From an optimization exercise on the open Yosys and OpenROAD flow, aimed at small area and a short achievable clock period; shortcuts taken in it are not production practice. Where RTL was checked, it was by simulation tests only, not by an equivalence proof against the original. The series may have gaps, and a smaller design here may also do less where the tests do not look. Function not checked in runs 5 to 7: the RTL went through the layout flow alone.

--- design/flow/config.mk ---
export PLATFORM = sky130hd
export DESIGN_NAME = top_level
export DESIGN_NICKNAME = top_level
export VERILOG_FILES = /design/flow/design.v
export SDC_FILE = /design/flow/constraint.sdc
export NUM_CORES = 4
export LEC_CHECK = 0
export ABC_AREA = 1
export CAP_MARGIN = 20
export CORE_MARGIN = 2
export CORE_UTILIZATION = 70
export SLEW_MARGIN = 20
--- design/flow/run.sh ---
#!/bin/bash
# synth_recipe.tcl (not shown) runs the flow's synth.tcl, then flattens the netlist and writes it again
# the make line also repeats each setting of config.mk as NAME=value (left out here)
make -C /OpenROAD-flow-scripts/flow DESIGN_CONFIG=/design/flow/config.mk WORK_HOME=/design/flow/orfs CLKGATE_MAP_FILE= SYNTH_SCRIPT=/design/flow/synth_recipe.tcl finish
--- design/flow/design.v ---
module zero_cross 
						(input clk,
						input reset,
						input enable,
						input signed [11:0] x,
						output reg flag
						);
	reg s_anterior, s_atual;
	always @ (posedge clk) begin
		if (enable) begin
			s_atual    <= x[11];
			s_anterior <= s_atual;
			flag       <= s_atual & ~s_anterior;
		end else begin
			flag <= 1'b0;
		end
	end
endmodule
module top_level (input clk,
						input reset,
						input signed [11:0] entrada,
						input amostra_pronta,
						output flag,
						output reg ctrl,
						output reg [15:0] cnt,
						output reg [15:0] contagem_final,
						output [24:0] freq
						);
	zero_cross  cruza_zero     (.clk(clk),
										 .reset(reset),
										 .enable(amostra_pronta),
										 .x(entrada),
										 .flag(flag)
										);
	function [16:0] add16;    
		input [15:0] a;
		input [15:0] b;
		input        ci;
		integer i;
		reg c;
		begin
			c = ci;
			for (i = 0; i < 16; i = i + 1) begin
				add16[i] = a[i] ^ b[i] ^ c;
				c = (a[i] & b[i]) | (c & (a[i] ^ b[i]));
			end
			add16[16] = c;
		end
	endfunction
	function [15:0] inc16;    
		input [15:0] a;
		integer i;
		reg c;
		begin
			c = 1'b1;
			for (i = 0; i < 16; i = i + 1) begin
				inc16[i] = a[i] ^ c;
				c = c & a[i];
			end
		end
	endfunction
	wire [15:0] cnt_inc = inc16(cnt);
	always @ (posedge clk) begin
		if (reset) begin
			if (flag) ctrl <= ~ctrl;
			if (ctrl) cnt <= cnt_inc;
			else cnt <= 16'd0;
		end else begin
			ctrl <= 1'b0;
			cnt <= 16'd0;
		end
	end
	always @ (posedge clk) begin
		if (reset) begin
			if (ctrl & flag) contagem_final <= cnt_inc;
		end
		else contagem_final <= 16'd0;
	end
	reg [15:0] Q, R;
	reg [9:0]  D;
	reg [10:0] S;
	reg [4:0]  E;
	reg [6:0]  T;
	wire [11:0] m2 = {inc16({5'd0, cnt_inc[11:1]}), cnt_inc[0]};
	wire [16:0] t1 = add16({4'd0, 1'b0, R[10:0]}, {4'd0, ~{1'b0, S}}, 1'b1);   
	wire        c1 = ~t1[12] & (R[15:11] == 5'd0);                            
	wire [16:0] Qn = add16(Q, ~{6'd0, D}, ~c1);                                 
	wire [16:0] Rn = add16(c1 ? cnt_inc : {R[15:11], 11'd0}, {{4{t1[11]}}, t1[11:0]}, c1);
	wire [16:0] y2 = add16({5'd0, S}, {3'd0, ~{5'd0, T, 1'b0}}, ~c1);          
	wire        c2a = y2[12];
	wire [16:0] s1 = add16({4'd0, y2[11:0]}, {4'd0, m2}, 1'b0);                 
	wire        c2b = c2a & s1[11] & (cnt[15:8] == 8'd0);
	wire [16:0] s2 = add16({8'd0, s1[7:0]}, {8'd0, m2[7:0]}, 1'b0);             
	wire [10:0] Sn = c2b ? {3'd0, s2[7:0]} : (c2a ? s1[10:0] : y2[10:0]);
	wire [16:0] Dn = add16({6'd0, D}, {6'd0, ~{4'd0, E, c2b}}, ~c2a);          
	wire [16:0] y3a = add16({9'd0, T}, {8'd0, ~{2'd0, E, c2b}}, ~c2a);         
	wire [16:0] y3  = add16({8'd0, y3a[7:0]}, {8'd0, ~{3'd0, E}}, 1'b1);        
	wire        c3  = y3[7];
	wire [16:0] En  = add16({11'd0, E}, {11'd0, 5'h1f}, ~c3);                   
	wire [16:0] Tn  = add16({9'd0, y3[6:0]}, {9'd0, c3 ? m2[6:0] : 7'd0}, c3);  
	always @ (posedge clk) begin
		if (cnt == 16'd42) begin
			Q <= 16'd45454; R <= 16'd24; D <= 10'd1010; S <= 11'd4; E <= 5'd21; T <= 7'd44;
		end else begin
			Q <= Qn[15:0]; R <= Rn[15:0]; D <= Dn[9:0]; S <= Sn; E <= En[4:0]; T <= Tn[6:0];
		end
	end
	wire        wrap = (cnt == 16'hffff);
	reg  [20:0] f_next;
	always @* begin
		f_next = wrap ? 21'd1 : {5'd0, Q};
		if (cnt[15:6] == 10'd0) begin
			case (cnt[5:0])
				6'd0: f_next = 21'd2000000;
				6'd1: f_next = 21'd1000000;
				6'd2: f_next = 21'd666666;
				6'd3: f_next = 21'd500000;
				6'd4: f_next = 21'd400000;
				6'd5: f_next = 21'd333333;
				6'd6: f_next = 21'd285714;
				6'd7: f_next = 21'd250000;
				6'd8: f_next = 21'd222222;
				6'd9: f_next = 21'd200000;
				6'd10: f_next = 21'd181818;
				6'd11: f_next = 21'd166666;
				6'd12: f_next = 21'd153846;
				6'd13: f_next = 21'd142857;
				6'd14: f_next = 21'd133333;
				6'd15: f_next = 21'd125000;
				6'd16: f_next = 21'd117647;
				6'd17: f_next = 21'd111111;
				6'd18: f_next = 21'd105263;
				6'd19: f_next = 21'd100000;
				6'd20: f_next = 21'd95238;
				6'd21: f_next = 21'd90909;
				6'd22: f_next = 21'd86956;
				6'd23: f_next = 21'd83333;
				6'd24: f_next = 21'd80000;
				6'd25: f_next = 21'd76923;
				6'd26: f_next = 21'd74074;
				6'd27: f_next = 21'd71428;
				6'd28: f_next = 21'd68965;
				6'd29: f_next = 21'd66666;
				6'd30: f_next = 21'd64516;
				6'd31: f_next = 21'd62500;
				6'd32: f_next = 21'd60606;
				6'd33: f_next = 21'd58823;
				6'd34: f_next = 21'd57142;
				6'd35: f_next = 21'd55555;
				6'd36: f_next = 21'd54054;
				6'd37: f_next = 21'd52631;
				6'd38: f_next = 21'd51282;
				6'd39: f_next = 21'd50000;
				6'd40: f_next = 21'd48780;
				6'd41: f_next = 21'd47619;
				6'd42: f_next = 21'd46511;
				default: ;
			endcase
		end
	end
	reg [20:0] freq_r;
	always @ (posedge clk) begin
		if (reset) begin
			if (ctrl & flag) freq_r <= f_next;
		end
		else freq_r <= 21'd1;
	end
	assign freq = {4'd0, freq_r};
endmodule
--- design/flow/constraint.sdc ---
create_clock -name core_clock -period 90.0 [get_ports {clk}]
set_input_delay 18.0000 -clock core_clock [delete_from_list [all_inputs] [get_ports {clk}]]
set_output_delay 18.0000 -clock core_clock [all_outputs]
set_load 0.01 [all_outputs]
==> flow_summary.yaml, run 1 <==
run_status:
  status: "finished clean"
cts:
  cts_setup_buffers: 0
  cts_root_buf: "clkbuf_16"
  clkTransAtPathRegs_ps: 50
  clkSinkCount: 122
  cts_buffers: 17
  clock_latency_ps: 440
  cts_resized: 0
  clock_path_buffers: 2
  cts_tree: "built"
  htree_num_levels: 4
  hold_buffers: 0
place:
  portBuffers: 58
  dp_cells: 1158
  gp_congestion: 1.047
  dp_hpwl_um: 18330
logic_synthesis:
  synth_area_per_cell_um2: 8.077
  yosys_register_bits: 122
  yosysWarnings: 2
  synth_ff_type: "dfxtp_1"
  ys_seq_area_share_pct: 30.86
  synth_edf_count: 2
  ys_types: 38
  synthCells: 988
  ys_async_sr_fraction_pct: 0
  syn_area_um2: 7980
setup_path:
  required_ps: 72000
  worstSetupStartpoint: "cruza_zero.flag$_SDFF_PN0_"
  cpPeakStageDelay_ps: 880
  crit_family: "flip-flops"
  critical_path_depth: 1
  path_cells: "clkdlybuf4s50_1"
  r2r_setup_slack_ps: 72840
  worst_setup_path_end_kind: "output port"
  r2r_end: "T[6]$_SDFF_PN0_"
  crit_type: "flop to output port"
  crit_arrival_ps: 2000
  r2r_start: "S[0]$_SDFF_PN0_"
  path_max_fanout: 17
  cp-start-kind: "flop"
  path_buf_inv: 1
  crit_end: "flag"
  reg2reg_depth: 58
  cp_slowest_cell: "dfxtp_1"
global_routing:
  grt_pass1_vias: 8256
  antenna_found_initial: 0
  grt_pass1_wl_um: 45020
  grt_usage_pct: 48.33
  overflow: 0
  grt_max_degree: 32
floorplanning:
  die_h_um: 110.8
  die_w_um: 110.8
  coreArea_um2: 10980
  ioPinCount: 74
  start_util_pct: 72.66
  rows: 38
  die-area_um2: 12270
finish:
  drive_above_1_share_pct: 4.766
  n_antenna_cell: 0
  syn_to_final_growth_pct: 15.22
  nets: 1180
  instances_no_fill: 1189
timing:
  maxSlewViolCount: 0
  setup-tns-final_ps: 0
  setup_viol: 0
  fin_crit_sh_pct: 22.23
  max_freq_mhz: 49.99
  skew_ps: 13.11
  hold_violations: 0
  rsz0062_at_grt: "no"
  period_minus_slack_ps: 20000
  tightestPinTransition_ps: 1007
  slew_headroom_pct: 32.63
min_path:
  hold_class: "flop to flop"
job:
  cap_violations: 0
drt:
  post-route-drc-count: 0
  dr.pass1.iters: 8
  drt_iter0_markers: 1048
  vias_per_cell: 6.601
  ant_nets: 0
==> run 1: flip-flops by register name (all words and copies together) (netlist names) <==
name and cells:
contagem_final 16, D 10, E 5, R 16
T 7, cruza_zero.s_atual 1, cruza_zero.s_anterior 1, cruza_zero.flag 1
ctrl 1, Q 16, S 11, cnt 16
freq_r 21
==> run 1: final cells by class <==
cell class / instances / area (µm²)
clock buffers: 18 / 429.2
clock inverters: 13 / 171.4
fillers: 573 / 1788
inverters: 162 / 608.1
multi-input cells: 672 / 4738
flip-flops and latches: 122 / 2462
well taps: 140 / 175.2
repair buffers: 62 / 610.6
==> run 1: kinds of logic after synthesis <==
group	share of synthesized area (%)
AO/OA/AOI/OAI	5.221
XOR/XNOR	1.317
adder cells (fa/ha/maj)	27.69
buffers and inverters	10.03
flip-flops	30.86
other	0.04699
AND/OR/NAND/NOR	24.84
==> run 1: cells in the final DEF (no fill, tap or decap), drive strengths merged, types with 2 or more instances in the layout <==
cell           instances
nand2                201
inv                  164
nor2                 146
dfxtp                120
nand3                 85
fa                    81
clkdlybuf4s50         58
ha                    47
nand4                 23
clkbuf                18
a22o                  14
o21ai                 13
a21oi                 11
xnor2                  8
o211ai                 7
clkinv                 7
nor3                   6
a311oi                 5
xor2                   4
o21a                   4
and2                   4
conb                   4
buf                    4
o21bai                 3
bufinv                 3
edfxtp                 2
==> run 1: per-stage QoR <==
step	hold slack [ps]	instance area [µm²]	setup slack (ps)	utilization (%)
floorplan	383.3	7991	71140	-
global placement	394.9	8589	70230	78.21
detailed placement	410.4	8589	70070	78.21
CTS	421.6	9190	70050	83.68
global route	427.9	9195	70000	83.72
finish	414.5	9195	70000	83.72
==> run 1: cells in the mapped netlist, types with 2 or more instances <==
master	number	area, µm²
inv_2	3	11.26
nand3_1	83	415.4
xor2_1	4	35.03
inv_1	159	596.8
nand2_1	200	750.7
fa_1	81	1622
xnor2_1	8	70.07
ha_1	47	588.1
o21bai_1	3	22.52
clkbuf_1	19	71.32
and2_1	4	25.02
nand4_1	23	143.9
edfxtp_1	2	60.06
o21a_1	4	30.03
o21ai_0	12	60.06
buf_2	4	20.02
buf_4	7	52.55
a21oi_1	11	55.05
nor2_2	4	25.02
dfxtp_1	120	2402
o211ai_1	7	52.55
nor3_1	6	30.03
nand3_2	2	20.02
a311oi_1	5	43.79
buf_6	4	45.04
nor2_1	141	529.3
a22o_1	14	122.6
==> run 1: worst min path at each step <==
stage                                          from                         end  depth (start not counted)
floorplan           cruza_zero.s_anterior$_DFFE_PP_  cruza_zero.flag$_SDFF_PN0_                          1
global placement    cruza_zero.s_anterior$_DFFE_PP_  cruza_zero.flag$_SDFF_PN0_                          1
detailed placement  cruza_zero.s_anterior$_DFFE_PP_  cruza_zero.flag$_SDFF_PN0_                          1
CTS                 cruza_zero.s_anterior$_DFFE_PP_  cruza_zero.flag$_SDFF_PN0_                          1
global route        cruza_zero.s_anterior$_DFFE_PP_  cruza_zero.flag$_SDFF_PN0_                          1
finish              cruza_zero.s_anterior$_DFFE_PP_  cruza_zero.flag$_SDFF_PN0_                          1
==> run 1: metal layers <==
metal	global-route usage (%)	vias up	share of wire (%)
met1	52.76	3628	32
met3	12.58	295	11
met5	0	-	0
li1	-	3180	-
met4	40.50	0	11
met2	78.69	745	47
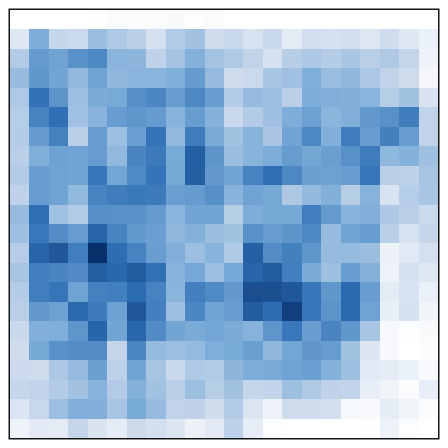
run_1/route_heat.png
22 x 22 tiles, from white (low) to dark blue (high), scaled to the fullest tile. Values are wire area over tile area, all layers added.
fullest tile: 1.0
mean over tiles: 0.43
emptiest ninth of the die: south-east
tiles over half the peak: 39%
nearly empty tiles: 5.8%

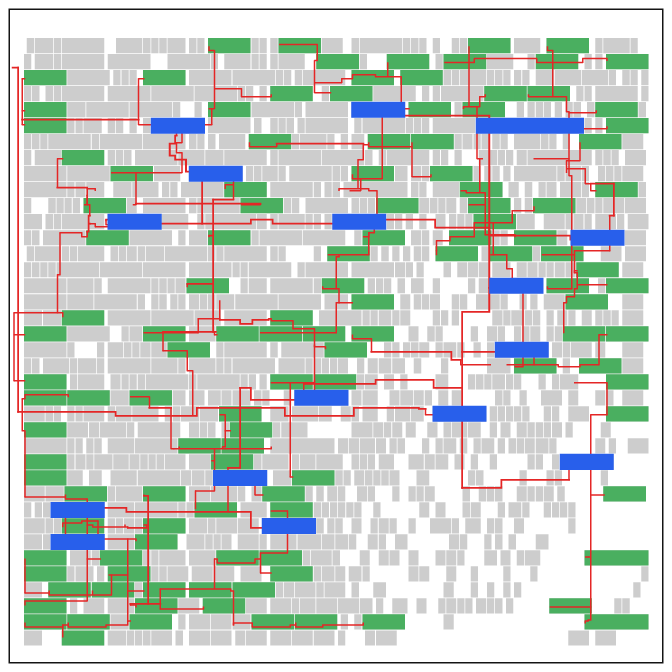
run_1/clock_wires.png
[flip-flops] green | count: 122
[clock-net drivers] blue | count: 17
[clock wires] red | length: 1,780 µm
routed clock nets: 18
flops lie: all over the die

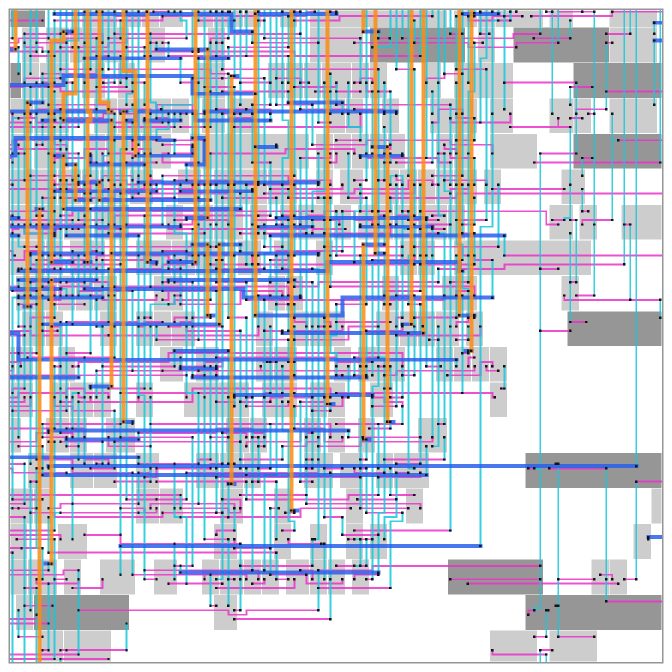
run_1/closeup.png
Window x 58 to 108, y 3 to 53 µm. Cells in gray, sequential cells in the stronger gray; small squares are vias.
[M4] orange
[M3] blue
[M2] cyan
[M1] magenta
cells with their middle in the window: 224
netlist names of flops here include: `freq_r` (6)
most frequent: nand2_1 (60), nand3_1 (42), nor2_1 (41)
sequential cells in the window: 9

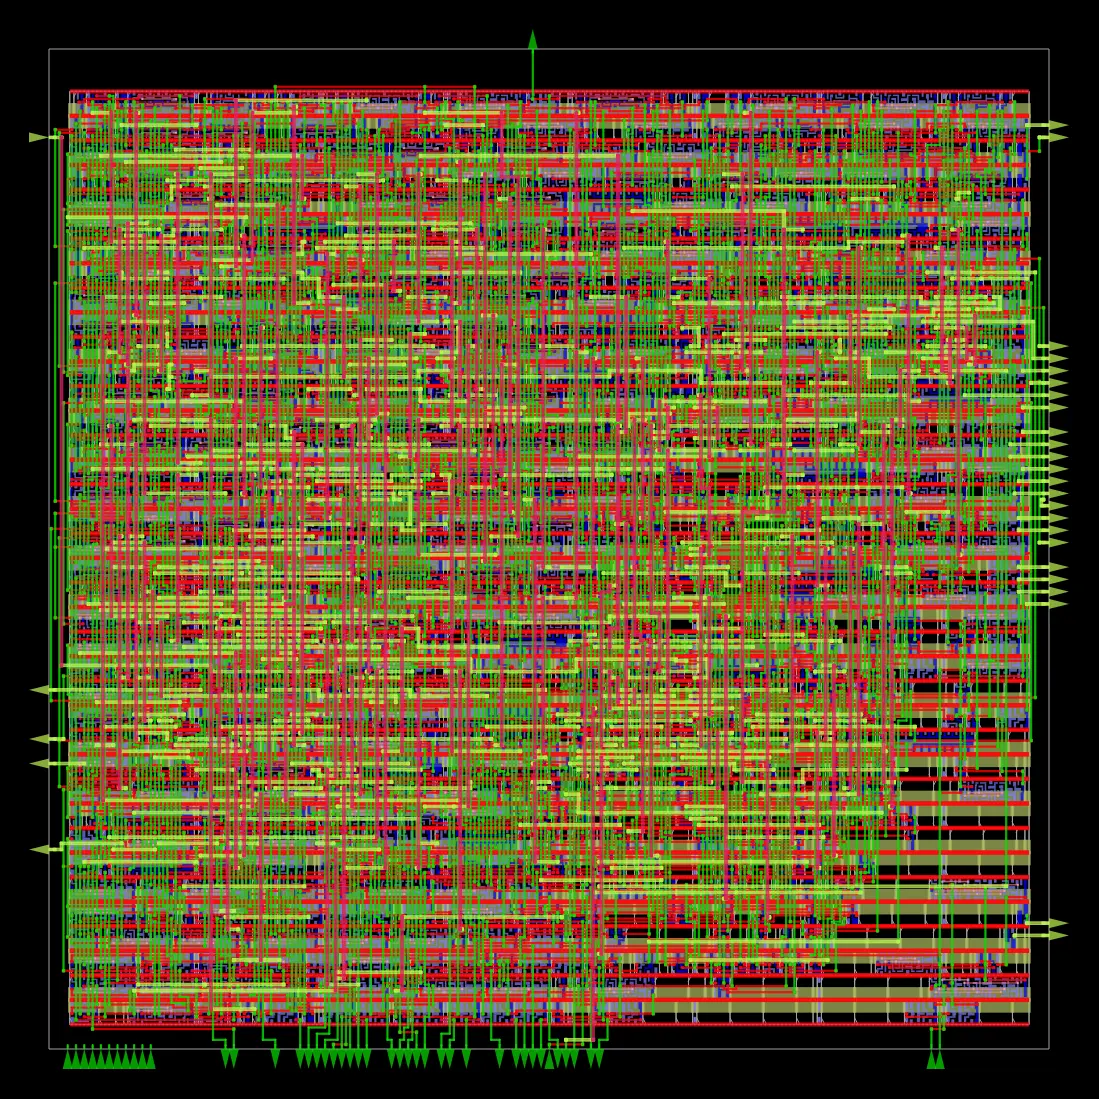
run_1/routed.png
met1 WL: 9234 µm
final WL: 28,650 µm
met2 WL: 13,360 µm
Vias: 7,848
WL/cell: 24.09 µm

==> inputs of run 2 (changes only) <==
==> design/flow/flow/run.sh (new file) <==
#!/bin/bash
# The standard layout (standard.sh: standard synthesis, floorplan, place,
# CTS, route, finish) with one change: the port buffers that global placement
# inserts are sky130_fd_sc_hd__buf_1 instead of the tool's default choice.
set -euo pipefail
export BUFFER_PORTS_ARGS="-buffer_cell sky130_fd_sc_hd__buf_1"
bash standard.sh finish > flow_standard.log 2>&1
==> design/flow/standard.sh (new file) <==
#!/bin/bash
# synth_recipe.tcl (not shown) runs the flow's synth.tcl, then flattens the netlist and writes it again
# the make line also repeats each setting of config.mk as NAME=value (left out here)
make -C /OpenROAD-flow-scripts/flow DESIGN_CONFIG=/design/flow/config.mk WORK_HOME=/design/flow/orfs CLKGATE_MAP_FILE= SYNTH_SCRIPT=/design/flow/synth_recipe.tcl "${@:-finish}"
removed: design/flow/run.sh
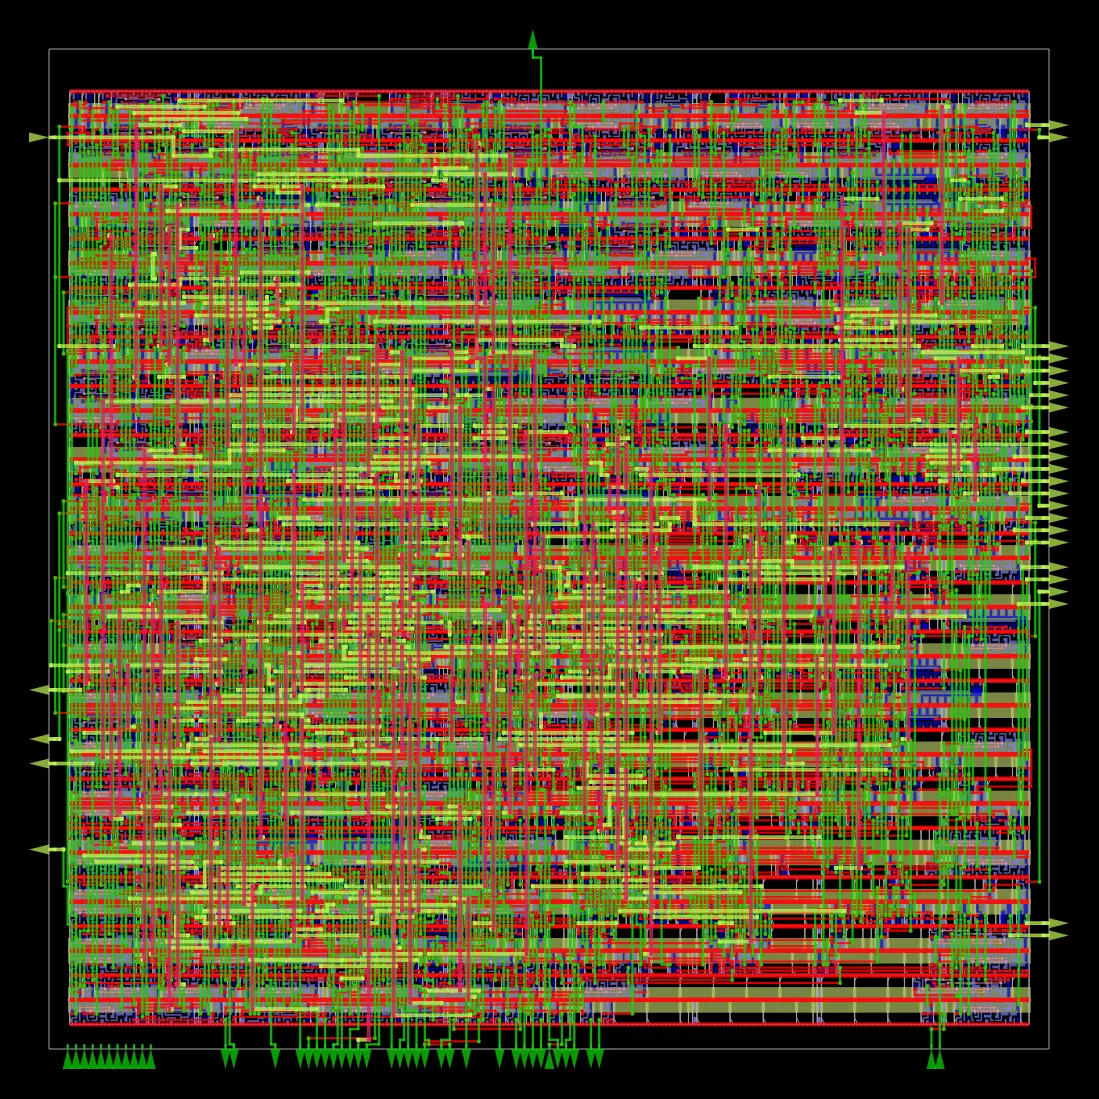
run_2/routed.png
final WL: 26,740 µm
DR WL met3: 2751 µm
gr usage total: 44.66%
WL/cell: 22.45 µm

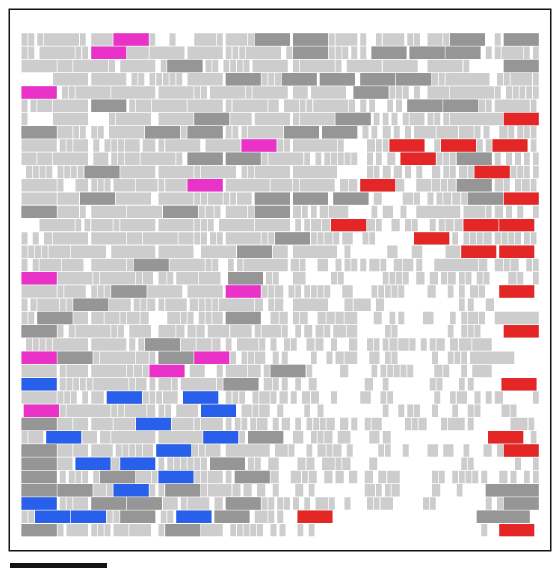
run_2/ff_map.png
The bar under the picture is 20 µm long.
[`cnt`] blue | placed flops: 16 | where: south-west
[`freq_r`] red | placed flops: 21
[`S`] magenta | placed flops: 11
not colored: 74

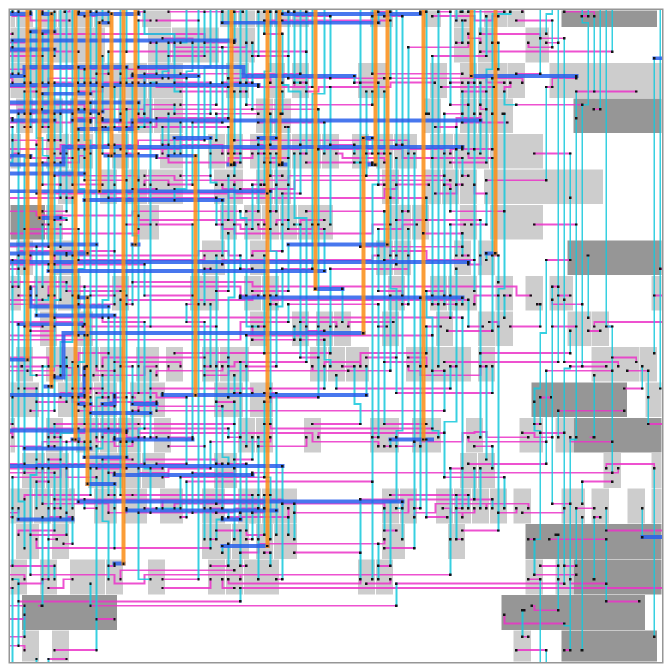
run_2/closeup.png
Window x 58 to 108, y 3 to 53 µm. Cells in gray, sequential cells in the stronger gray; small squares are vias.
[M2] cyan
[M1] magenta
[M4] orange
[M3] blue
sequential cells in the window: 9
cells with their middle in the window: 209
netlist names of flops here include: `freq_r` (6)
most frequent: nand2_1 (55), nand3_1 (39), nor2_1 (39)

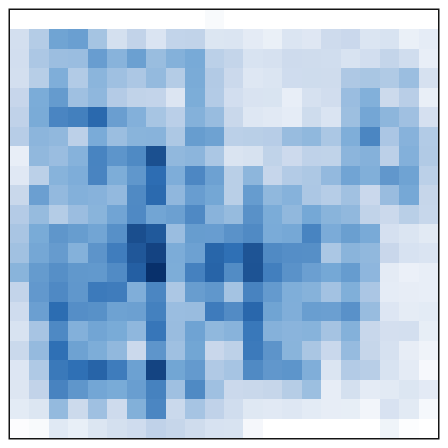
run_2/route_heat.png
22 x 22 tiles, from white (low) to dark blue (high), scaled to the fullest tile. Values are wire area over tile area, all layers added.
Vias: 7,551

==> run 2 against run 1 <==
Net effect: setup slack improved by 570 ps; highest routed layer unchanged; wire length is 6.7% lower; non-clock buffer count up 1; maximum frequency grew 2.9%.
==> flow_summary.yaml, run 2 <==
run_status:
  status: "finished clean"
global_routing:
  grt_pass1_vias: 7926
  grt_max_degree: 31
  grt_pass1_wl_um: 42000
  grt_use_met2_pct: 73.09
logic_synthesis:
  yosysMostFrequentCell: "nand2_1"
  yosysWarnings: 2
  ys_seq_area_share_pct: 30.86
  synth_edf_count: 2
  synth_area_per_cell_um2: 8.077
  yosys.area.top_type_share_pct: 30.10
  synth_ff_type: "dfxtp_1"
  syn_area_um2: 7980
  synthCells: 988
setup_path:
  crit_arrival_ps: 1440
  r2r_start: "R[0]$_SDFF_PN0_"
  r2r_setup_slack_ps: 72850
  worst_setup_path_end_kind: "output port"
  crit_type: "flop to output port"
  crit_family: "flip-flops"
  cpPeakStageDelay_ps: 800
  required_ps: 72000
drt:
  dr.pass1.iters: 10
  drt_iter0_markers: 950
  ant_nets: 0
finish:
  nFillCells: 650
  largest_reg_flops: 21
  syn_to_final_growth_pct: 10.58
  largest_register: "freq_r"
cts:
  clkSinkCount: 122
  cts_buffers: 17
  clock_latency_ps: 440
  cts_tree: "built"
timing:
  setup_viol: 0
  rsz0062_at_grt: "no"
  period_minus_slack_ps: 19440
  hold_slack_ps: 405.9
  maxSlewViolCount: 0
  hold_violations: 0
floorplanning:
  rows: 38
  start_util_pct: 72.66
min_path:
  min-delay-start: "cruza_zero.s_anterior$_DFFE_PP_"
==> run 2: cell counts after synthesis <==
No cell type changed its count.
==> run 2: cell families after synthesis <==
kind of cell / count (synthesis) / share of synthesized area [%]
flip-flops: 122 / 30.86
adder cells (fa/ha/maj): 128 / 27.69
XOR/XNOR: 12 / 1.317
other: 1 / 0.04699
buffers and inverters: 197 / 10.03
AND/OR/NAND/NOR: 468 / 24.84
AO/OA/AOI/OAI: 60 / 5.221
==> run 2: layout make-up <==
cell class / count / area (µm²) / area share, %
timing repair buffer: 63 / 255.2 / 2.892
clock inverter: 14 / 146.4 / 1.659
sequential: 122 / 2462 / 27.90
multi-input combinational: 672 / 4738 / 53.69
clock buffer: 18 / 439.2 / 4.977
inverter: 162 / 608.1 / 6.891
tap: 140 / 175.2 / 1.985
==> run 2: worst paths after layout <==
| kind | endpoint | depth (start not counted) |
|---|---|---|
| max | flag | 1 |
| min | cruza_zero.flag$_SDFF_PN0_ | 1 |
| max reg2reg | T[6]$_SDFF_PN0_ | 59 |
| min reg2reg | cruza_zero.flag$_SDFF_PN0_ | 1 |
==> run 2: per-layer routing <==
layer,up-vias,share of wire [%]
met1,3453,33
met5,-,0
met4,0,9.0
li1,3176,-
met2,680,48
met3,242,10
==> inputs of run 3 (changes only) <==
--- a/design/flow/config.mk
+++ b/design/flow/config.mk
@@ -10,3 +10,4 @@
 export CORE_MARGIN = 2
 export CORE_UTILIZATION = 70
+export CTS_BUF_LIST = sky130_fd_sc_hd__clkbuf_2 sky130_fd_sc_hd__clkbuf_4 sky130_fd_sc_hd__clkbuf_8
 export SLEW_MARGIN = 20
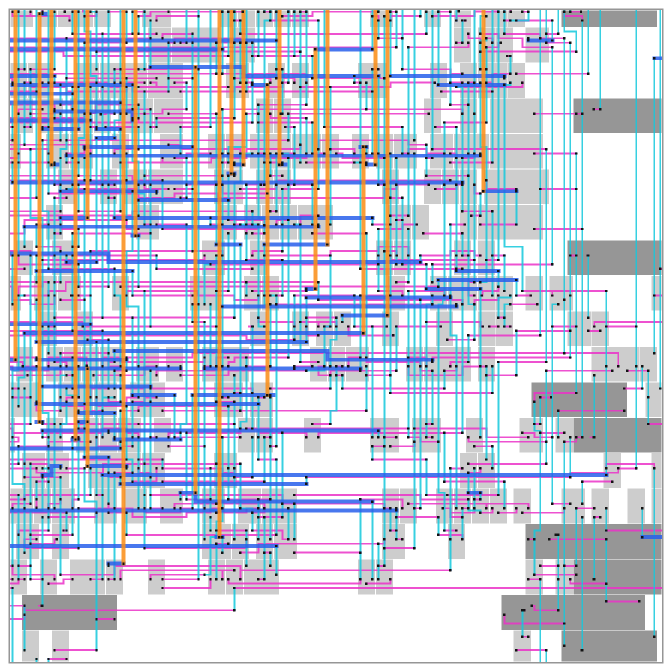
run_3/closeup.png
Window x 58 to 108, y 3 to 53 µm. Cells in gray, sequential cells in the stronger gray; small squares are vias.
[M1] magenta
[M4] orange
[M2] cyan
[M3] blue
cells with their middle in the window: 208
sequential cells in the window: 9
netlist names of flops here include: `freq_r` (6)
most frequent: nand2_1 (55), nand3_1 (39), nor2_1 (39)

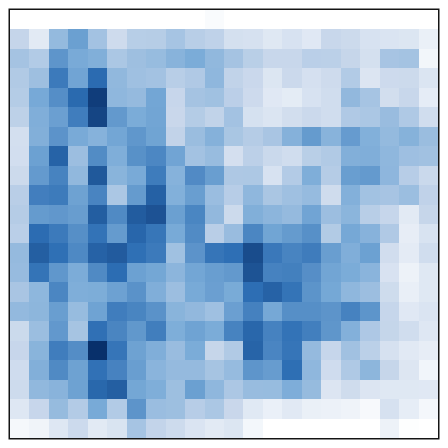
run_3/route_heat.png
22 x 22 tiles, from white (low) to dark blue (high), scaled to the fullest tile. Values are wire area over tile area, all layers added.
fullest tile: 0.96
mean over tiles: 0.38
nearly empty tiles: 6.0%
tiles over half the peak: 32%

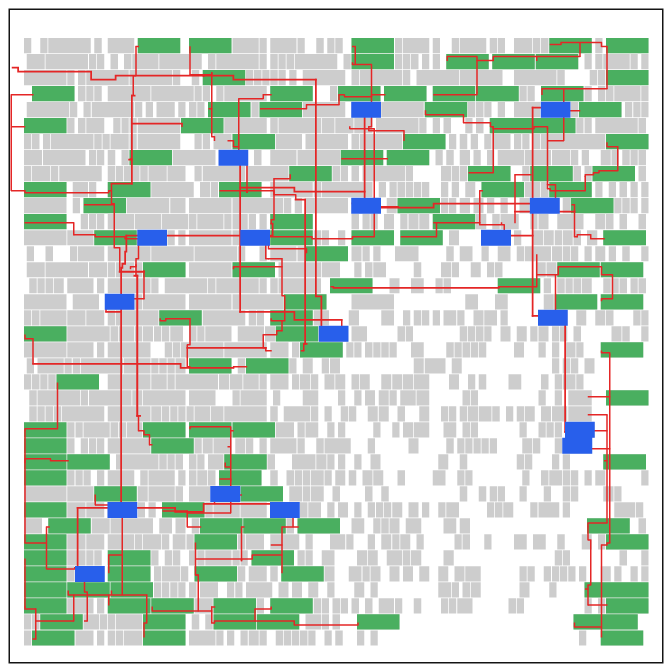
run_3/clock_wires.png
Clock Latency Late Sink: 470 ps
Worst Clk Skew: 16.75 ps

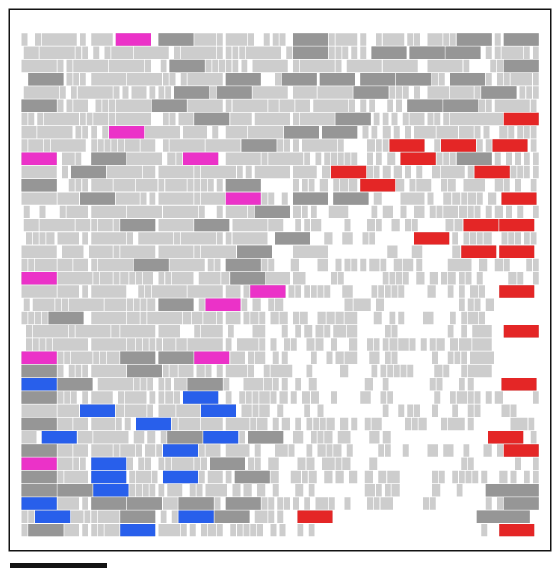
run_3/ff_map.png
The bar under the picture is 20 µm long.
[`cnt`] blue | placed flops: 16 | where: south-west
[`S`] magenta | placed flops: 11
[`freq_r`] red | placed flops: 21

==> run 3 against run 2 <==
Net effect: still clean; clock-buffer cell count unchanged; worst hold slack better by 2.6 ps; final cell count stayed put; largest cell class unchanged.
==> flow_summary.yaml, run 3 <==
run_status:
  status: "finished clean"
setup_path:
  r2r_setup_slack_ps: 73020
  path_cells: "buf_1"
  cp-start-kind: "flop"
  cpPeakStageDelay_ps: 830
  r2r_start: "S[0]$_SDFF_PN0_"
  path_max_fanout: 17
  path_buf_inv: 1
  cp_slowest_cell: "dfxtp_1"
  r2r_end: "T[6]$_SDFF_PN0_"
  worst_setup_path_end_kind: "output port"
  reg2reg_depth: 58
  crit_arrival_ps: 1500
  worstSetupStartpoint: "cruza_zero.flag$_SDFF_PN0_"
  crit_family: "flip-flops"
place:
  place_ws_ps: 70590
  portBuffers: 58
  placed_area_um2: 8234
  gp_congestion: 0.9886
timing:
  fin_crit_sh_pct: 21.67
  setup_viol: 0
  worst_slack_ps: 70500
  hold_violations: 0
  maxSlewViolCount: 0
  slew_headroom_pct: 47.97
  max_freq_mhz: 51.28
finish:
  n_antenna_cell: 0
  drive_above_1_share_pct: 5.043
  register_area_um2: 2462
  nets: 1181
  nFillCells: 698
  syn_to_final_growth_pct: 8.184
  layout_common_cells: "nand2_1, inv_1, nor2_1, dfxtp_1, nand3_1"
  largest_reg_flops: 21
  multiInputGateArea_um2: 4738
  final_core_util_pct: 78.61
  largest_register: "freq_r"
floorplanning:
  coreArea_um2: 10980
  ioPinCount: 74
  start_util_pct: 72.66
  die_w_um: 110.8
  die_h_um: 110.8
global_routing:
  overflow: 0
  grt_pass1_wl_um: 40990
  antenna_found_initial: 0
  grt_max_degree: 31
  grt_usage_pct: 44.09
drt:
  vias: 7472
  dr.pass1.iters: 6
  wl_um: 26040
  post-route-drc-count: 0
  wl_per_cell_um: 21.86
  drt_iter0_markers: 944
  ant_nets: 0
cts:
  cts_resized: 0
  cts_tree: "built"
  clock_path_buffers: 2
  htree_num_levels: 4
  cts_setup_buffers: 0
  cts_buffers: 17
  cts_root_buf: "clkbuf_8"
logic_synthesis:
  syn_area_um2: 7980
  ys_types: 38
  yosys.area.top_type_share_pct: 30.10
  synth_xor_area_share_pct: 1.317
  ys_async_sr_fraction_pct: 0
  yosys.area_share.adder_pct: 27.69
  synth_edf_count: 2
  yosysTopAreaCell: "dfxtp_1"
  synth_compound_area_share_pct: 5.221
  synth_area_per_cell_um2: 8.077
  yosys_register_bits: 122
  yosys.area_share.simple_pct: 24.84
  synth_mux_area_share_pct: 0
  ys_seq_area_share_pct: 30.86
  synth_top_family_by_area: "adder cells"
  synthTopCellsByArea: "dfxtp_1, fa_1, nand2_1"
  yosysMostFrequentCell: "nand2_1"
  ys_top_cells_by_count: "nand2_1, inv_1, nor2_1"
  synthCells: 988
job:
  cap_violations: 0
min_path:
  holdPathEnd: "cruza_zero.flag$_SDFF_PN0_"
[run 3: cell counts after synthesis]
Identical to the previous run, type by type.
[run 3: per-layer routing]
layer / routed length, µm / global-route usage (%) / vias to the layer above
met5: 0 / 0 / -
met4: 2290 / 30.17 / 0
met3: 2462 / 10.55 / 216
met2: 12490 / 73.99 / 630
met1: 8801 / 49.74 / 3449
li1: - / - / 3177
[run 3: cell type report]
| class | instances | share of cell area [%] |
|---|---|---|
| clock inverters | 14 | 1.696 |
| multi-input cells | 672 | 54.88 |
| repair buffers | 63 | 2.957 |
| inverters | 162 | 7.043 |
| well taps | 140 | 2.029 |
| clock buffers | 18 | 2.870 |
| flip-flops and latches | 122 | 28.52 |
[run 3: worst max path at each step]
stage | endpoint | slack (ps) | cells past startpoint
2_1_floorplan | contagem_final[10]$_SDFFE_PN0P_ | 71140 | 4
3_3_place_gp | freq_r[19]$_SDFFE_PN0P_ | 70660 | 5
3_5_place_dp | freq_r[18]$_SDFFE_PN0P_ | 70590 | 6
4_1_cts | flag | 70540 | 1
5_1_grt | flag | 70460 | 1
6_report | flag | 70500 | 1
[run 3: kinds of logic (layout without fill, tap and decap cells)]
kind of cell,after synthesis,after routing
AO/OA/AOI/OAI,60,60
XOR/XNOR,12,12
adder cells (fa/ha/maj),128,128
buffers and inverters,197,257
flip-flops,122,122
other,1,4
AND/OR/NAND/NOR,468,468
[run 3: metrics by stage]
step	std cells	hold WS (ps)
after floorplan	991	383.3
final	1191	408.5
after global routing	1191	432.2
after global placement	1159	394.7
after CTS	1191	412.5
after detailed placement	1159	405.4
==> inputs of run 4 (changes only) <==
--- a/design/flow/config.mk
+++ b/design/flow/config.mk
@@ -10,4 +10,6 @@
 export CORE_MARGIN = 2
 export CORE_UTILIZATION = 70
-export CTS_BUF_LIST = sky130_fd_sc_hd__clkbuf_2 sky130_fd_sc_hd__clkbuf_4 sky130_fd_sc_hd__clkbuf_8
+export CTS_BUF_LIST = sky130_fd_sc_hd__clkbuf_8
+export CTS_CLUSTER_DIAMETER = 80
+export CTS_CLUSTER_SIZE = 30
 export SLEW_MARGIN = 20
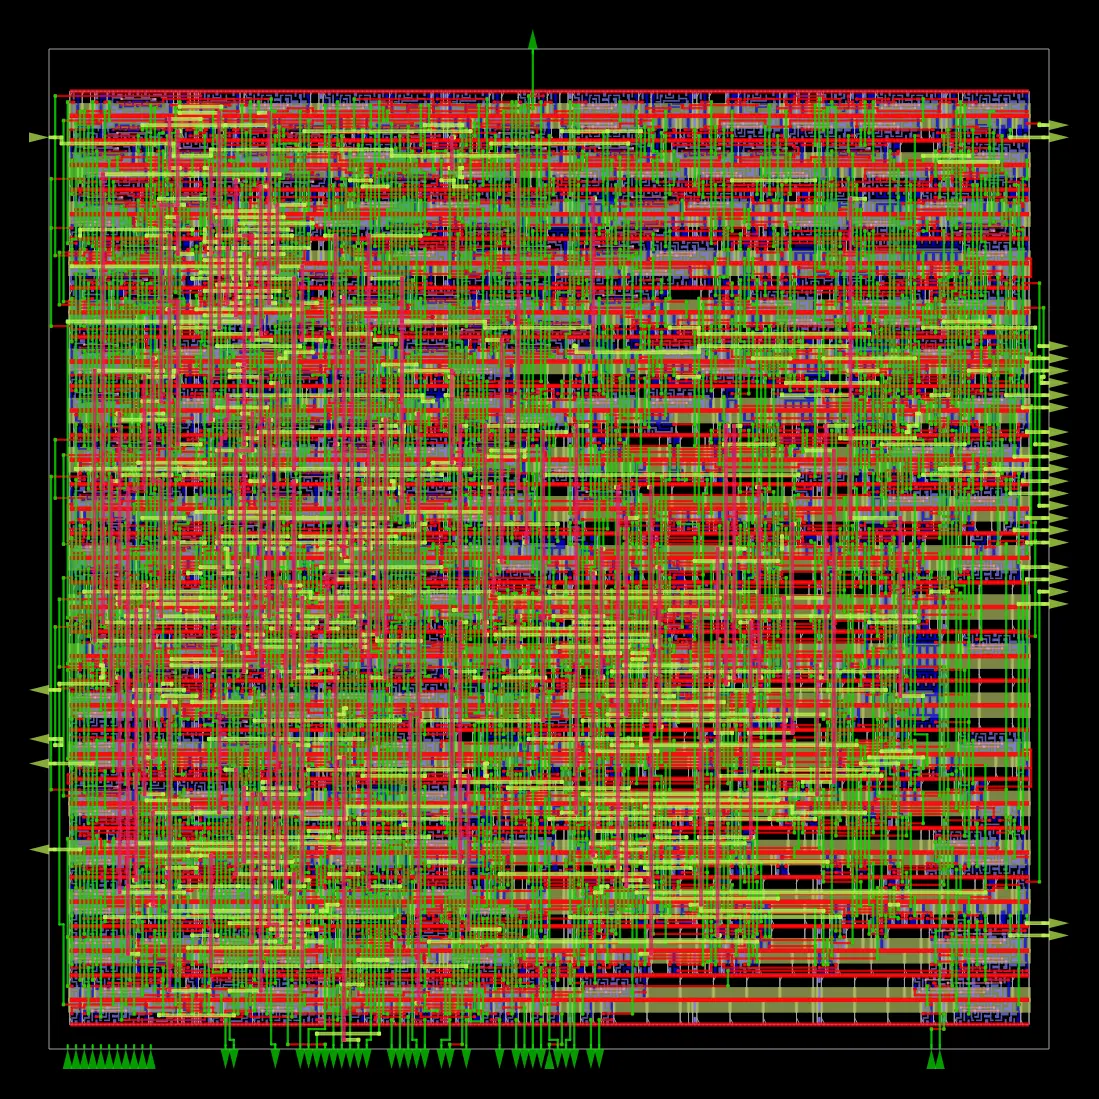
run_4/routed.png
highest metal used: met4
DR WL met3: 2462 µm
WL/cell: 21.86 µm
gr usage total: 44.09%
Vias: 7,472

==> run 4 against run 3 <==
Net effect: still clean on timing, DRC and antenna; clock-buffer cell count did not move; worst hold slack is the same; clock skew is the same; non-clock buffer count did not move; setup slack stayed put; via count unchanged; critical path depth unchanged; register-to-register slack barely moved; design area unchanged; highest routed layer unchanged.
==> flow_summary.yaml, run 4 <==
logic_synthesis:
  synthCells: 988
  ys_seq_area_share_pct: 30.86
  syn_area_um2: 7980
  ys_async_sr_fraction_pct: 0
  synth_ff_type: "dfxtp_1"
  yosys.area_share.adder_pct: 27.69
  ys_types: 38
  synth_xor_area_share_pct: 1.317
  yosys.area_share.simple_pct: 24.84
  yosysWarnings: 2
  synth_area_per_cell_um2: 8.077
  synth_edf_count: 2
timing:
  setup_viol: 0
  rsz0062_at_grt: "no"
  fin_crit_sh_pct: 21.67
  slew_headroom_pct: 47.97
  tightestPinTransition_ps: 779.4
  maxSlewViolCount: 0
  hold_violations: 0
  period_minus_slack_ps: 19500
  max_freq_mhz: 51.28
place:
  portBuffers: 58
  gp_congestion: 0.9886
setup_path:
  worst_setup_path_end_kind: "output port"
  cp-start-kind: "flop"
  required_ps: 72000
  crit_arrival_ps: 1500
global_routing:
  antenna_found_initial: 0
drt:
  vias_per_cell: 6.274
  ant_nets: 0
  post-route-drc-count: 0
  dr.pass1.iters: 6
floorplanning:
  coreArea_um2: 10980
  rows: 38
finish:
  syn_to_final_growth_pct: 8.184
  final_area_um2: 8633
  final_common_cell: "nand2_1"
  nets: 1181
  largest_register: "freq_r"
  drive_above_1_share_pct: 5.043
  nFillCells: 698
  multiInputGateArea_um2: 4738
  register_area_um2: 2462
  layout_common_cells: "nand2_1, inv_1, nor2_1, dfxtp_1, nand3_1"
cts:
  clkSinkCount: 122
  clock_path_buffers: 2
  clock_latency_ps: 470
run_status:
  status: "finished clean"
run 4: cell counts in the layout (fill, tap and decap cells not counted):
Identical to the previous run, type by type.
run 4: path summary, 6_finish.rpt:
path              cells after the start                    endpoint                       startpoint  slack (ps)
setup / recovery                      1                        flag       cruza_zero.flag$_SDFF_PN0_       70500
setup reg to reg                     58             T[6]$_SDFF_PN0_                  S[0]$_SDFF_PN0_       73020
hold / removal                        1  cruza_zero.flag$_SDFF_PN0_  cruza_zero.s_anterior$_DFFE_PP_         410
hold reg to reg                       1  cruza_zero.flag$_SDFF_PN0_  cruza_zero.s_anterior$_DFFE_PP_         410
run 4: metal layers:
metal / vias to the layer above / global-route usage (%) / part of all wire (%)
li1: 3177 / - / -
met1: 3449 / 49.74 / 34
met2: 630 / 73.99 / 48
met3: 216 / 10.55 / 9.5
met4: 0 / 30.17 / 8.8
met5: - / 0 / 0
run 4: cells by family after synthesis:
| family | after synthesis |
|---|---|
| and+or+nand+nor | 468 |
| buffers and inverters | 197 |
| adders and majority gates | 128 |
| DFF | 122 |
| AOI/OAI and AO/OA | 60 |
| xor gates and xnor gates | 12 |
| other | 1 |
run 4: area by class of cell:
cell class | count | area share (%)
clock buffer | 18 | 2.870
multi-input combinational | 672 | 54.88
sequential | 122 | 28.52
tap | 140 | 2.029
inverter | 162 | 7.043
clock inverter | 14 | 1.696
timing repair buffer | 63 | 2.957
run 4: per-stage QoR:
stage	hold WS, ps	setup WS [ps]	util, %
floorplan	383.3	71140	-
global placement	394.7	70660	74.97
detailed placement	405.4	70590	74.97
CTS	412.5	70540	78.56
global route	432.2	70460	78.61
finish	408.5	70500	78.61
==> inputs of run 5 (changes only) <==
--- a/design/flow/design.v
+++ b/design/flow/design.v
@@ -82,26 +82,28 @@
 	reg [4:0]  E;
 	reg [6:0]  T;
-	wire [11:0] m2 = {inc16({5'd0, cnt_inc[11:1]}), cnt_inc[0]};
-	wire [16:0] t1 = add16({4'd0, 1'b0, R[10:0]}, {4'd0, ~{1'b0, S}}, 1'b1);   
-	wire        c1 = ~t1[12] & (R[15:11] == 5'd0);                            
-	wire [16:0] Qn = add16(Q, ~{6'd0, D}, ~c1);                                 
-	wire [16:0] Rn = add16(c1 ? cnt_inc : {R[15:11], 11'd0}, {{4{t1[11]}}, t1[11:0]}, c1);
-	wire [16:0] y2 = add16({5'd0, S}, {3'd0, ~{5'd0, T, 1'b0}}, ~c1);          
-	wire        c2a = y2[12];
-	wire [16:0] s1 = add16({4'd0, y2[11:0]}, {4'd0, m2}, 1'b0);                 
-	wire        c2b = c2a & s1[11] & (cnt[15:8] == 8'd0);
-	wire [16:0] s2 = add16({8'd0, s1[7:0]}, {8'd0, m2[7:0]}, 1'b0);             
-	wire [10:0] Sn = c2b ? {3'd0, s2[7:0]} : (c2a ? s1[10:0] : y2[10:0]);
-	wire [16:0] Dn = add16({6'd0, D}, {6'd0, ~{4'd0, E, c2b}}, ~c2a);          
-	wire [16:0] y3a = add16({9'd0, T}, {8'd0, ~{2'd0, E, c2b}}, ~c2a);         
-	wire [16:0] y3  = add16({8'd0, y3a[7:0]}, {8'd0, ~{3'd0, E}}, 1'b1);        
-	wire        c3  = y3[7];
-	wire [16:0] En  = add16({11'd0, E}, {11'd0, 5'h1f}, ~c3);                   
-	wire [16:0] Tn  = add16({9'd0, y3[6:0]}, {9'd0, c3 ? m2[6:0] : 7'd0}, c3);  
+	wire [15:0] m1 = inc16(cnt_inc);                             
+	wire [15:0] m2 = inc16(m1);                                  
+	wire [15:0] m3 = inc16(m2);                                  
+	wire [16:0] t1 = add16({5'd0, R[10:0]}, ~{5'd0, S}, 1'b1);    
+	wire        c1 = ~t1[16] & (R[15:11] == 5'd0);                
+	wire [15:0] Qn = add16(Q, ~{6'd0, D}, ~c1);                   
+	wire [15:0] Rn = add16(c1 ? m1 : {R[15:11], 11'd0}, {{4{~t1[16]}}, t1[11:0]}, 1'b0);
+	wire [16:0] y2 = add16({5'd0, S}, ~{8'd0, T, 1'b0}, ~c1);     
+	wire [15:0] s1 = add16(y2[15:0], m2, 1'b0);                    
+	wire        c2a = y2[15];
+	wire        c2b = c2a & s1[15] & (cnt[15:8] == 8'd0);
+	wire [15:0] s2 = add16(s1, m2, 1'b0);                          
+	wire [10:0] Sn = c2b ? s2[10:0] : (c2a ? s1[10:0] : y2[10:0]);
+	wire [15:0] Dn = add16({6'd0, D}, ~{10'd0, E, c2b}, ~c2a);    
+	wire [15:0] y3a = add16({9'd0, T}, ~{10'd0, E, c2b}, ~c2a);    
+	wire [15:0] y3  = add16(y3a, ~{11'd0, E}, 1'b1);              
+	wire        c3  = y3[15];
+	wire [15:0] En  = add16({11'd0, E}, 16'hffff, ~c3);           
+	wire [15:0] Tn  = add16(y3, c3 ? m3 : 16'd0, 1'b0);
 	always @ (posedge clk) begin
 		if (cnt == 16'd42) begin
 			Q <= 16'd45454; R <= 16'd24; D <= 10'd1010; S <= 11'd4; E <= 5'd21; T <= 7'd44;
 		end else begin
-			Q <= Qn[15:0]; R <= Rn[15:0]; D <= Dn[9:0]; S <= Sn; E <= En[4:0]; T <= Tn[6:0];
+			Q <= Qn; R <= Rn; D <= Dn[9:0]; S <= Sn; E <= En[4:0]; T <= Tn[6:0];
 		end
 	end
==> design/flow/run.sh (new file) <==
#!/bin/bash
# synth_recipe.tcl (not shown) runs the flow's synth.tcl, then flattens the netlist and writes it again
# the make line also repeats each setting of config.mk as NAME=value (left out here)
make -C /OpenROAD-flow-scripts/flow DESIGN_CONFIG=/design/flow/config.mk WORK_HOME=/design/flow/orfs CLKGATE_MAP_FILE= SYNTH_SCRIPT=/design/flow/synth_recipe.tcl finish
--- a/design/flow/config.mk
+++ b/design/flow/config.mk
@@ -9,7 +9,4 @@
 export CAP_MARGIN = 20
 export CORE_MARGIN = 2
-export CORE_UTILIZATION = 70
-export CTS_BUF_LIST = sky130_fd_sc_hd__clkbuf_8
-export CTS_CLUSTER_DIAMETER = 80
-export CTS_CLUSTER_SIZE = 30
+export CORE_UTILIZATION = 40
 export SLEW_MARGIN = 20
removed: design/flow/flow/run.sh
removed: design/flow/standard.sh
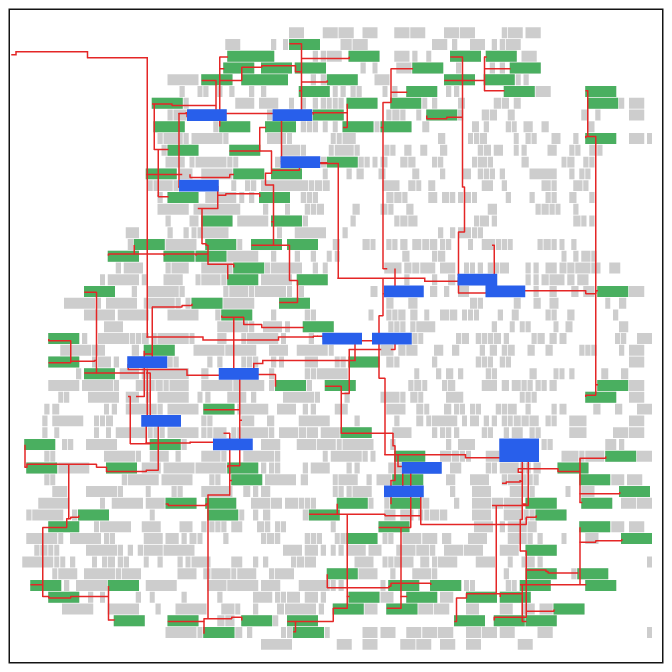
run_5/clock_wires.png
[clock-net drivers] blue | count: 17
[clock wires] red | length: 1,950 µm
[flip-flops] green | count: 122
flops lie: all over the die

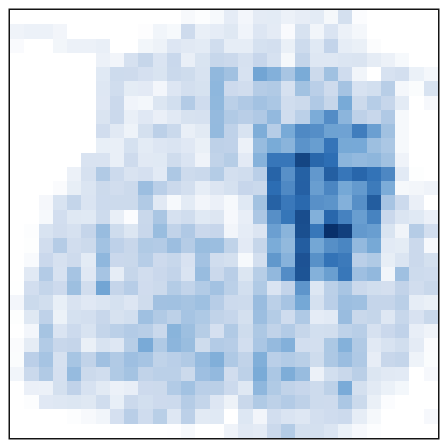
run_5/route_heat.png
30 x 30 tiles, from white (low) to dark blue (high), scaled to the fullest tile. Values are wire area over tile area, all layers added.
mean over tiles: 0.16
nearly empty tiles: 18%
fullest tile: 0.70
tiles over half the peak: 8.1%
densest ninth of the die: east

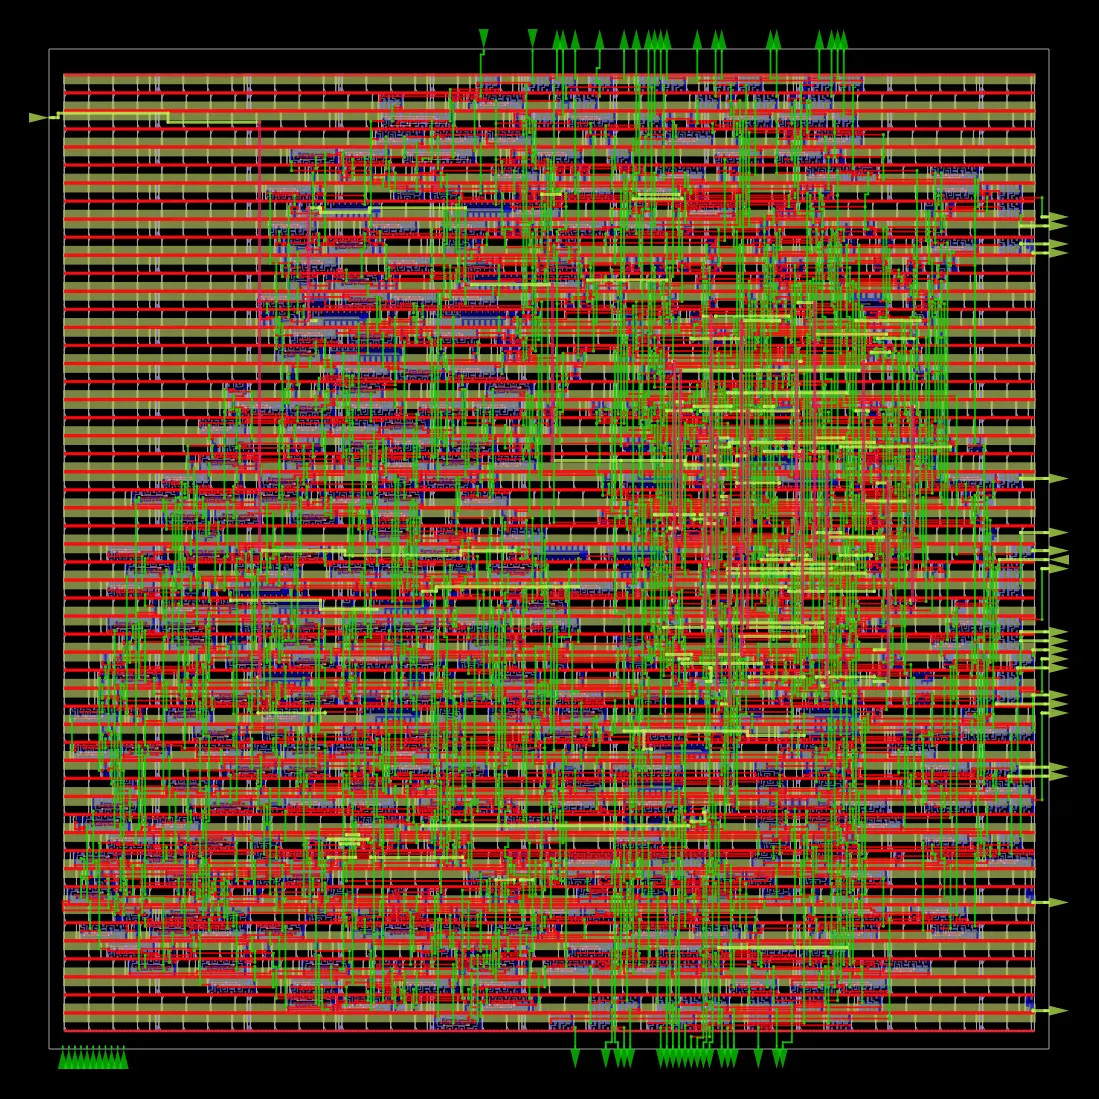
run_5/routed.png
gr usage total: 21.51%
Vias: 6,976
met1 WL: 10,510 µm
final WL: 22,550 µm
met2 WL: 10,610 µm

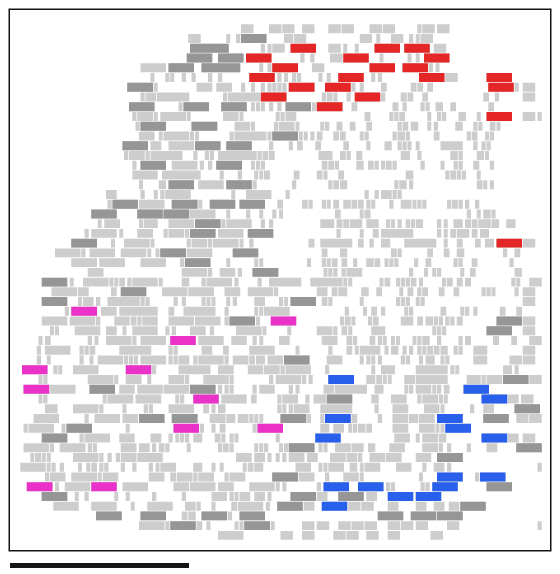
run_5/ff_map.png
The bar under the picture is 50 µm long.
[`cnt`] blue | placed flops: 16 | where: south-east
[`S`] magenta | placed flops: 11
[`freq_r`] red | placed flops: 21
not colored: 74

==> run 5 against run 4 <==
Net effect: synthesized cell count up 8.4%; die area up 85%; setup slack worse by 330 ps; highest routed layer unchanged; sequential cell count unchanged.
==> flow_summary.yaml, run 5 <==
run_status:
  status: "finished clean"
cts:
  clkSinkCount: 122
  cts_resized: 0
  cts_tree: "built"
  clock_latency_ps: 420
  cts_root_buf: "clkbuf_16"
  cts_buffers: 17
  hold_buffers: 0
  clock_path_buffers: 2
  cts_setup_buffers: 0
  htree_num_levels: 4
  clkTransAtPathRegs_ps: 60
setup_path:
  crit_type: "flop to output port"
  path_cells: "clkdlybuf4s50_1"
  cp_slowest_cell: "dfxtp_1"
  worst_setup_path_end_kind: "output port"
  required_ps: 72000
  cp-start-kind: "flop"
  path_max_fanout: 11
  crit_family: "flip-flops"
  crit_arrival_ps: 1830
  cpPeakStageDelay_ps: 750
  path_buf_inv: 1
floorplanning:
  die-area_um2: 22730
  die_w_um: 150.8
  ioPinCount: 74
  start_util_pct: 40.86
  rows: 53
  coreArea_um2: 21090
  die_h_um: 150.8
timing:
  skew_ps: 9.883
  hold_violations: 0
  slew_headroom_pct: 50.29
  tightestPinTransition_ps: 744.8
  maxSlewViolCount: 0
  setup_viol: 0
  max_freq_mhz: 50.43
  setup-tns-final_ps: 0
  fin_crit_sh_pct: 22.03
  rsz0062_at_grt: "no"
  period_minus_slack_ps: 19830
finish:
  final_common_cell: "nand2_1"
  largest_register: "freq_r"
  layout_common_cells: "nand2_1, inv_1, nor2_1, dfxtp_1, nand3_1"
  instances_no_fill: 1409
  largest_reg_flops: 21
  drive_above_1_share_pct: 6.437
  nets: 1293
  syn_to_final_growth_pct: 16.48
  n_antenna_cell: 0
logic_synthesis:
  synth_area_per_cell_um2: 8.046
  synth_edf_count: 2
  ys_types: 43
  synth_ff_type: "dfxtp_1"
  yosys_register_bits: 122
  yosysTopAreaCell: "dfxtp_1"
  ys_seq_area_share_pct: 28.58
  yosys.area.top_type_share_pct: 27.88
  ys_async_sr_fraction_pct: 0
  yosysMostFrequentCell: "nand2_1"
  synthTopCellsByArea: "dfxtp_1, fa_1, ha_1"
  syn_area_um2: 8617
  yosysWarnings: 2
  synthCells: 1071
  ys_top_cells_by_count: "nand2_1, inv_1, nor2_1"
global_routing:
  overflow: 0
  grt_max_degree: 35
  antenna_found_initial: 0
  grt_pass1_vias: 7040
  grt_pass1_wl_um: 37200
job:
  cap_violations: 0
drt:
  dr.pass1.iters: 5
  vias_per_cell: 4.951
  ant_nets: 0
  drt_iter0_markers: 469
  post-route-drc-count: 0
  wl_per_cell_um: 16.01
place:
  gp_congestion: 0.9627
  dp_cells: 1377
  portBuffers: 58
  dp_hpwl_um: 17430
min_path:
  hold_class: "flop to flop"
run 5: area by class of cell:
type	count	area [µm²]
clock buffer	17	425.4
clock inverter	15	190.2
fill	2056	11050
inverter	163	611.8
multi-input combinational	751	5359
sequential	122	2462
tap	275	344.1
timing repair buffer	66	644.4
run 5: worst paths after layout:
path	startpoint	end	slack, ps	depth (start not counted)
setup reg to reg	S[0]$_SDFF_PN0_	T[6]$_SDFF_PN0_	74210	59
hold reg to reg	cruza_zero.s_anterior$_DFFE_PP_	cruza_zero.flag$_SDFF_PN0_	400	1
setup / recovery	cnt[0]$_SDFF_PN0_	cnt[0]	70170	1
hold / removal	cruza_zero.s_anterior$_DFFE_PP_	cruza_zero.flag$_SDFF_PN0_	400	1
run 5: metal layers:
metal	GRT usage [%]	vias to the layer above	wire, µm
met5	0	-	0
met3	3.614	41	832
li1	-	3450	-
met1	29.19	3304	10510
met2	34.91	181	10610
met4	7.383	0	604
run 5: through the flow:
step | cell area (µm²) | setup WS [ps] | hold slack, ps | utilization (%)
after floorplan | 8628 | 71100 | 383.3 | -
after global placement | 9410 | 70130 | 387.5 | 44.62
after detailed placement | 9422 | 70160 | 401.2 | 44.68
after CTS | 10040 | 70120 | 409.8 | 47.60
after global routing | 10040 | 70060 | 418.0 | 47.60
final | 10040 | 70170 | 403.7 | 47.60
run 5: cells by family (layout without fill, tap and decap cells):
kind of cell / Yosys count / in the layout / share of synthesized area [%]
simple gates: 523 / 523 / 26.43
buf+inv: 201 / 261 / 9.467
fa+ha+maj: 157 / 157 / 29.85
flops: 122 / 122 / 28.58
compound gates: 53 / 53 / 4.196
xor+xnor: 13 / 13 / 1.321
other cells: 1 / 4 / 0.04352
mux: 1 / 1 / 0.1162
==> inputs of run 6 (changes only) <==
--- a/design/flow/design.v
+++ b/design/flow/design.v
@@ -33,32 +33,5 @@
 										 .flag(flag)
 										);
-	function [16:0] add16;    
-		input [15:0] a;
-		input [15:0] b;
-		input        ci;
-		integer i;
-		reg c;
-		begin
-			c = ci;
-			for (i = 0; i < 16; i = i + 1) begin
-				add16[i] = a[i] ^ b[i] ^ c;
-				c = (a[i] & b[i]) | (c & (a[i] ^ b[i]));
-			end
-			add16[16] = c;
-		end
-	endfunction
-	function [15:0] inc16;    
-		input [15:0] a;
-		integer i;
-		reg c;
-		begin
-			c = 1'b1;
-			for (i = 0; i < 16; i = i + 1) begin
-				inc16[i] = a[i] ^ c;
-				c = c & a[i];
-			end
-		end
-	endfunction
-	wire [15:0] cnt_inc = inc16(cnt);
+	wire [15:0] cnt_inc = cnt + 16'd1;
 	always @ (posedge clk) begin
 		if (reset) begin
@@ -82,28 +55,27 @@
 	reg [4:0]  E;
 	reg [6:0]  T;
-	wire [15:0] m1 = inc16(cnt_inc);                             
-	wire [15:0] m2 = inc16(m1);                                  
-	wire [15:0] m3 = inc16(m2);                                  
-	wire [16:0] t1 = add16({5'd0, R[10:0]}, ~{5'd0, S}, 1'b1);    
-	wire        c1 = ~t1[16] & (R[15:11] == 5'd0);                
-	wire [15:0] Qn = add16(Q, ~{6'd0, D}, ~c1);                   
-	wire [15:0] Rn = add16(c1 ? m1 : {R[15:11], 11'd0}, {{4{~t1[16]}}, t1[11:0]}, 1'b0);
-	wire [16:0] y2 = add16({5'd0, S}, ~{8'd0, T, 1'b0}, ~c1);     
-	wire [15:0] s1 = add16(y2[15:0], m2, 1'b0);                    
-	wire        c2a = y2[15];
-	wire        c2b = c2a & s1[15] & (cnt[15:8] == 8'd0);
-	wire [15:0] s2 = add16(s1, m2, 1'b0);                          
-	wire [10:0] Sn = c2b ? s2[10:0] : (c2a ? s1[10:0] : y2[10:0]);
-	wire [15:0] Dn = add16({6'd0, D}, ~{10'd0, E, c2b}, ~c2a);    
-	wire [15:0] y3a = add16({9'd0, T}, ~{10'd0, E, c2b}, ~c2a);    
-	wire [15:0] y3  = add16(y3a, ~{11'd0, E}, 1'b1);              
-	wire        c3  = y3[15];
-	wire [15:0] En  = add16({11'd0, E}, 16'hffff, ~c3);           
-	wire [15:0] Tn  = add16(y3, c3 ? m3 : 16'd0, 1'b0);
+	wire [15:0] m1 = cnt + 16'd2;    
+	wire [15:0] m2 = cnt + 16'd3;    
+	wire [15:0] m3 = cnt + 16'd4;    
+	wire        c1 = (R[15:11] == 5'd0) && (R[10:0] < S);
+	wire [15:0] Qn = Q - {6'd0, D} - {15'd0, c1};
+	wire [15:0] Rn = R - {5'd0, S} + (c1 ? m1 : 16'd0);
+	wire signed [12:0] Y2  = $signed({2'b00, S}) - $signed({5'b00000, T, 1'b0}) - $signed({12'd0, c1});
+	wire signed [12:0] Y2a = Y2 + $signed({4'd0, m2[8:0]});
+	wire        c2a = Y2[12];
+	wire        c2b = c2a && (m2[15:9] == 7'd0) && Y2a[12];
+	wire [1:0]  c2  = {c2b, c2a & ~c2b};
+	wire [10:0] S1  = Y2[10:0] + m2[10:0];
+	wire [10:0] Sn  = c2b ? (S1 + m2[10:0]) : (c2a ? S1 : Y2[10:0]);
+	wire [9:0]  Dn  = D - {4'd0, E, 1'b0} - {8'd0, c2};
+	wire signed [8:0] Y3 = $signed({2'b00, T}) - $signed({4'd0, E}) - $signed({3'd0, E, 1'b0}) - $signed({7'd0, c2});
+	wire        c3 = Y3[8];
+	wire [4:0]  En = E - {4'd0, c3};
+	wire [6:0]  Tn = c3 ? (Y3[6:0] + m3[6:0]) : Y3[6:0];
 	always @ (posedge clk) begin
 		if (cnt == 16'd42) begin
 			Q <= 16'd45454; R <= 16'd24; D <= 10'd1010; S <= 11'd4; E <= 5'd21; T <= 7'd44;
 		end else begin
-			Q <= Qn; R <= Rn; D <= Dn[9:0]; S <= Sn; E <= En[4:0]; T <= Tn[6:0];
+			Q <= Qn; R <= Rn; D <= Dn; S <= Sn; E <= En; T <= Tn;
 		end
 	end
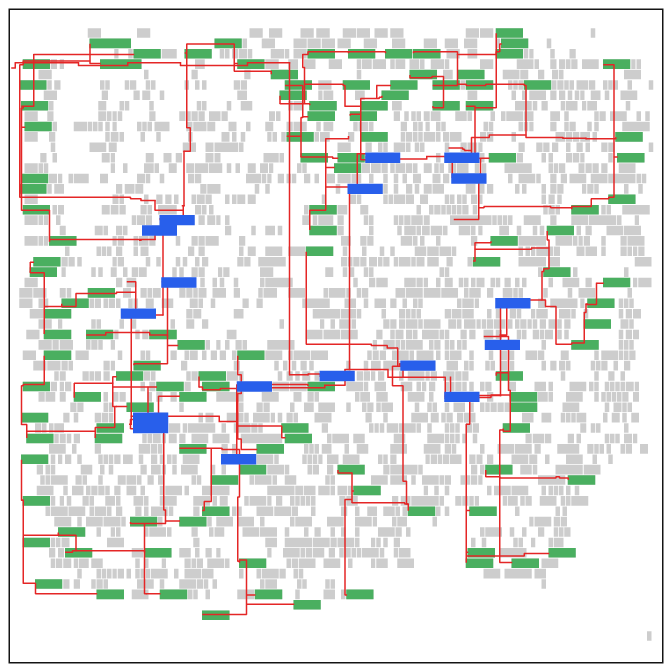
run_6/clock_wires.png
[clock wires] red | length: 2,360 µm
[flip-flops] green | count: 122
[clock-net drivers] blue | count: 17
flops lie: all over the die

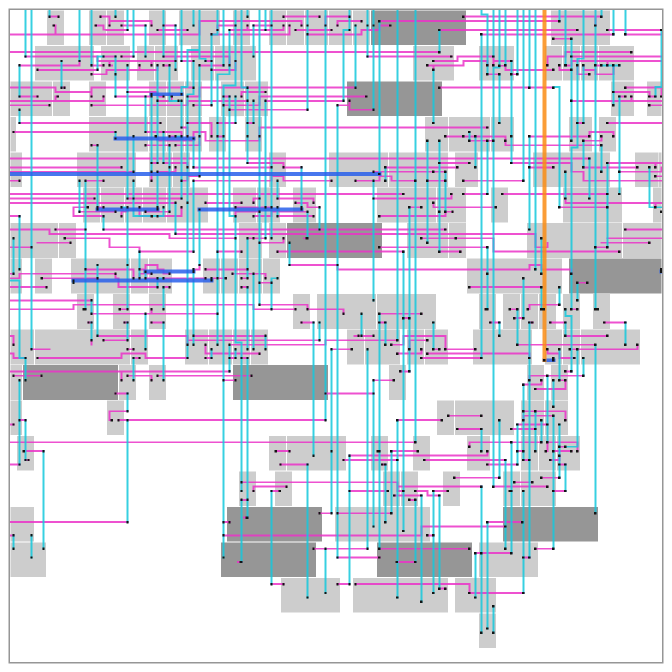
run_6/closeup.png
Window x 103 to 153, y 18 to 68 µm. Cells in gray, sequential cells in the stronger gray; small squares are vias.

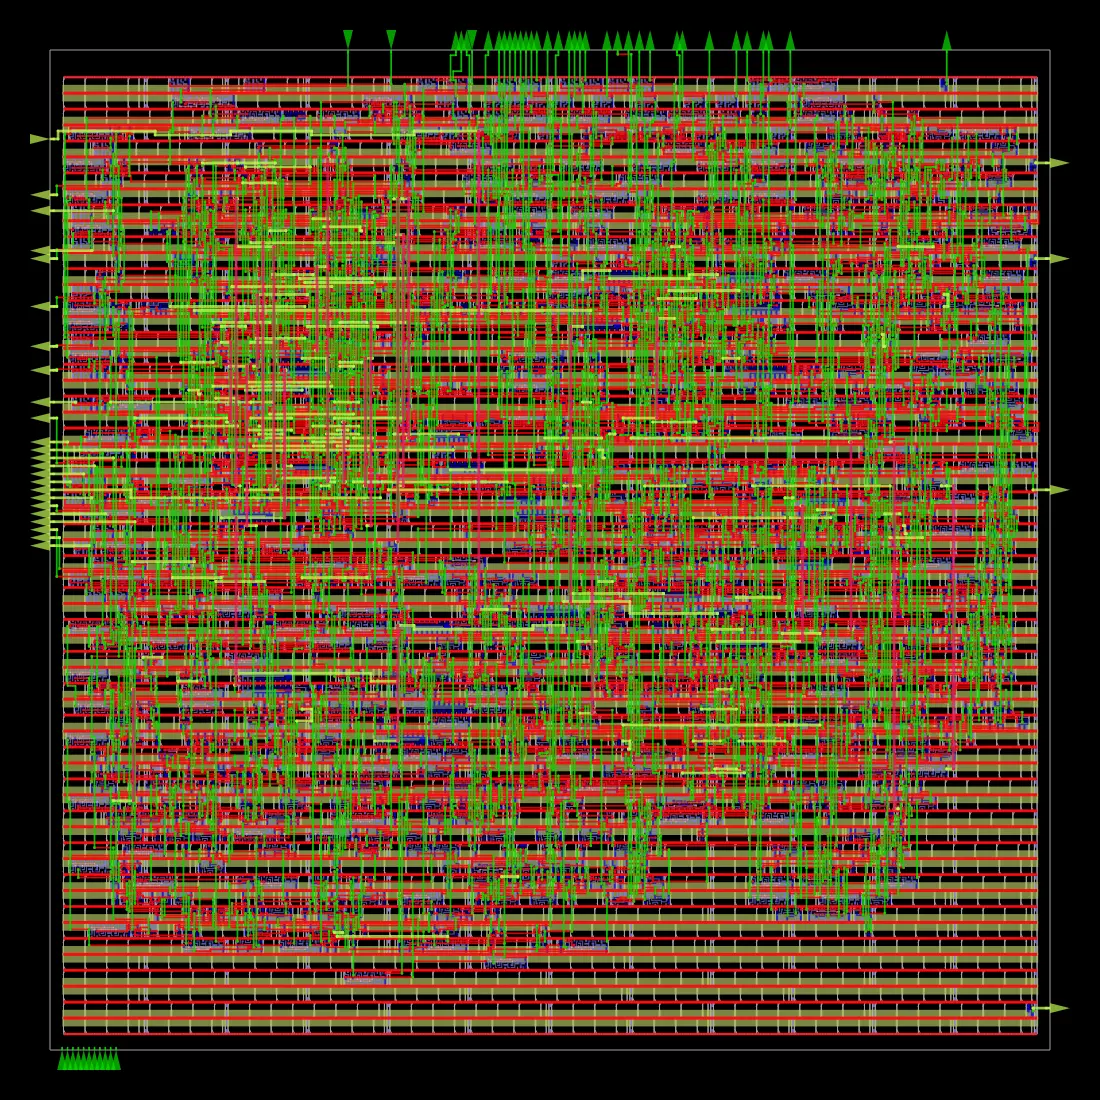
run_6/routed.png
DR WL met3: 1418 µm
final WL: 33,440 µm
Vias: 10,671
met2 WL: 15,810 µm

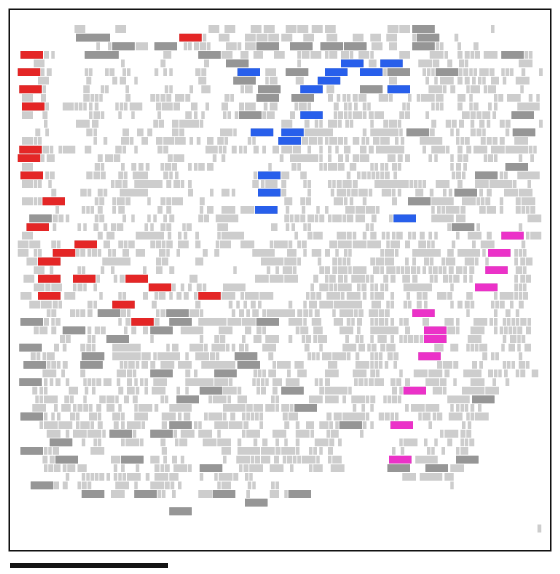
run_6/ff_map.png
The bar under the picture is 50 µm long.
[`freq_r`] red | placed flops: 21
[`cnt`] blue | placed flops: 16 | where: north
[`S`] magenta | placed flops: 11

==> run 6 against run 5 <==
Net effect: maximum frequency is 0.71% lower; first-iteration DRC count increased by 90%; sequential cell count stayed put; area after synthesis grew 29%; design area up 25%; clock skew increased by 5.9 ps; non-clock buffer count shrank 1; register-to-register slack gained 7500 ps.
==> flow_summary.yaml, run 6 <==
run_status:
  status: "finished clean"
setup_path:
  r2r_setup_slack_ps: 81740
  path_cells: "clkdlybuf4s50_1"
  crit_arrival_ps: 1970
  required_ps: 72000
  cp-start-kind: "flop"
  cpPeakStageDelay_ps: 840
  cp_slowest_cell: "dfxtp_1"
  path_buf_inv: 1
  path_max_fanout: 13
cts:
  clkSinkCount: 122
  cts_tree: "built"
  cts_root_buf: "clkbuf_16"
  cts_setup_buffers: 0
  clock_latency_ps: 430
  cts_resized: 0
  clock_path_buffers: 2
  hold_buffers: 0
  htree_num_levels: 4
  cts_buffers: 17
logic_synthesis:
  yosysTopAreaCell: "dfxtp_1"
  yosysWarnings: 2
  yosysMostFrequentCell: "nand2_1"
  syn_area_um2: 11100
  ys_top_cells_by_count: "nand2_1, inv_1, nor2_1"
  synthCells: 1643
  yosys_register_bits: 122
  synth_ff_type: "dfxtp_1"
  synth_edf_count: 2
finish:
  final_common_cell: "nand2_1"
  nets: 1858
  largest_register: "freq_r"
  drive_above_1_share_pct: 6.561
  n_antenna_cell: 0
  multiInputGateArea_um2: 7320
  register_area_um2: 2462
  instances_no_fill: 2079
  nFillCells: 2793
  layout_common_cells: "nand2_1, inv_1, nor2_1, ha_1, dfxtp_1"
  largest_reg_flops: 21
  syn_to_final_growth_pct: 13.34
timing:
  setup-tns-final_ps: 0
  tightestPinTransition_ps: 1060
  slew_headroom_pct: 29.25
  hold_violations: 0
  period_minus_slack_ps: 19970
  max_freq_mhz: 50.08
  maxSlewViolCount: 0
  rsz0062_at_grt: "no"
drt:
  wl_per_cell_um: 16.08
  ant_nets: 0
  drt_iter0_markers: 890
  dr.pass1.iters: 6
  post-route-drc-count: 0
  vias_per_cell: 5.133
floorplanning:
  coreArea_um2: 27100
  start_util_pct: 40.95
  rows: 60
  die_w_um: 170.6
  ioPinCount: 74
  die-area_um2: 29090
  die_h_um: 170.6
global_routing:
  grt_max_degree: 30
  antenna_found_initial: 0
  grt_pass1_wl_um: 53760
  overflow: 0
  grt_usage_pct: 23.59
job:
  cap_violations: 0
place:
  dp_cells: 2049
  dp_hpwl_um: 26550
min_path:
  hold_class: "flop to flop"
## run 6: cell type report
type	instances	share of cell area [%]
multi-input combinational	1192	58.20
sequential	122	19.58
inverter	298	8.983
timing repair buffer	65	5.034
tap	372	3.701
clock buffer	19	3.522
clock inverter	11	0.9849
## run 6: worst paths after layout
kind                                                      start                    endpoint  cells past startpoint
worst max-delay path                          cnt[3]$_SDFF_PN0_                      cnt[3]                      1
worst min-delay path            cruza_zero.s_anterior$_DFFE_PP_  cruza_zero.flag$_SDFF_PN0_                      1
worst max register to register                  S[6]$_SDFF_PN0_             T[6]$_SDFF_PN0_                     40
worst min register to register  cruza_zero.s_anterior$_DFFE_PP_  cruza_zero.flag$_SDFF_PN0_                      1
## run 6: stage by stage
step / worst slack (ps) / hold WS, ps / utilization [%] / instance area, µm²
5_1_grt: 69980 / 439.8 / 46.41 / 12580
2_1_floorplan: 71100 / 383.3 / - / 11110
3_3_place_gp: 69990 / 392.8 / 44.32 / 12010
4_1_cts: 70020 / 416.6 / 46.41 / 12580
6_report: 70030 / 415.4 / 46.41 / 12580
3_5_place_dp: 70010 / 395.4 / 44.32 / 12010
## run 6: cells by family after synthesis
family / Yosys count / synth area share (%)
adder cells (fa/ha/maj): 147 / 17.93
AO/OA/AOI/OAI: 243 / 12.34
AND/OR/NAND/NOR: 729 / 30.00
other: 1 / 0.03379
flip-flops: 122 / 22.19
XOR/XNOR: 69 / 5.514
buffers and inverters: 332 / 12.00
## run 6: per-layer routing
| metal | share of wire [%] | up-vias | GRT usage (%) |
|---|---|---|---|
| li1 | - | 5414 | - |
| met1 | 46 | 4911 | 29.99 |
| met2 | 47 | 289 | 40.77 |
| met3 | 4.2 | 57 | 3.262 |
| met4 | 2.7 | 0 | 8.398 |
| met5 | 0 | - | 0 |
==> inputs of run 7 (changes only) <==
==> design/flow/design.v (replaced) <==
module zero_cross 
						(input clk,
						input reset,
						input enable,
						input signed [11:0] x,
						output reg flag
						);
	reg signed [11:0] x_anterior, x_atual;
	always @ (posedge clk ) begin
		if (enable)begin 
			x_atual <= x;
			if((x_atual[11] == 1) &(x_anterior[11] == 0)) begin
				flag <= 1'b1;
			end else begin 
				flag <= 1'b0;
				end
			x_anterior <= x_atual;
		end else begin
					flag <= 1'b0;
					end
	end
endmodule
module top_level (input clk,
						input reset,
						input signed [11:0] entrada,
						input amostra_pronta,
						output flag,
						output reg ctrl,
						output reg [15:0] cnt,
						output reg [15:0] contagem_final,
						output [24:0] freq
						);
	zero_cross  cruza_zero     (.clk(clk),
										 .reset(reset),
										 .enable(amostra_pronta),
										 .x(entrada),
										 .flag(flag)
										);
	always @ (posedge clk) begin
	if(reset)begin
		if(flag) ctrl <= ~ctrl;
		if(ctrl) cnt <= cnt + 16'd1;
		else cnt <= 16'd0;
	end else  begin 
					ctrl <= 1'b0;
					cnt <= 16'd0; 
				end
	end
		always @ (posedge clk) begin
			if(reset) begin
				if(ctrl & flag) contagem_final <= cnt + 16'd1;
			end
			else contagem_final <= 16'd0;
		end
	wire [24:0] contagem_ext;
	assign contagem_ext = contagem_final;
	assign freq = (contagem_ext == 25'd0) ? (25'd1)  : (25'd2000000 / contagem_ext);	
endmodule
--- a/design/flow/config.mk
+++ b/design/flow/config.mk
@@ -6,5 +6,4 @@
 export NUM_CORES = 4
 export LEC_CHECK = 0
-export ABC_AREA = 1
 export CAP_MARGIN = 20
 export CORE_MARGIN = 2
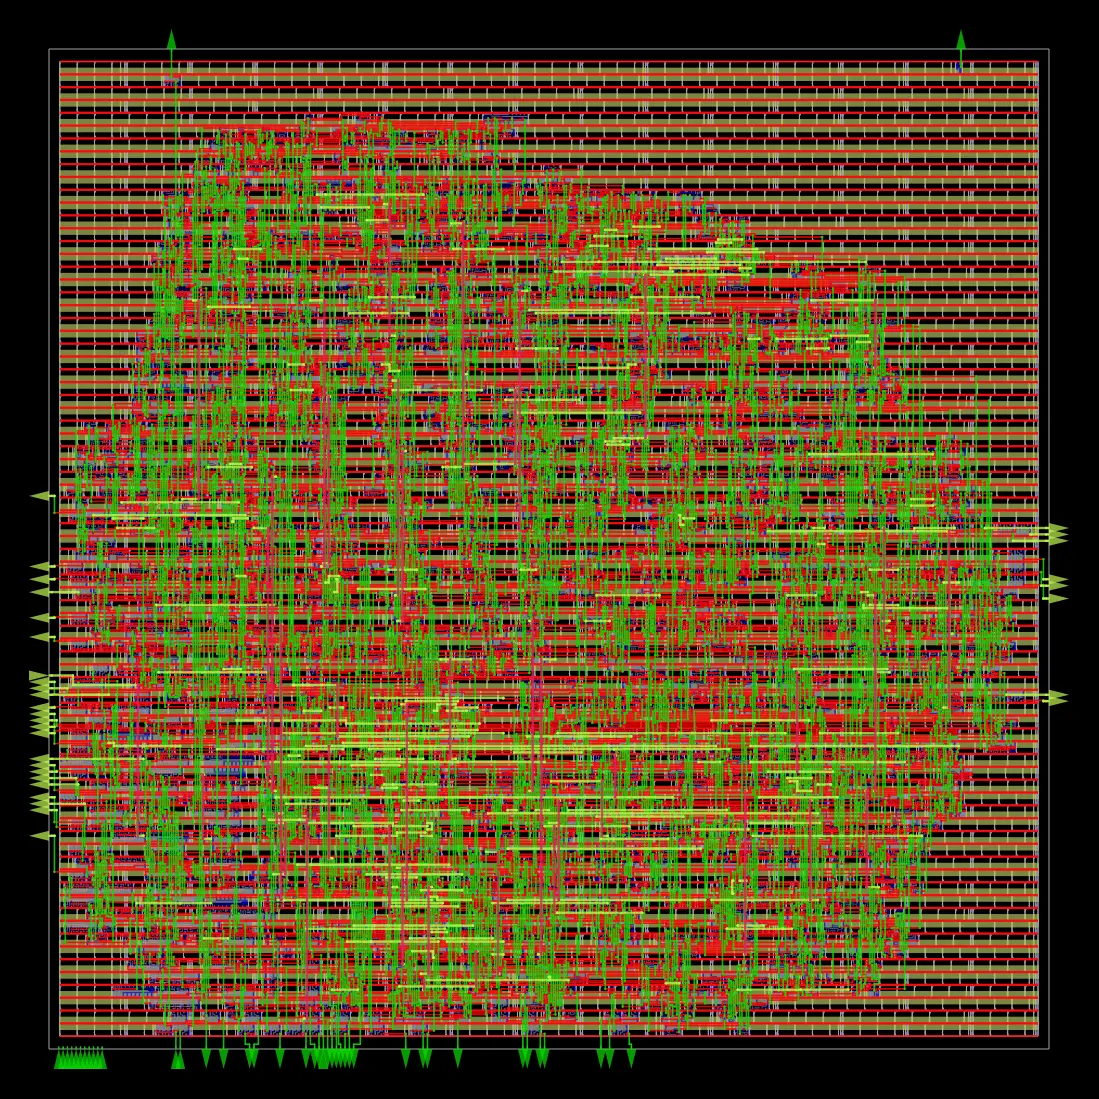
run_7/routed.png
met2 WL: 24,980 µm
final WL: 55,080 µm

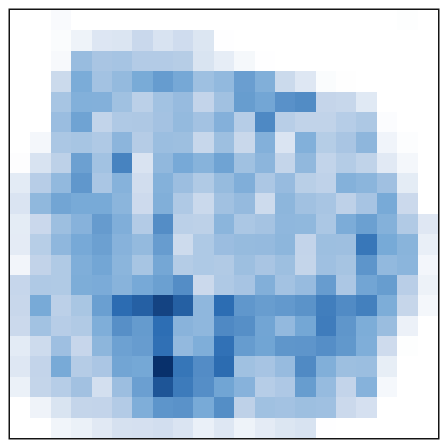
run_7/route_heat.png
21 x 21 tiles, from white (low) to dark blue (high), scaled to the fullest tile. Values are wire area over tile area, all layers added.
Vias: 18,400
gr usage total: 24.21%
WL/cell: 18.03 µm

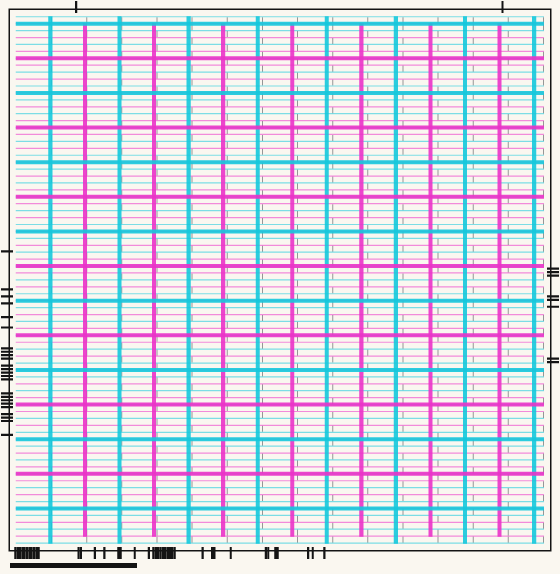
run_7/floorplan.png
The bar under the picture is 50 µm long. Pins as bars on the die edge. Tap cells in gray.
[VSS] cyan
[VDD] magenta
met1 rails: 77
rows: 76
signal pins: 74
met5 straps: 15
met4 straps: 15

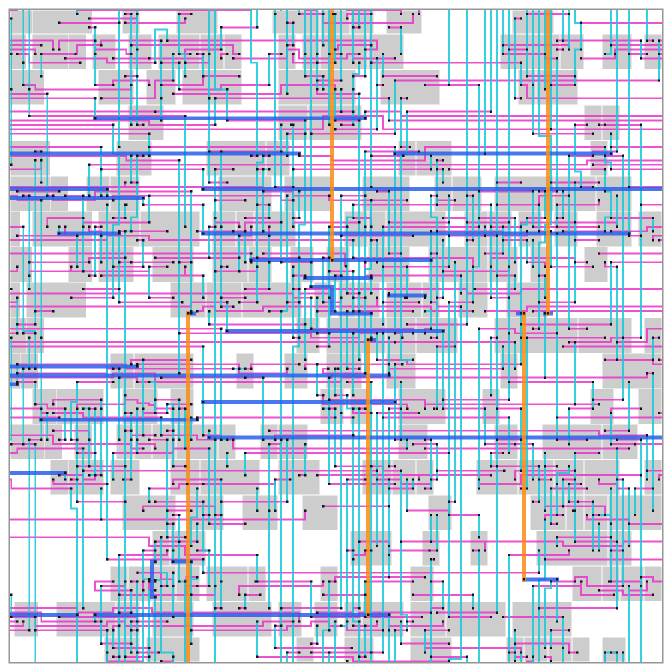
run_7/closeup.png
Window x 134 to 184, y 28 to 78 µm. Cells in gray, sequential cells in the stronger gray; small squares are vias.
[M2] cyan
[M4] orange
[M3] blue
[M1] magenta
most frequent: ha_1 (22), nor2_1 (21)
cells with their middle in the window: 200
sequential cells in the window: 0

==> run 7 against run 6 <==
Net effect: still clean on timing, DRC and antenna; sequential cell count down 86; wire length rose by 65%; setup slack got worse by 60000 ps; synthesized cell count increased by 48%; utilization shrank 2.6 points.
==> flow_summary.yaml, run 7 <==
run_status:
  status: "finished clean"
setup_path:
  crit_arrival_ps: 61830
  required_ps: 72000
  worst_setup_path_end_kind: "output port"
  path_common_cell: "o21ai_0"
  path_max_fanout: 28
  r2r_setup_slack_ps: 87960
  r2r_end: "contagem_final[14]$_SDFFE_PN0P_"
  reg2reg_depth: 9
  cpPeakStageDelay_ps: 940
  crit_type: "flop to output port"
  cp_slowest_cell: "a21oi_1"
  worstSetupStartpoint: "contagem_final[1]$_SDFFE_PN0P_"
  cp-start-kind: "flop"
  r2r_start: "cnt[0]$_SDFF_PN0_"
timing:
  period_minus_slack_ps: 79830
  slew_headroom_pct: 23.49
  maxSlewViolCount: 0
  fin_crit_sh_pct: 88.69
  rsz0062_at_grt: "no"
  setup_viol: 0
  skew_ps: 6.097
  max_freq_mhz: 12.53
  setup-tns-final_ps: 0
  hold_violations: 0
  tightestPinTransition_ps: 1148
place:
  dp_hpwl_um: 43030
  gp_congestion: 0.9227
  portBuffers: 61
logic_synthesis:
  synthCells: 2435
  synth_edf_count: 2
  syn_area_um2: 17320
  yosysTopAreaCell: "ha_1"
  ys_top_cells_by_count: "ha_1, nor2_1, nand2_1"
  ys_types: 112
  yosys.area.top_type_share_pct: 18.49
  ys_async_sr_fraction_pct: 0
  ys_seq_area_share_pct: 4.277
  yosysWarnings: 2
  synthTopCellsByArea: "ha_1, xnor2_1, a21oi_1"
  yosys_register_bits: 36
  synth_area_per_cell_um2: 7.113
  synth_ff_type: "dfxtp_1"
drt:
  dr.pass1.iters: 5
  vias_per_cell: 6.023
  drt_iter0_markers: 1175
  post-route-drc-count: 0
  ant_nets: 0
cts:
  clkSinkCount: 36
  cts_tree: "built"
  cts_root_buf: "clkbuf_16"
  hold_buffers: 0
  cts_resized: 0
  clkTransAtPathRegs_ps: 60
  clock_latency_ps: 280
  clock_path_buffers: 2
  htree_num_levels: 2
  cts_buffers: 5
  cts_setup_buffers: 0
global_routing:
  grt_pass1_wl_um: 89800
  grt_pass1_vias: 17568
  grt_max_degree: 67
  overflow: 0
  antenna_found_initial: 0
min_path:
  hold_path_depth: 0
  holdPathEnd: "cruza_zero.x_anterior[11]$_DFFE_PP_"
  min-delay-start: "cruza_zero.x_atual[11]$_DFFE_PP_"
  hold_class: "flop to flop"
finish:
  layout_common_cells: "nor2_1, ha_1, nand2_1, a21oi_1, o21ai_0"
  drive_above_1_share_pct: 7.935
  nets: 2740
  top_regs: "cnt x16, contagem_final x16"
  syn_to_final_growth_pct: 8.495
  n_antenna_cell: 0
floorplanning:
  die-area_um2: 44980
  die_w_um: 212.1
  rows: 76
  die_h_um: 212.1
  start_util_pct: 40.39
  coreArea_um2: 42890
  ioPinCount: 74
job:
  cap_violations: 0
## run 7: cell types whose count changed after synthesis, sizes merged, moves of 88 or more
cell / change
inv: -221
ha: +129
o21ai: +88
nand2: -120
xnor2: +106
## run 7: worst max-delay path: cells and delay by family (launching register included)
kind | cells | cell delay (ps)
simple gates | 68 | 13960
fa+ha+maj | 23 | 7500
compound gates | 138 | 34820
flops | 1 | 710
buf+inv | 11 | 3470
mux | 3 | 910
## run 7: layer usage
metal  vias to the layer above  wire length [µm]  track usage, %
met4                         0              1236           5.780
met3                        91              2790           1.787
met5                         -                 0               0
li1                       9226                 -               -
met1                      8628             26070           33.15
met2                       455             24980           41.14
## run 7: final cells by class
| cell class | count | area (µm²) |
|---|---|---|
| timing repair buffer | 93 | 850.8 |
| tap | 585 | 732.0 |
| sequential | 36 | 742.0 |
| fill | 4470 | 24090 |
| inverter | 77 | 289.0 |
| multi-input combinational | 2256 | 16010 |
| clock inverter | 2 | 35.03 |
| clock buffer | 6 | 128.9 |
## run 7: worst max-delay path by stage
| stage | endpoint |
|---|---|
| floorplan | freq[0] |
| global placement | freq[0] |
| detailed placement | freq[0] |
| CTS | freq[0] |
| global route | freq[0] |
| finish | freq[0] |
## run 7: metrics by stage
step / cell area (µm²) / instances / setup slack, ps / hold slack [ps] / utilization [%]
final: 18790 / 3055 / 10170 / 449.3 / 43.82
after global routing: 18790 / 3055 / 4857 / 470.2 / 43.82
after CTS: 18790 / 3055 / 10940 / 456.5 / 43.82
after detailed placement: 18630 / 3047 / 11500 / 444.1 / 43.44
after global placement: 18630 / 3047 / 12100 / 433.0 / 43.44
after floorplan: 17320 / 2436 / 19990 / 418.8 / -
## run 7: logic make-up (layout without fill, tap and decap cells)
kind of cell,count (synthesis),after routing,synth area share [%]
buffers and inverters,144,178,3.366
AOI/OAI and AO/OA,816,816,32.25
other,1,2,0.02165
and+or+nand+nor,886,886,24.93
DFF,36,36,4.277
muxes,112,112,7.354
xor gates and xnor gates,184,184,9.304
adders and majority gates,256,256,18.49
## Run 8: files that changed since run 7, shown whole
removed: design/flow/run.sh
==> design/flow/design.v <==
module zero_cross 
						(input clk,
						input reset,
						input enable,
						input signed [11:0] x,
						output reg flag
						);
	reg s_anterior, s_atual;
	always @ (posedge clk) begin
		if (enable) begin
			s_atual    <= x[11];
			s_anterior <= s_atual;
			flag       <= s_atual & ~s_anterior;
		end else begin
			flag <= 1'b0;
		end
	end
endmodule
module top_level (input clk,
						input reset,
						input signed [11:0] entrada,
						input amostra_pronta,
						output flag,
						output reg ctrl,
						output reg [15:0] cnt,
						output reg [15:0] contagem_final,
						output [24:0] freq
						);
	zero_cross  cruza_zero     (.clk(clk),
										 .reset(reset),
										 .enable(amostra_pronta),
										 .x(entrada),
										 .flag(flag)
										);
	function [16:0] add16;    
		input [15:0] a;
		input [15:0] b;
		input        ci;
		integer i;
		reg c;
		begin
			c = ci;
			for (i = 0; i < 16; i = i + 1) begin
				add16[i] = a[i] ^ b[i] ^ c;
				c = (a[i] & b[i]) | (c & (a[i] ^ b[i]));
			end
			add16[16] = c;
		end
	endfunction
	function [15:0] inc16;    
		input [15:0] a;
		integer i;
		reg c;
		begin
			c = 1'b1;
			for (i = 0; i < 16; i = i + 1) begin
				inc16[i] = a[i] ^ c;
				c = c & a[i];
			end
		end
	endfunction
	wire [15:0] cnt_inc = inc16(cnt);
	always @ (posedge clk) begin
		if (reset) begin
			if (flag) ctrl <= ~ctrl;
			if (ctrl) cnt <= cnt_inc;
			else cnt <= 16'd0;
		end else begin
			ctrl <= 1'b0;
			cnt <= 16'd0;
		end
	end
	always @ (posedge clk) begin
		if (reset) begin
			if (ctrl & flag) contagem_final <= cnt_inc;
		end
		else contagem_final <= 16'd0;
	end
	reg [15:0] Q, R;
	reg [9:0]  D;
	reg [10:0] S;
	reg [4:0]  E;
	reg [6:0]  T;
	wire [11:0] m2 = {inc16({5'd0, cnt_inc[11:1]}), cnt_inc[0]};
	wire [16:0] t1 = add16({4'd0, 1'b0, R[10:0]}, {4'd0, ~{1'b0, S}}, 1'b1);   
	wire        c1 = ~t1[12] & (R[15:11] == 5'd0);                            
	wire [16:0] Qn = add16(Q, ~{6'd0, D}, ~c1);                                 
	wire [16:0] Rn = add16(c1 ? cnt_inc : {R[15:11], 11'd0}, {{4{t1[11]}}, t1[11:0]}, c1);
	wire [16:0] y2 = add16({5'd0, S}, {3'd0, ~{5'd0, T, 1'b0}}, ~c1);          
	wire        c2a = y2[12];
	wire [16:0] s1 = add16({4'd0, y2[11:0]}, {4'd0, m2}, 1'b0);                 
	wire        c2b = c2a & s1[11] & (cnt[15:8] == 8'd0);
	wire [16:0] s2 = add16({8'd0, s1[7:0]}, {8'd0, m2[7:0]}, 1'b0);             
	wire [10:0] Sn = c2b ? {3'd0, s2[7:0]} : (c2a ? s1[10:0] : y2[10:0]);
	wire [16:0] Dn = add16({6'd0, D}, {6'd0, ~{4'd0, E, c2b}}, ~c2a);          
	wire [16:0] y3a = add16({9'd0, T}, {8'd0, ~{2'd0, E, c2b}}, ~c2a);         
	wire [16:0] y3  = add16({8'd0, y3a[7:0]}, {8'd0, ~{3'd0, E}}, 1'b1);        
	wire        c3  = y3[7];
	wire [16:0] En  = add16({11'd0, E}, {11'd0, 5'h1f}, ~c3);                   
	wire [16:0] Tn  = add16({9'd0, y3[6:0]}, {9'd0, c3 ? m2[6:0] : 7'd0}, c3);  
	always @ (posedge clk) begin
		if (cnt == 16'd42) begin
			Q <= 16'd45454; R <= 16'd24; D <= 10'd1010; S <= 11'd4; E <= 5'd21; T <= 7'd44;
		end else begin
			Q <= Qn[15:0]; R <= Rn[15:0]; D <= Dn[9:0]; S <= Sn; E <= En[4:0]; T <= Tn[6:0];
		end
	end
	wire        wrap = (cnt == 16'hffff);
	reg  [20:0] f_next;
	always @* begin
		f_next = wrap ? 21'd1 : {5'd0, Q};
		if (cnt[15:6] == 10'd0) begin
			case (cnt[5:0])
				6'd0: f_next = 21'd2000000;
				6'd1: f_next = 21'd1000000;
				6'd2: f_next = 21'd666666;
				6'd3: f_next = 21'd500000;
				6'd4: f_next = 21'd400000;
				6'd5: f_next = 21'd333333;
				6'd6: f_next = 21'd285714;
				6'd7: f_next = 21'd250000;
				6'd8: f_next = 21'd222222;
				6'd9: f_next = 21'd200000;
				6'd10: f_next = 21'd181818;
				6'd11: f_next = 21'd166666;
				6'd12: f_next = 21'd153846;
				6'd13: f_next = 21'd142857;
				6'd14: f_next = 21'd133333;
				6'd15: f_next = 21'd125000;
				6'd16: f_next = 21'd117647;
				6'd17: f_next = 21'd111111;
				6'd18: f_next = 21'd105263;
				6'd19: f_next = 21'd100000;
				6'd20: f_next = 21'd95238;
				6'd21: f_next = 21'd90909;
				6'd22: f_next = 21'd86956;
				6'd23: f_next = 21'd83333;
				6'd24: f_next = 21'd80000;
				6'd25: f_next = 21'd76923;
				6'd26: f_next = 21'd74074;
				6'd27: f_next = 21'd71428;
				6'd28: f_next = 21'd68965;
				6'd29: f_next = 21'd66666;
				6'd30: f_next = 21'd64516;
				6'd31: f_next = 21'd62500;
				6'd32: f_next = 21'd60606;
				6'd33: f_next = 21'd58823;
				6'd34: f_next = 21'd57142;
				6'd35: f_next = 21'd55555;
				6'd36: f_next = 21'd54054;
				6'd37: f_next = 21'd52631;
				6'd38: f_next = 21'd51282;
				6'd39: f_next = 21'd50000;
				6'd40: f_next = 21'd48780;
				6'd41: f_next = 21'd47619;
				6'd42: f_next = 21'd46511;
				default: ;
			endcase
		end
	end
	reg [20:0] freq_r;
	always @ (posedge clk) begin
		if (reset) begin
			if (ctrl & flag) freq_r <= f_next;
		end
		else freq_r <= 21'd1;
	end
	assign freq = {4'd0, freq_r};
endmodule
==> design/flow/flow/run.sh <==
#!/bin/bash
# The standard layout (standard.sh) with two changes:
#  1. after the standard synthesis, its combinational logic is re-mapped by
#     flow/resyn.tcl (ABC's default liberty script, cell don't-use list kept);
#     every flip-flop keeps its instance name and cell type;
#  2. the port buffers that global placement inserts are buf_1 cells.
# Each tool's output goes to a log file of its own in this folder.
set -euo pipefail
export BUFFER_PORTS_ARGS="-buffer_cell sky130_fd_sc_hd__buf_1"
RES=orfs/results/sky130hd/top_level/base
bash standard.sh synth > flow_1_synth.log 2>&1
cp $RES/1_2_yosys.v std_netlist.v
export LIB=$FLOW_HOME/platforms/sky130hd/lib/sky130_fd_sc_hd__tt_025C_1v80.lib
export IN_NETLIST=std_netlist.v OUT_NETLIST=resyn_netlist.v OUT_STAT=resyn_stat.txt TOP=$FLOW_TOP
export DONT_USE_LIST="$(grep -m1 '^abc -script' orfs/logs/sky130hd/top_level/base/1_2_yosys.log | grep -o -- '-dont_use [^ ]*' | sed 's/-dont_use //' | tr '\n' ' ')"
yosys -c flow/resyn.tcl > flow_2_resyn.log 2>&1
diff <(grep -oE 'sky130_fd_sc_hd__[a-z]*df[a-z]*_[0-9]+ +[^ ]+' std_netlist.v | sort) \
     <(grep -oE 'sky130_fd_sc_hd__[a-z]*df[a-z]*_[0-9]+ +[^ ]+' resyn_netlist.v | sort) > flow_3_ffcheck.log 2>&1
cp resyn_netlist.v $RES/1_2_yosys.v
rm -f $RES/1_synth.odb $RES/1_synth.sdc
bash standard.sh finish > flow_4_finish.log 2>&1
==> design/flow/flow/resyn.tcl <==
# Re-maps the combinational logic of the standard synthesis netlist with ABC's
# default liberty script. Every flip-flop instance (name and cell type) is kept
# as the standard synthesis made it.
yosys -import
set lib $::env(LIB)
read_liberty -ignore_miss_func $lib
read_verilog $::env(IN_NETLIST)
hierarchy -top $::env(TOP)
foreach m {sky130_fd_sc_hd__dfxtp_1 sky130_fd_sc_hd__dfxtp_2 sky130_fd_sc_hd__dfxtp_4 sky130_fd_sc_hd__edfxtp_1 sky130_fd_sc_hd__dfxbp_1 sky130_fd_sc_hd__dfxbp_2 sky130_fd_sc_hd__dfrtp_1 sky130_fd_sc_hd__dfstp_1 sky130_fd_sc_hd__dfrtp_2 sky130_fd_sc_hd__dfrtp_4} { catch { blackbox $m } }
flatten
opt_clean
set dont_use {}
foreach c $::env(DONT_USE_LIST) { lappend dont_use -dont_use $c }
abc -liberty $lib {*}$dont_use
opt_clean -purge
hilomap -hicell sky130_fd_sc_hd__conb_1 HI -locell sky130_fd_sc_hd__conb_1 LO
splitnets
yosys rename -hide w:*.*
opt_clean -purge
tee -o $::env(OUT_STAT) stat -liberty $lib
write_verilog -noattr -nohex -nodec $::env(OUT_NETLIST)
==> design/flow/standard.sh <==
#!/bin/bash
# synth_recipe.tcl (not shown) runs the flow's synth.tcl, then flattens the netlist and writes it again
# the make line also repeats each setting of config.mk as NAME=value (left out here)
make -C /OpenROAD-flow-scripts/flow DESIGN_CONFIG=/design/flow/config.mk WORK_HOME=/design/flow/orfs CLKGATE_MAP_FILE= SYNTH_SCRIPT=/design/flow/synth_recipe.tcl "${@:-finish}"
==> design/flow/config.mk <==
export PLATFORM = sky130hd
export DESIGN_NAME = top_level
export DESIGN_NICKNAME = top_level
export VERILOG_FILES = /design/flow/design.v
export SDC_FILE = /design/flow/constraint.sdc
export NUM_CORES = 4
export LEC_CHECK = 0
export ABC_AREA = 1
export CAP_MARGIN = 20
export CORE_MARGIN = 2
export CORE_UTILIZATION = 70
export SLEW_MARGIN = 20
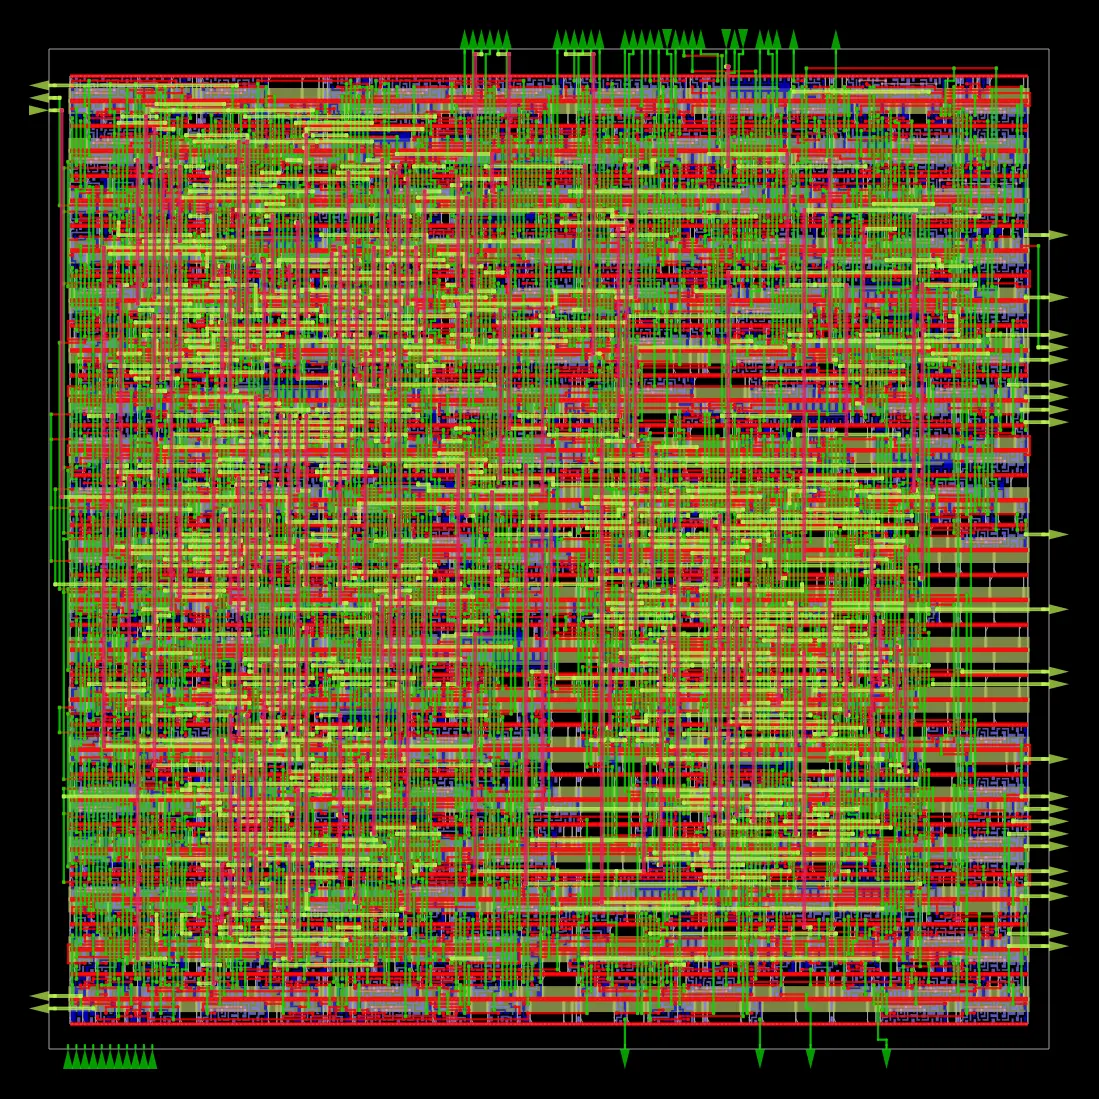
run_8/routed.png
met2 WL: 12,790 µm
Vias: 9,151
final WL: 28,540 µm
gr usage total: 48.88%

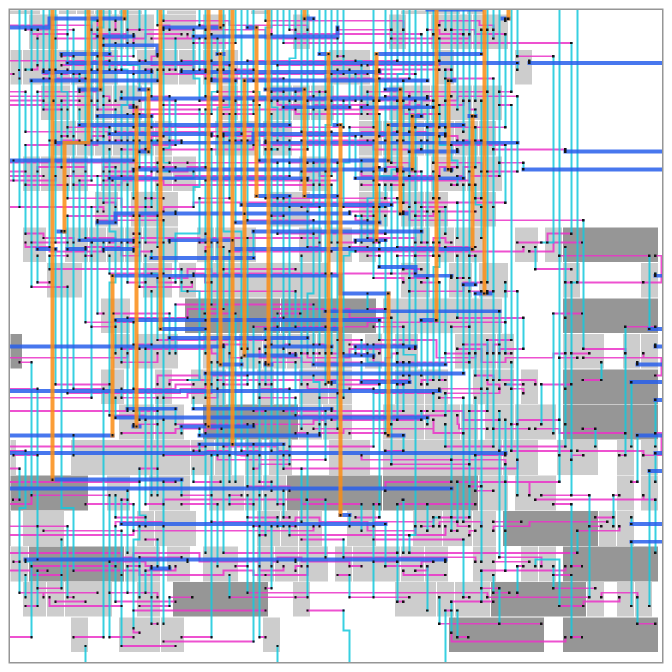
run_8/closeup.png
Window x 57 to 107, y 2 to 52 µm. Cells in gray, sequential cells in the stronger gray; small squares are vias.
[M1] magenta
[M2] cyan
[M4] orange
[M3] blue
sequential cells in the window: 17
most frequent: nor2_1 (37), buf_1 (18), dfxtp_1 (17)
cells with their middle in the window: 207
netlist names of flops here include: `freq_r` (12), `Q` (4)

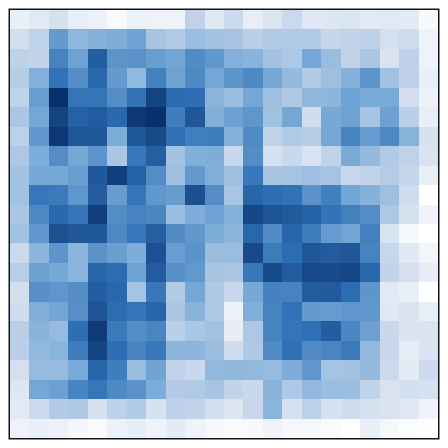
run_8/route_heat.png
22 x 22 tiles, from white (low) to dark blue (high), scaled to the fullest tile. Values are wire area over tile area, all layers added.
mean over tiles: 0.44
nearly empty tiles: 1.2%
tiles over half the peak: 44%
fullest tile: 0.98

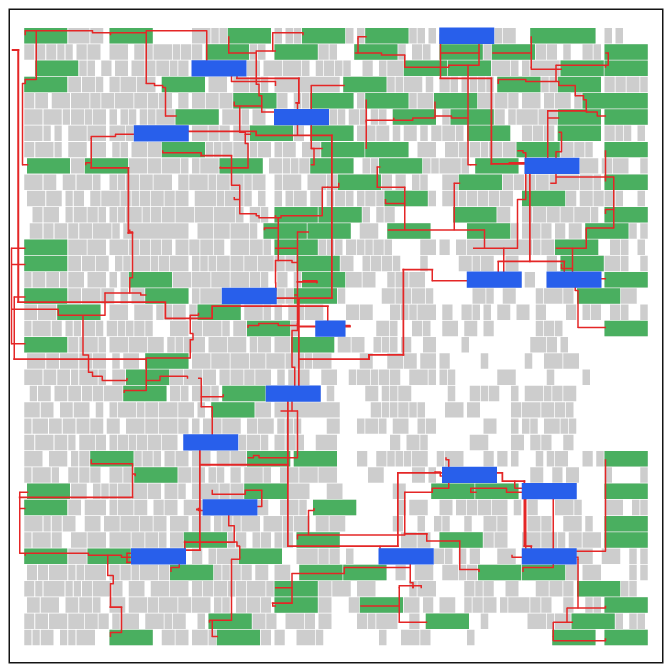
run_8/clock_wires.png
[clock wires] red | length: 1,770 µm
[flip-flops] green | count: 122
[clock-net drivers] blue | count: 17
flops lie: all over the die
routed clock nets: 18

==> run 8 against run 7 <==
Net effect: still clean on timing, DRC and antenna; setup slack improved by 60000 ps; register-to-register slack got worse by 9300 ps; final cell count decreased by 58%; maximum frequency increased to 4.1 times the previous value; highest routed layer unchanged.
==> flow_summary.yaml, run 8 <==
run_status:
  status: "finished clean"
logic_synthesis:
  synthCells: 1044
  synth_area_per_cell_um2: 7.396
floorplanning:
  coreArea_um2: 10790
  ioPinCount: 74
  die_h_um: 109.0
cts:
  htree_num_levels: 4
  clkTransAtPathRegs_ps: 60
  cts_resized: 0
  hold_buffers: 0
  cts_tree: "built"
  cts_root_buf: "clkbuf_8"
  cts_buffers: 17
global_routing:
  antenna_found_initial: 0
  overflow: 0
  grt_pass1_wl_um: 44380
finish:
  drive_above_1_share_pct: 3.755
  instances_no_fill: 1285
  layout_common_cells: "nor2_1, nand2_1, dfxtp_1, o21ai_0, xnor2_1"
  syn_to_final_growth_pct: 14.44
  nets: 1147
  final_common_cell: "nor2_1"
  final_core_util_pct: 81.87
  n_antenna_cell: 0
  largest_register: "freq_r"
  largest_reg_flops: 21
  nFillCells: 601
timing:
  hold_slack_ps: 413.5
  rsz0062_at_grt: "no"
  tightestPinTransition_ps: 1038
  maxSlewViolCount: 0
  skew_ps: 9.800
  max_freq_mhz: 51.36
drt:
  vias_per_cell: 7.121
  dr.pass1.iters: 8
  wl_met3_um: 3543
  drt_iter0_markers: 1449
  post-route-drc-count: 0
place:
  place_ws_ps: 70190
  dp_hpwl_um: 17760
  portBuffers: 58
setup_path:
  path_max_fanout: 15
  cp_slowest_cell: "dfxtp_1"
  cp-start-kind: "flop"
  crit_family: "flip-flops"
  worst_setup_path_end_kind: "output port"
  critical_path_depth: 1
  required_ps: 72000
  r2r_setup_slack_ps: 78610
  crit_arrival_ps: 1470
min_path:
  hold_class: "flop to flop"
job:
  cap_violations: 0
-- run 8: how the worst min path moves through the flow --
stage / from / to
finish: cruza_zero.s_anterior$_DFFE_PP_ / cruza_zero.flag$_SDFF_PN0_
floorplan: cruza_zero.s_anterior$_DFFE_PP_ / cruza_zero.flag$_SDFF_PN0_
global route: cruza_zero.s_anterior$_DFFE_PP_ / cruza_zero.flag$_SDFF_PN0_
CTS: cruza_zero.s_anterior$_DFFE_PP_ / cruza_zero.flag$_SDFF_PN0_
detailed placement: cruza_zero.s_anterior$_DFFE_PP_ / cruza_zero.flag$_SDFF_PN0_
global placement: cruza_zero.s_anterior$_DFFE_PP_ / cruza_zero.flag$_SDFF_PN0_
-- run 8: per-layer routing --
layer,global-route usage (%),up-vias
met3,14.82,302
met4,38.46,0
li1,-,3868
met5,0,-
met2,77.99,897
met1,53.97,4084
-- run 8: final cells by class --
| type | instances | area, µm² | area share [%] |
|---|---|---|---|
| Inverter | 22 | 82.58 | 0.9346 |
| Multi-Input combinational cell | 900 | 5181 | 58.64 |
| Clock buffer | 20 | 445.4 | 5.041 |
| Timing Repair Buffer | 69 | 300.3 | 3.398 |
| Tap cell | 140 | 175.2 | 1.982 |
| Sequential cell | 122 | 2462 | 27.87 |
| Clock inverter | 12 | 188.9 | 2.138 |

## afterwards: timing with drivers on the ports
How much do the figures lean on ideal ports? The routed layouts below were timed once more, with nothing changed but the port constraints.
Step 1 sets driving cells, clkbuf_16 on the clock port and buf_2 on the other inputs (assumed; they add their load-dependent delay and slew).
Step 2 moves the port delays by t, midway between the first and last clock arrival at a register: inputs arrive t later, outputs are due t later. That takes back most of the time a late clock gives input paths.
Slacks: ideal / step 1 / step 2; pairs: ideal / step 1.
run	t (ns)	slack for setup (ns)	worst setup path at the end	worst slew at a driven data input, ns
run 1	0.485	69.995 / 69.944 / 69.961	input to register	0.04
run 2	0.469	70.562 / 70.519 / 70.479	input to register	0.03
run 3	0.502	70.499 / 70.462 / 70.488	input to register	0.03
run 4	0.502	70.499 / 70.462 / 70.488	input to register	0.03
run 5	0.458	70.171 / 70.126 / 70.171	input to register	0.04
run 6	0.476	70.030 / 69.979 / 70.014	input to register	0.05
run 7	0.306	10.175 / 10.144 / 10.450	register to output	0.04
run 8	0.600	70.529 / 70.489 / 70.132	input to register	0.05
After both steps setup and hold are still met in every run listed. The setup slack of run 8, which loses most, moves by -0.040 ns with the drivers and by -0.397 ns with both steps.
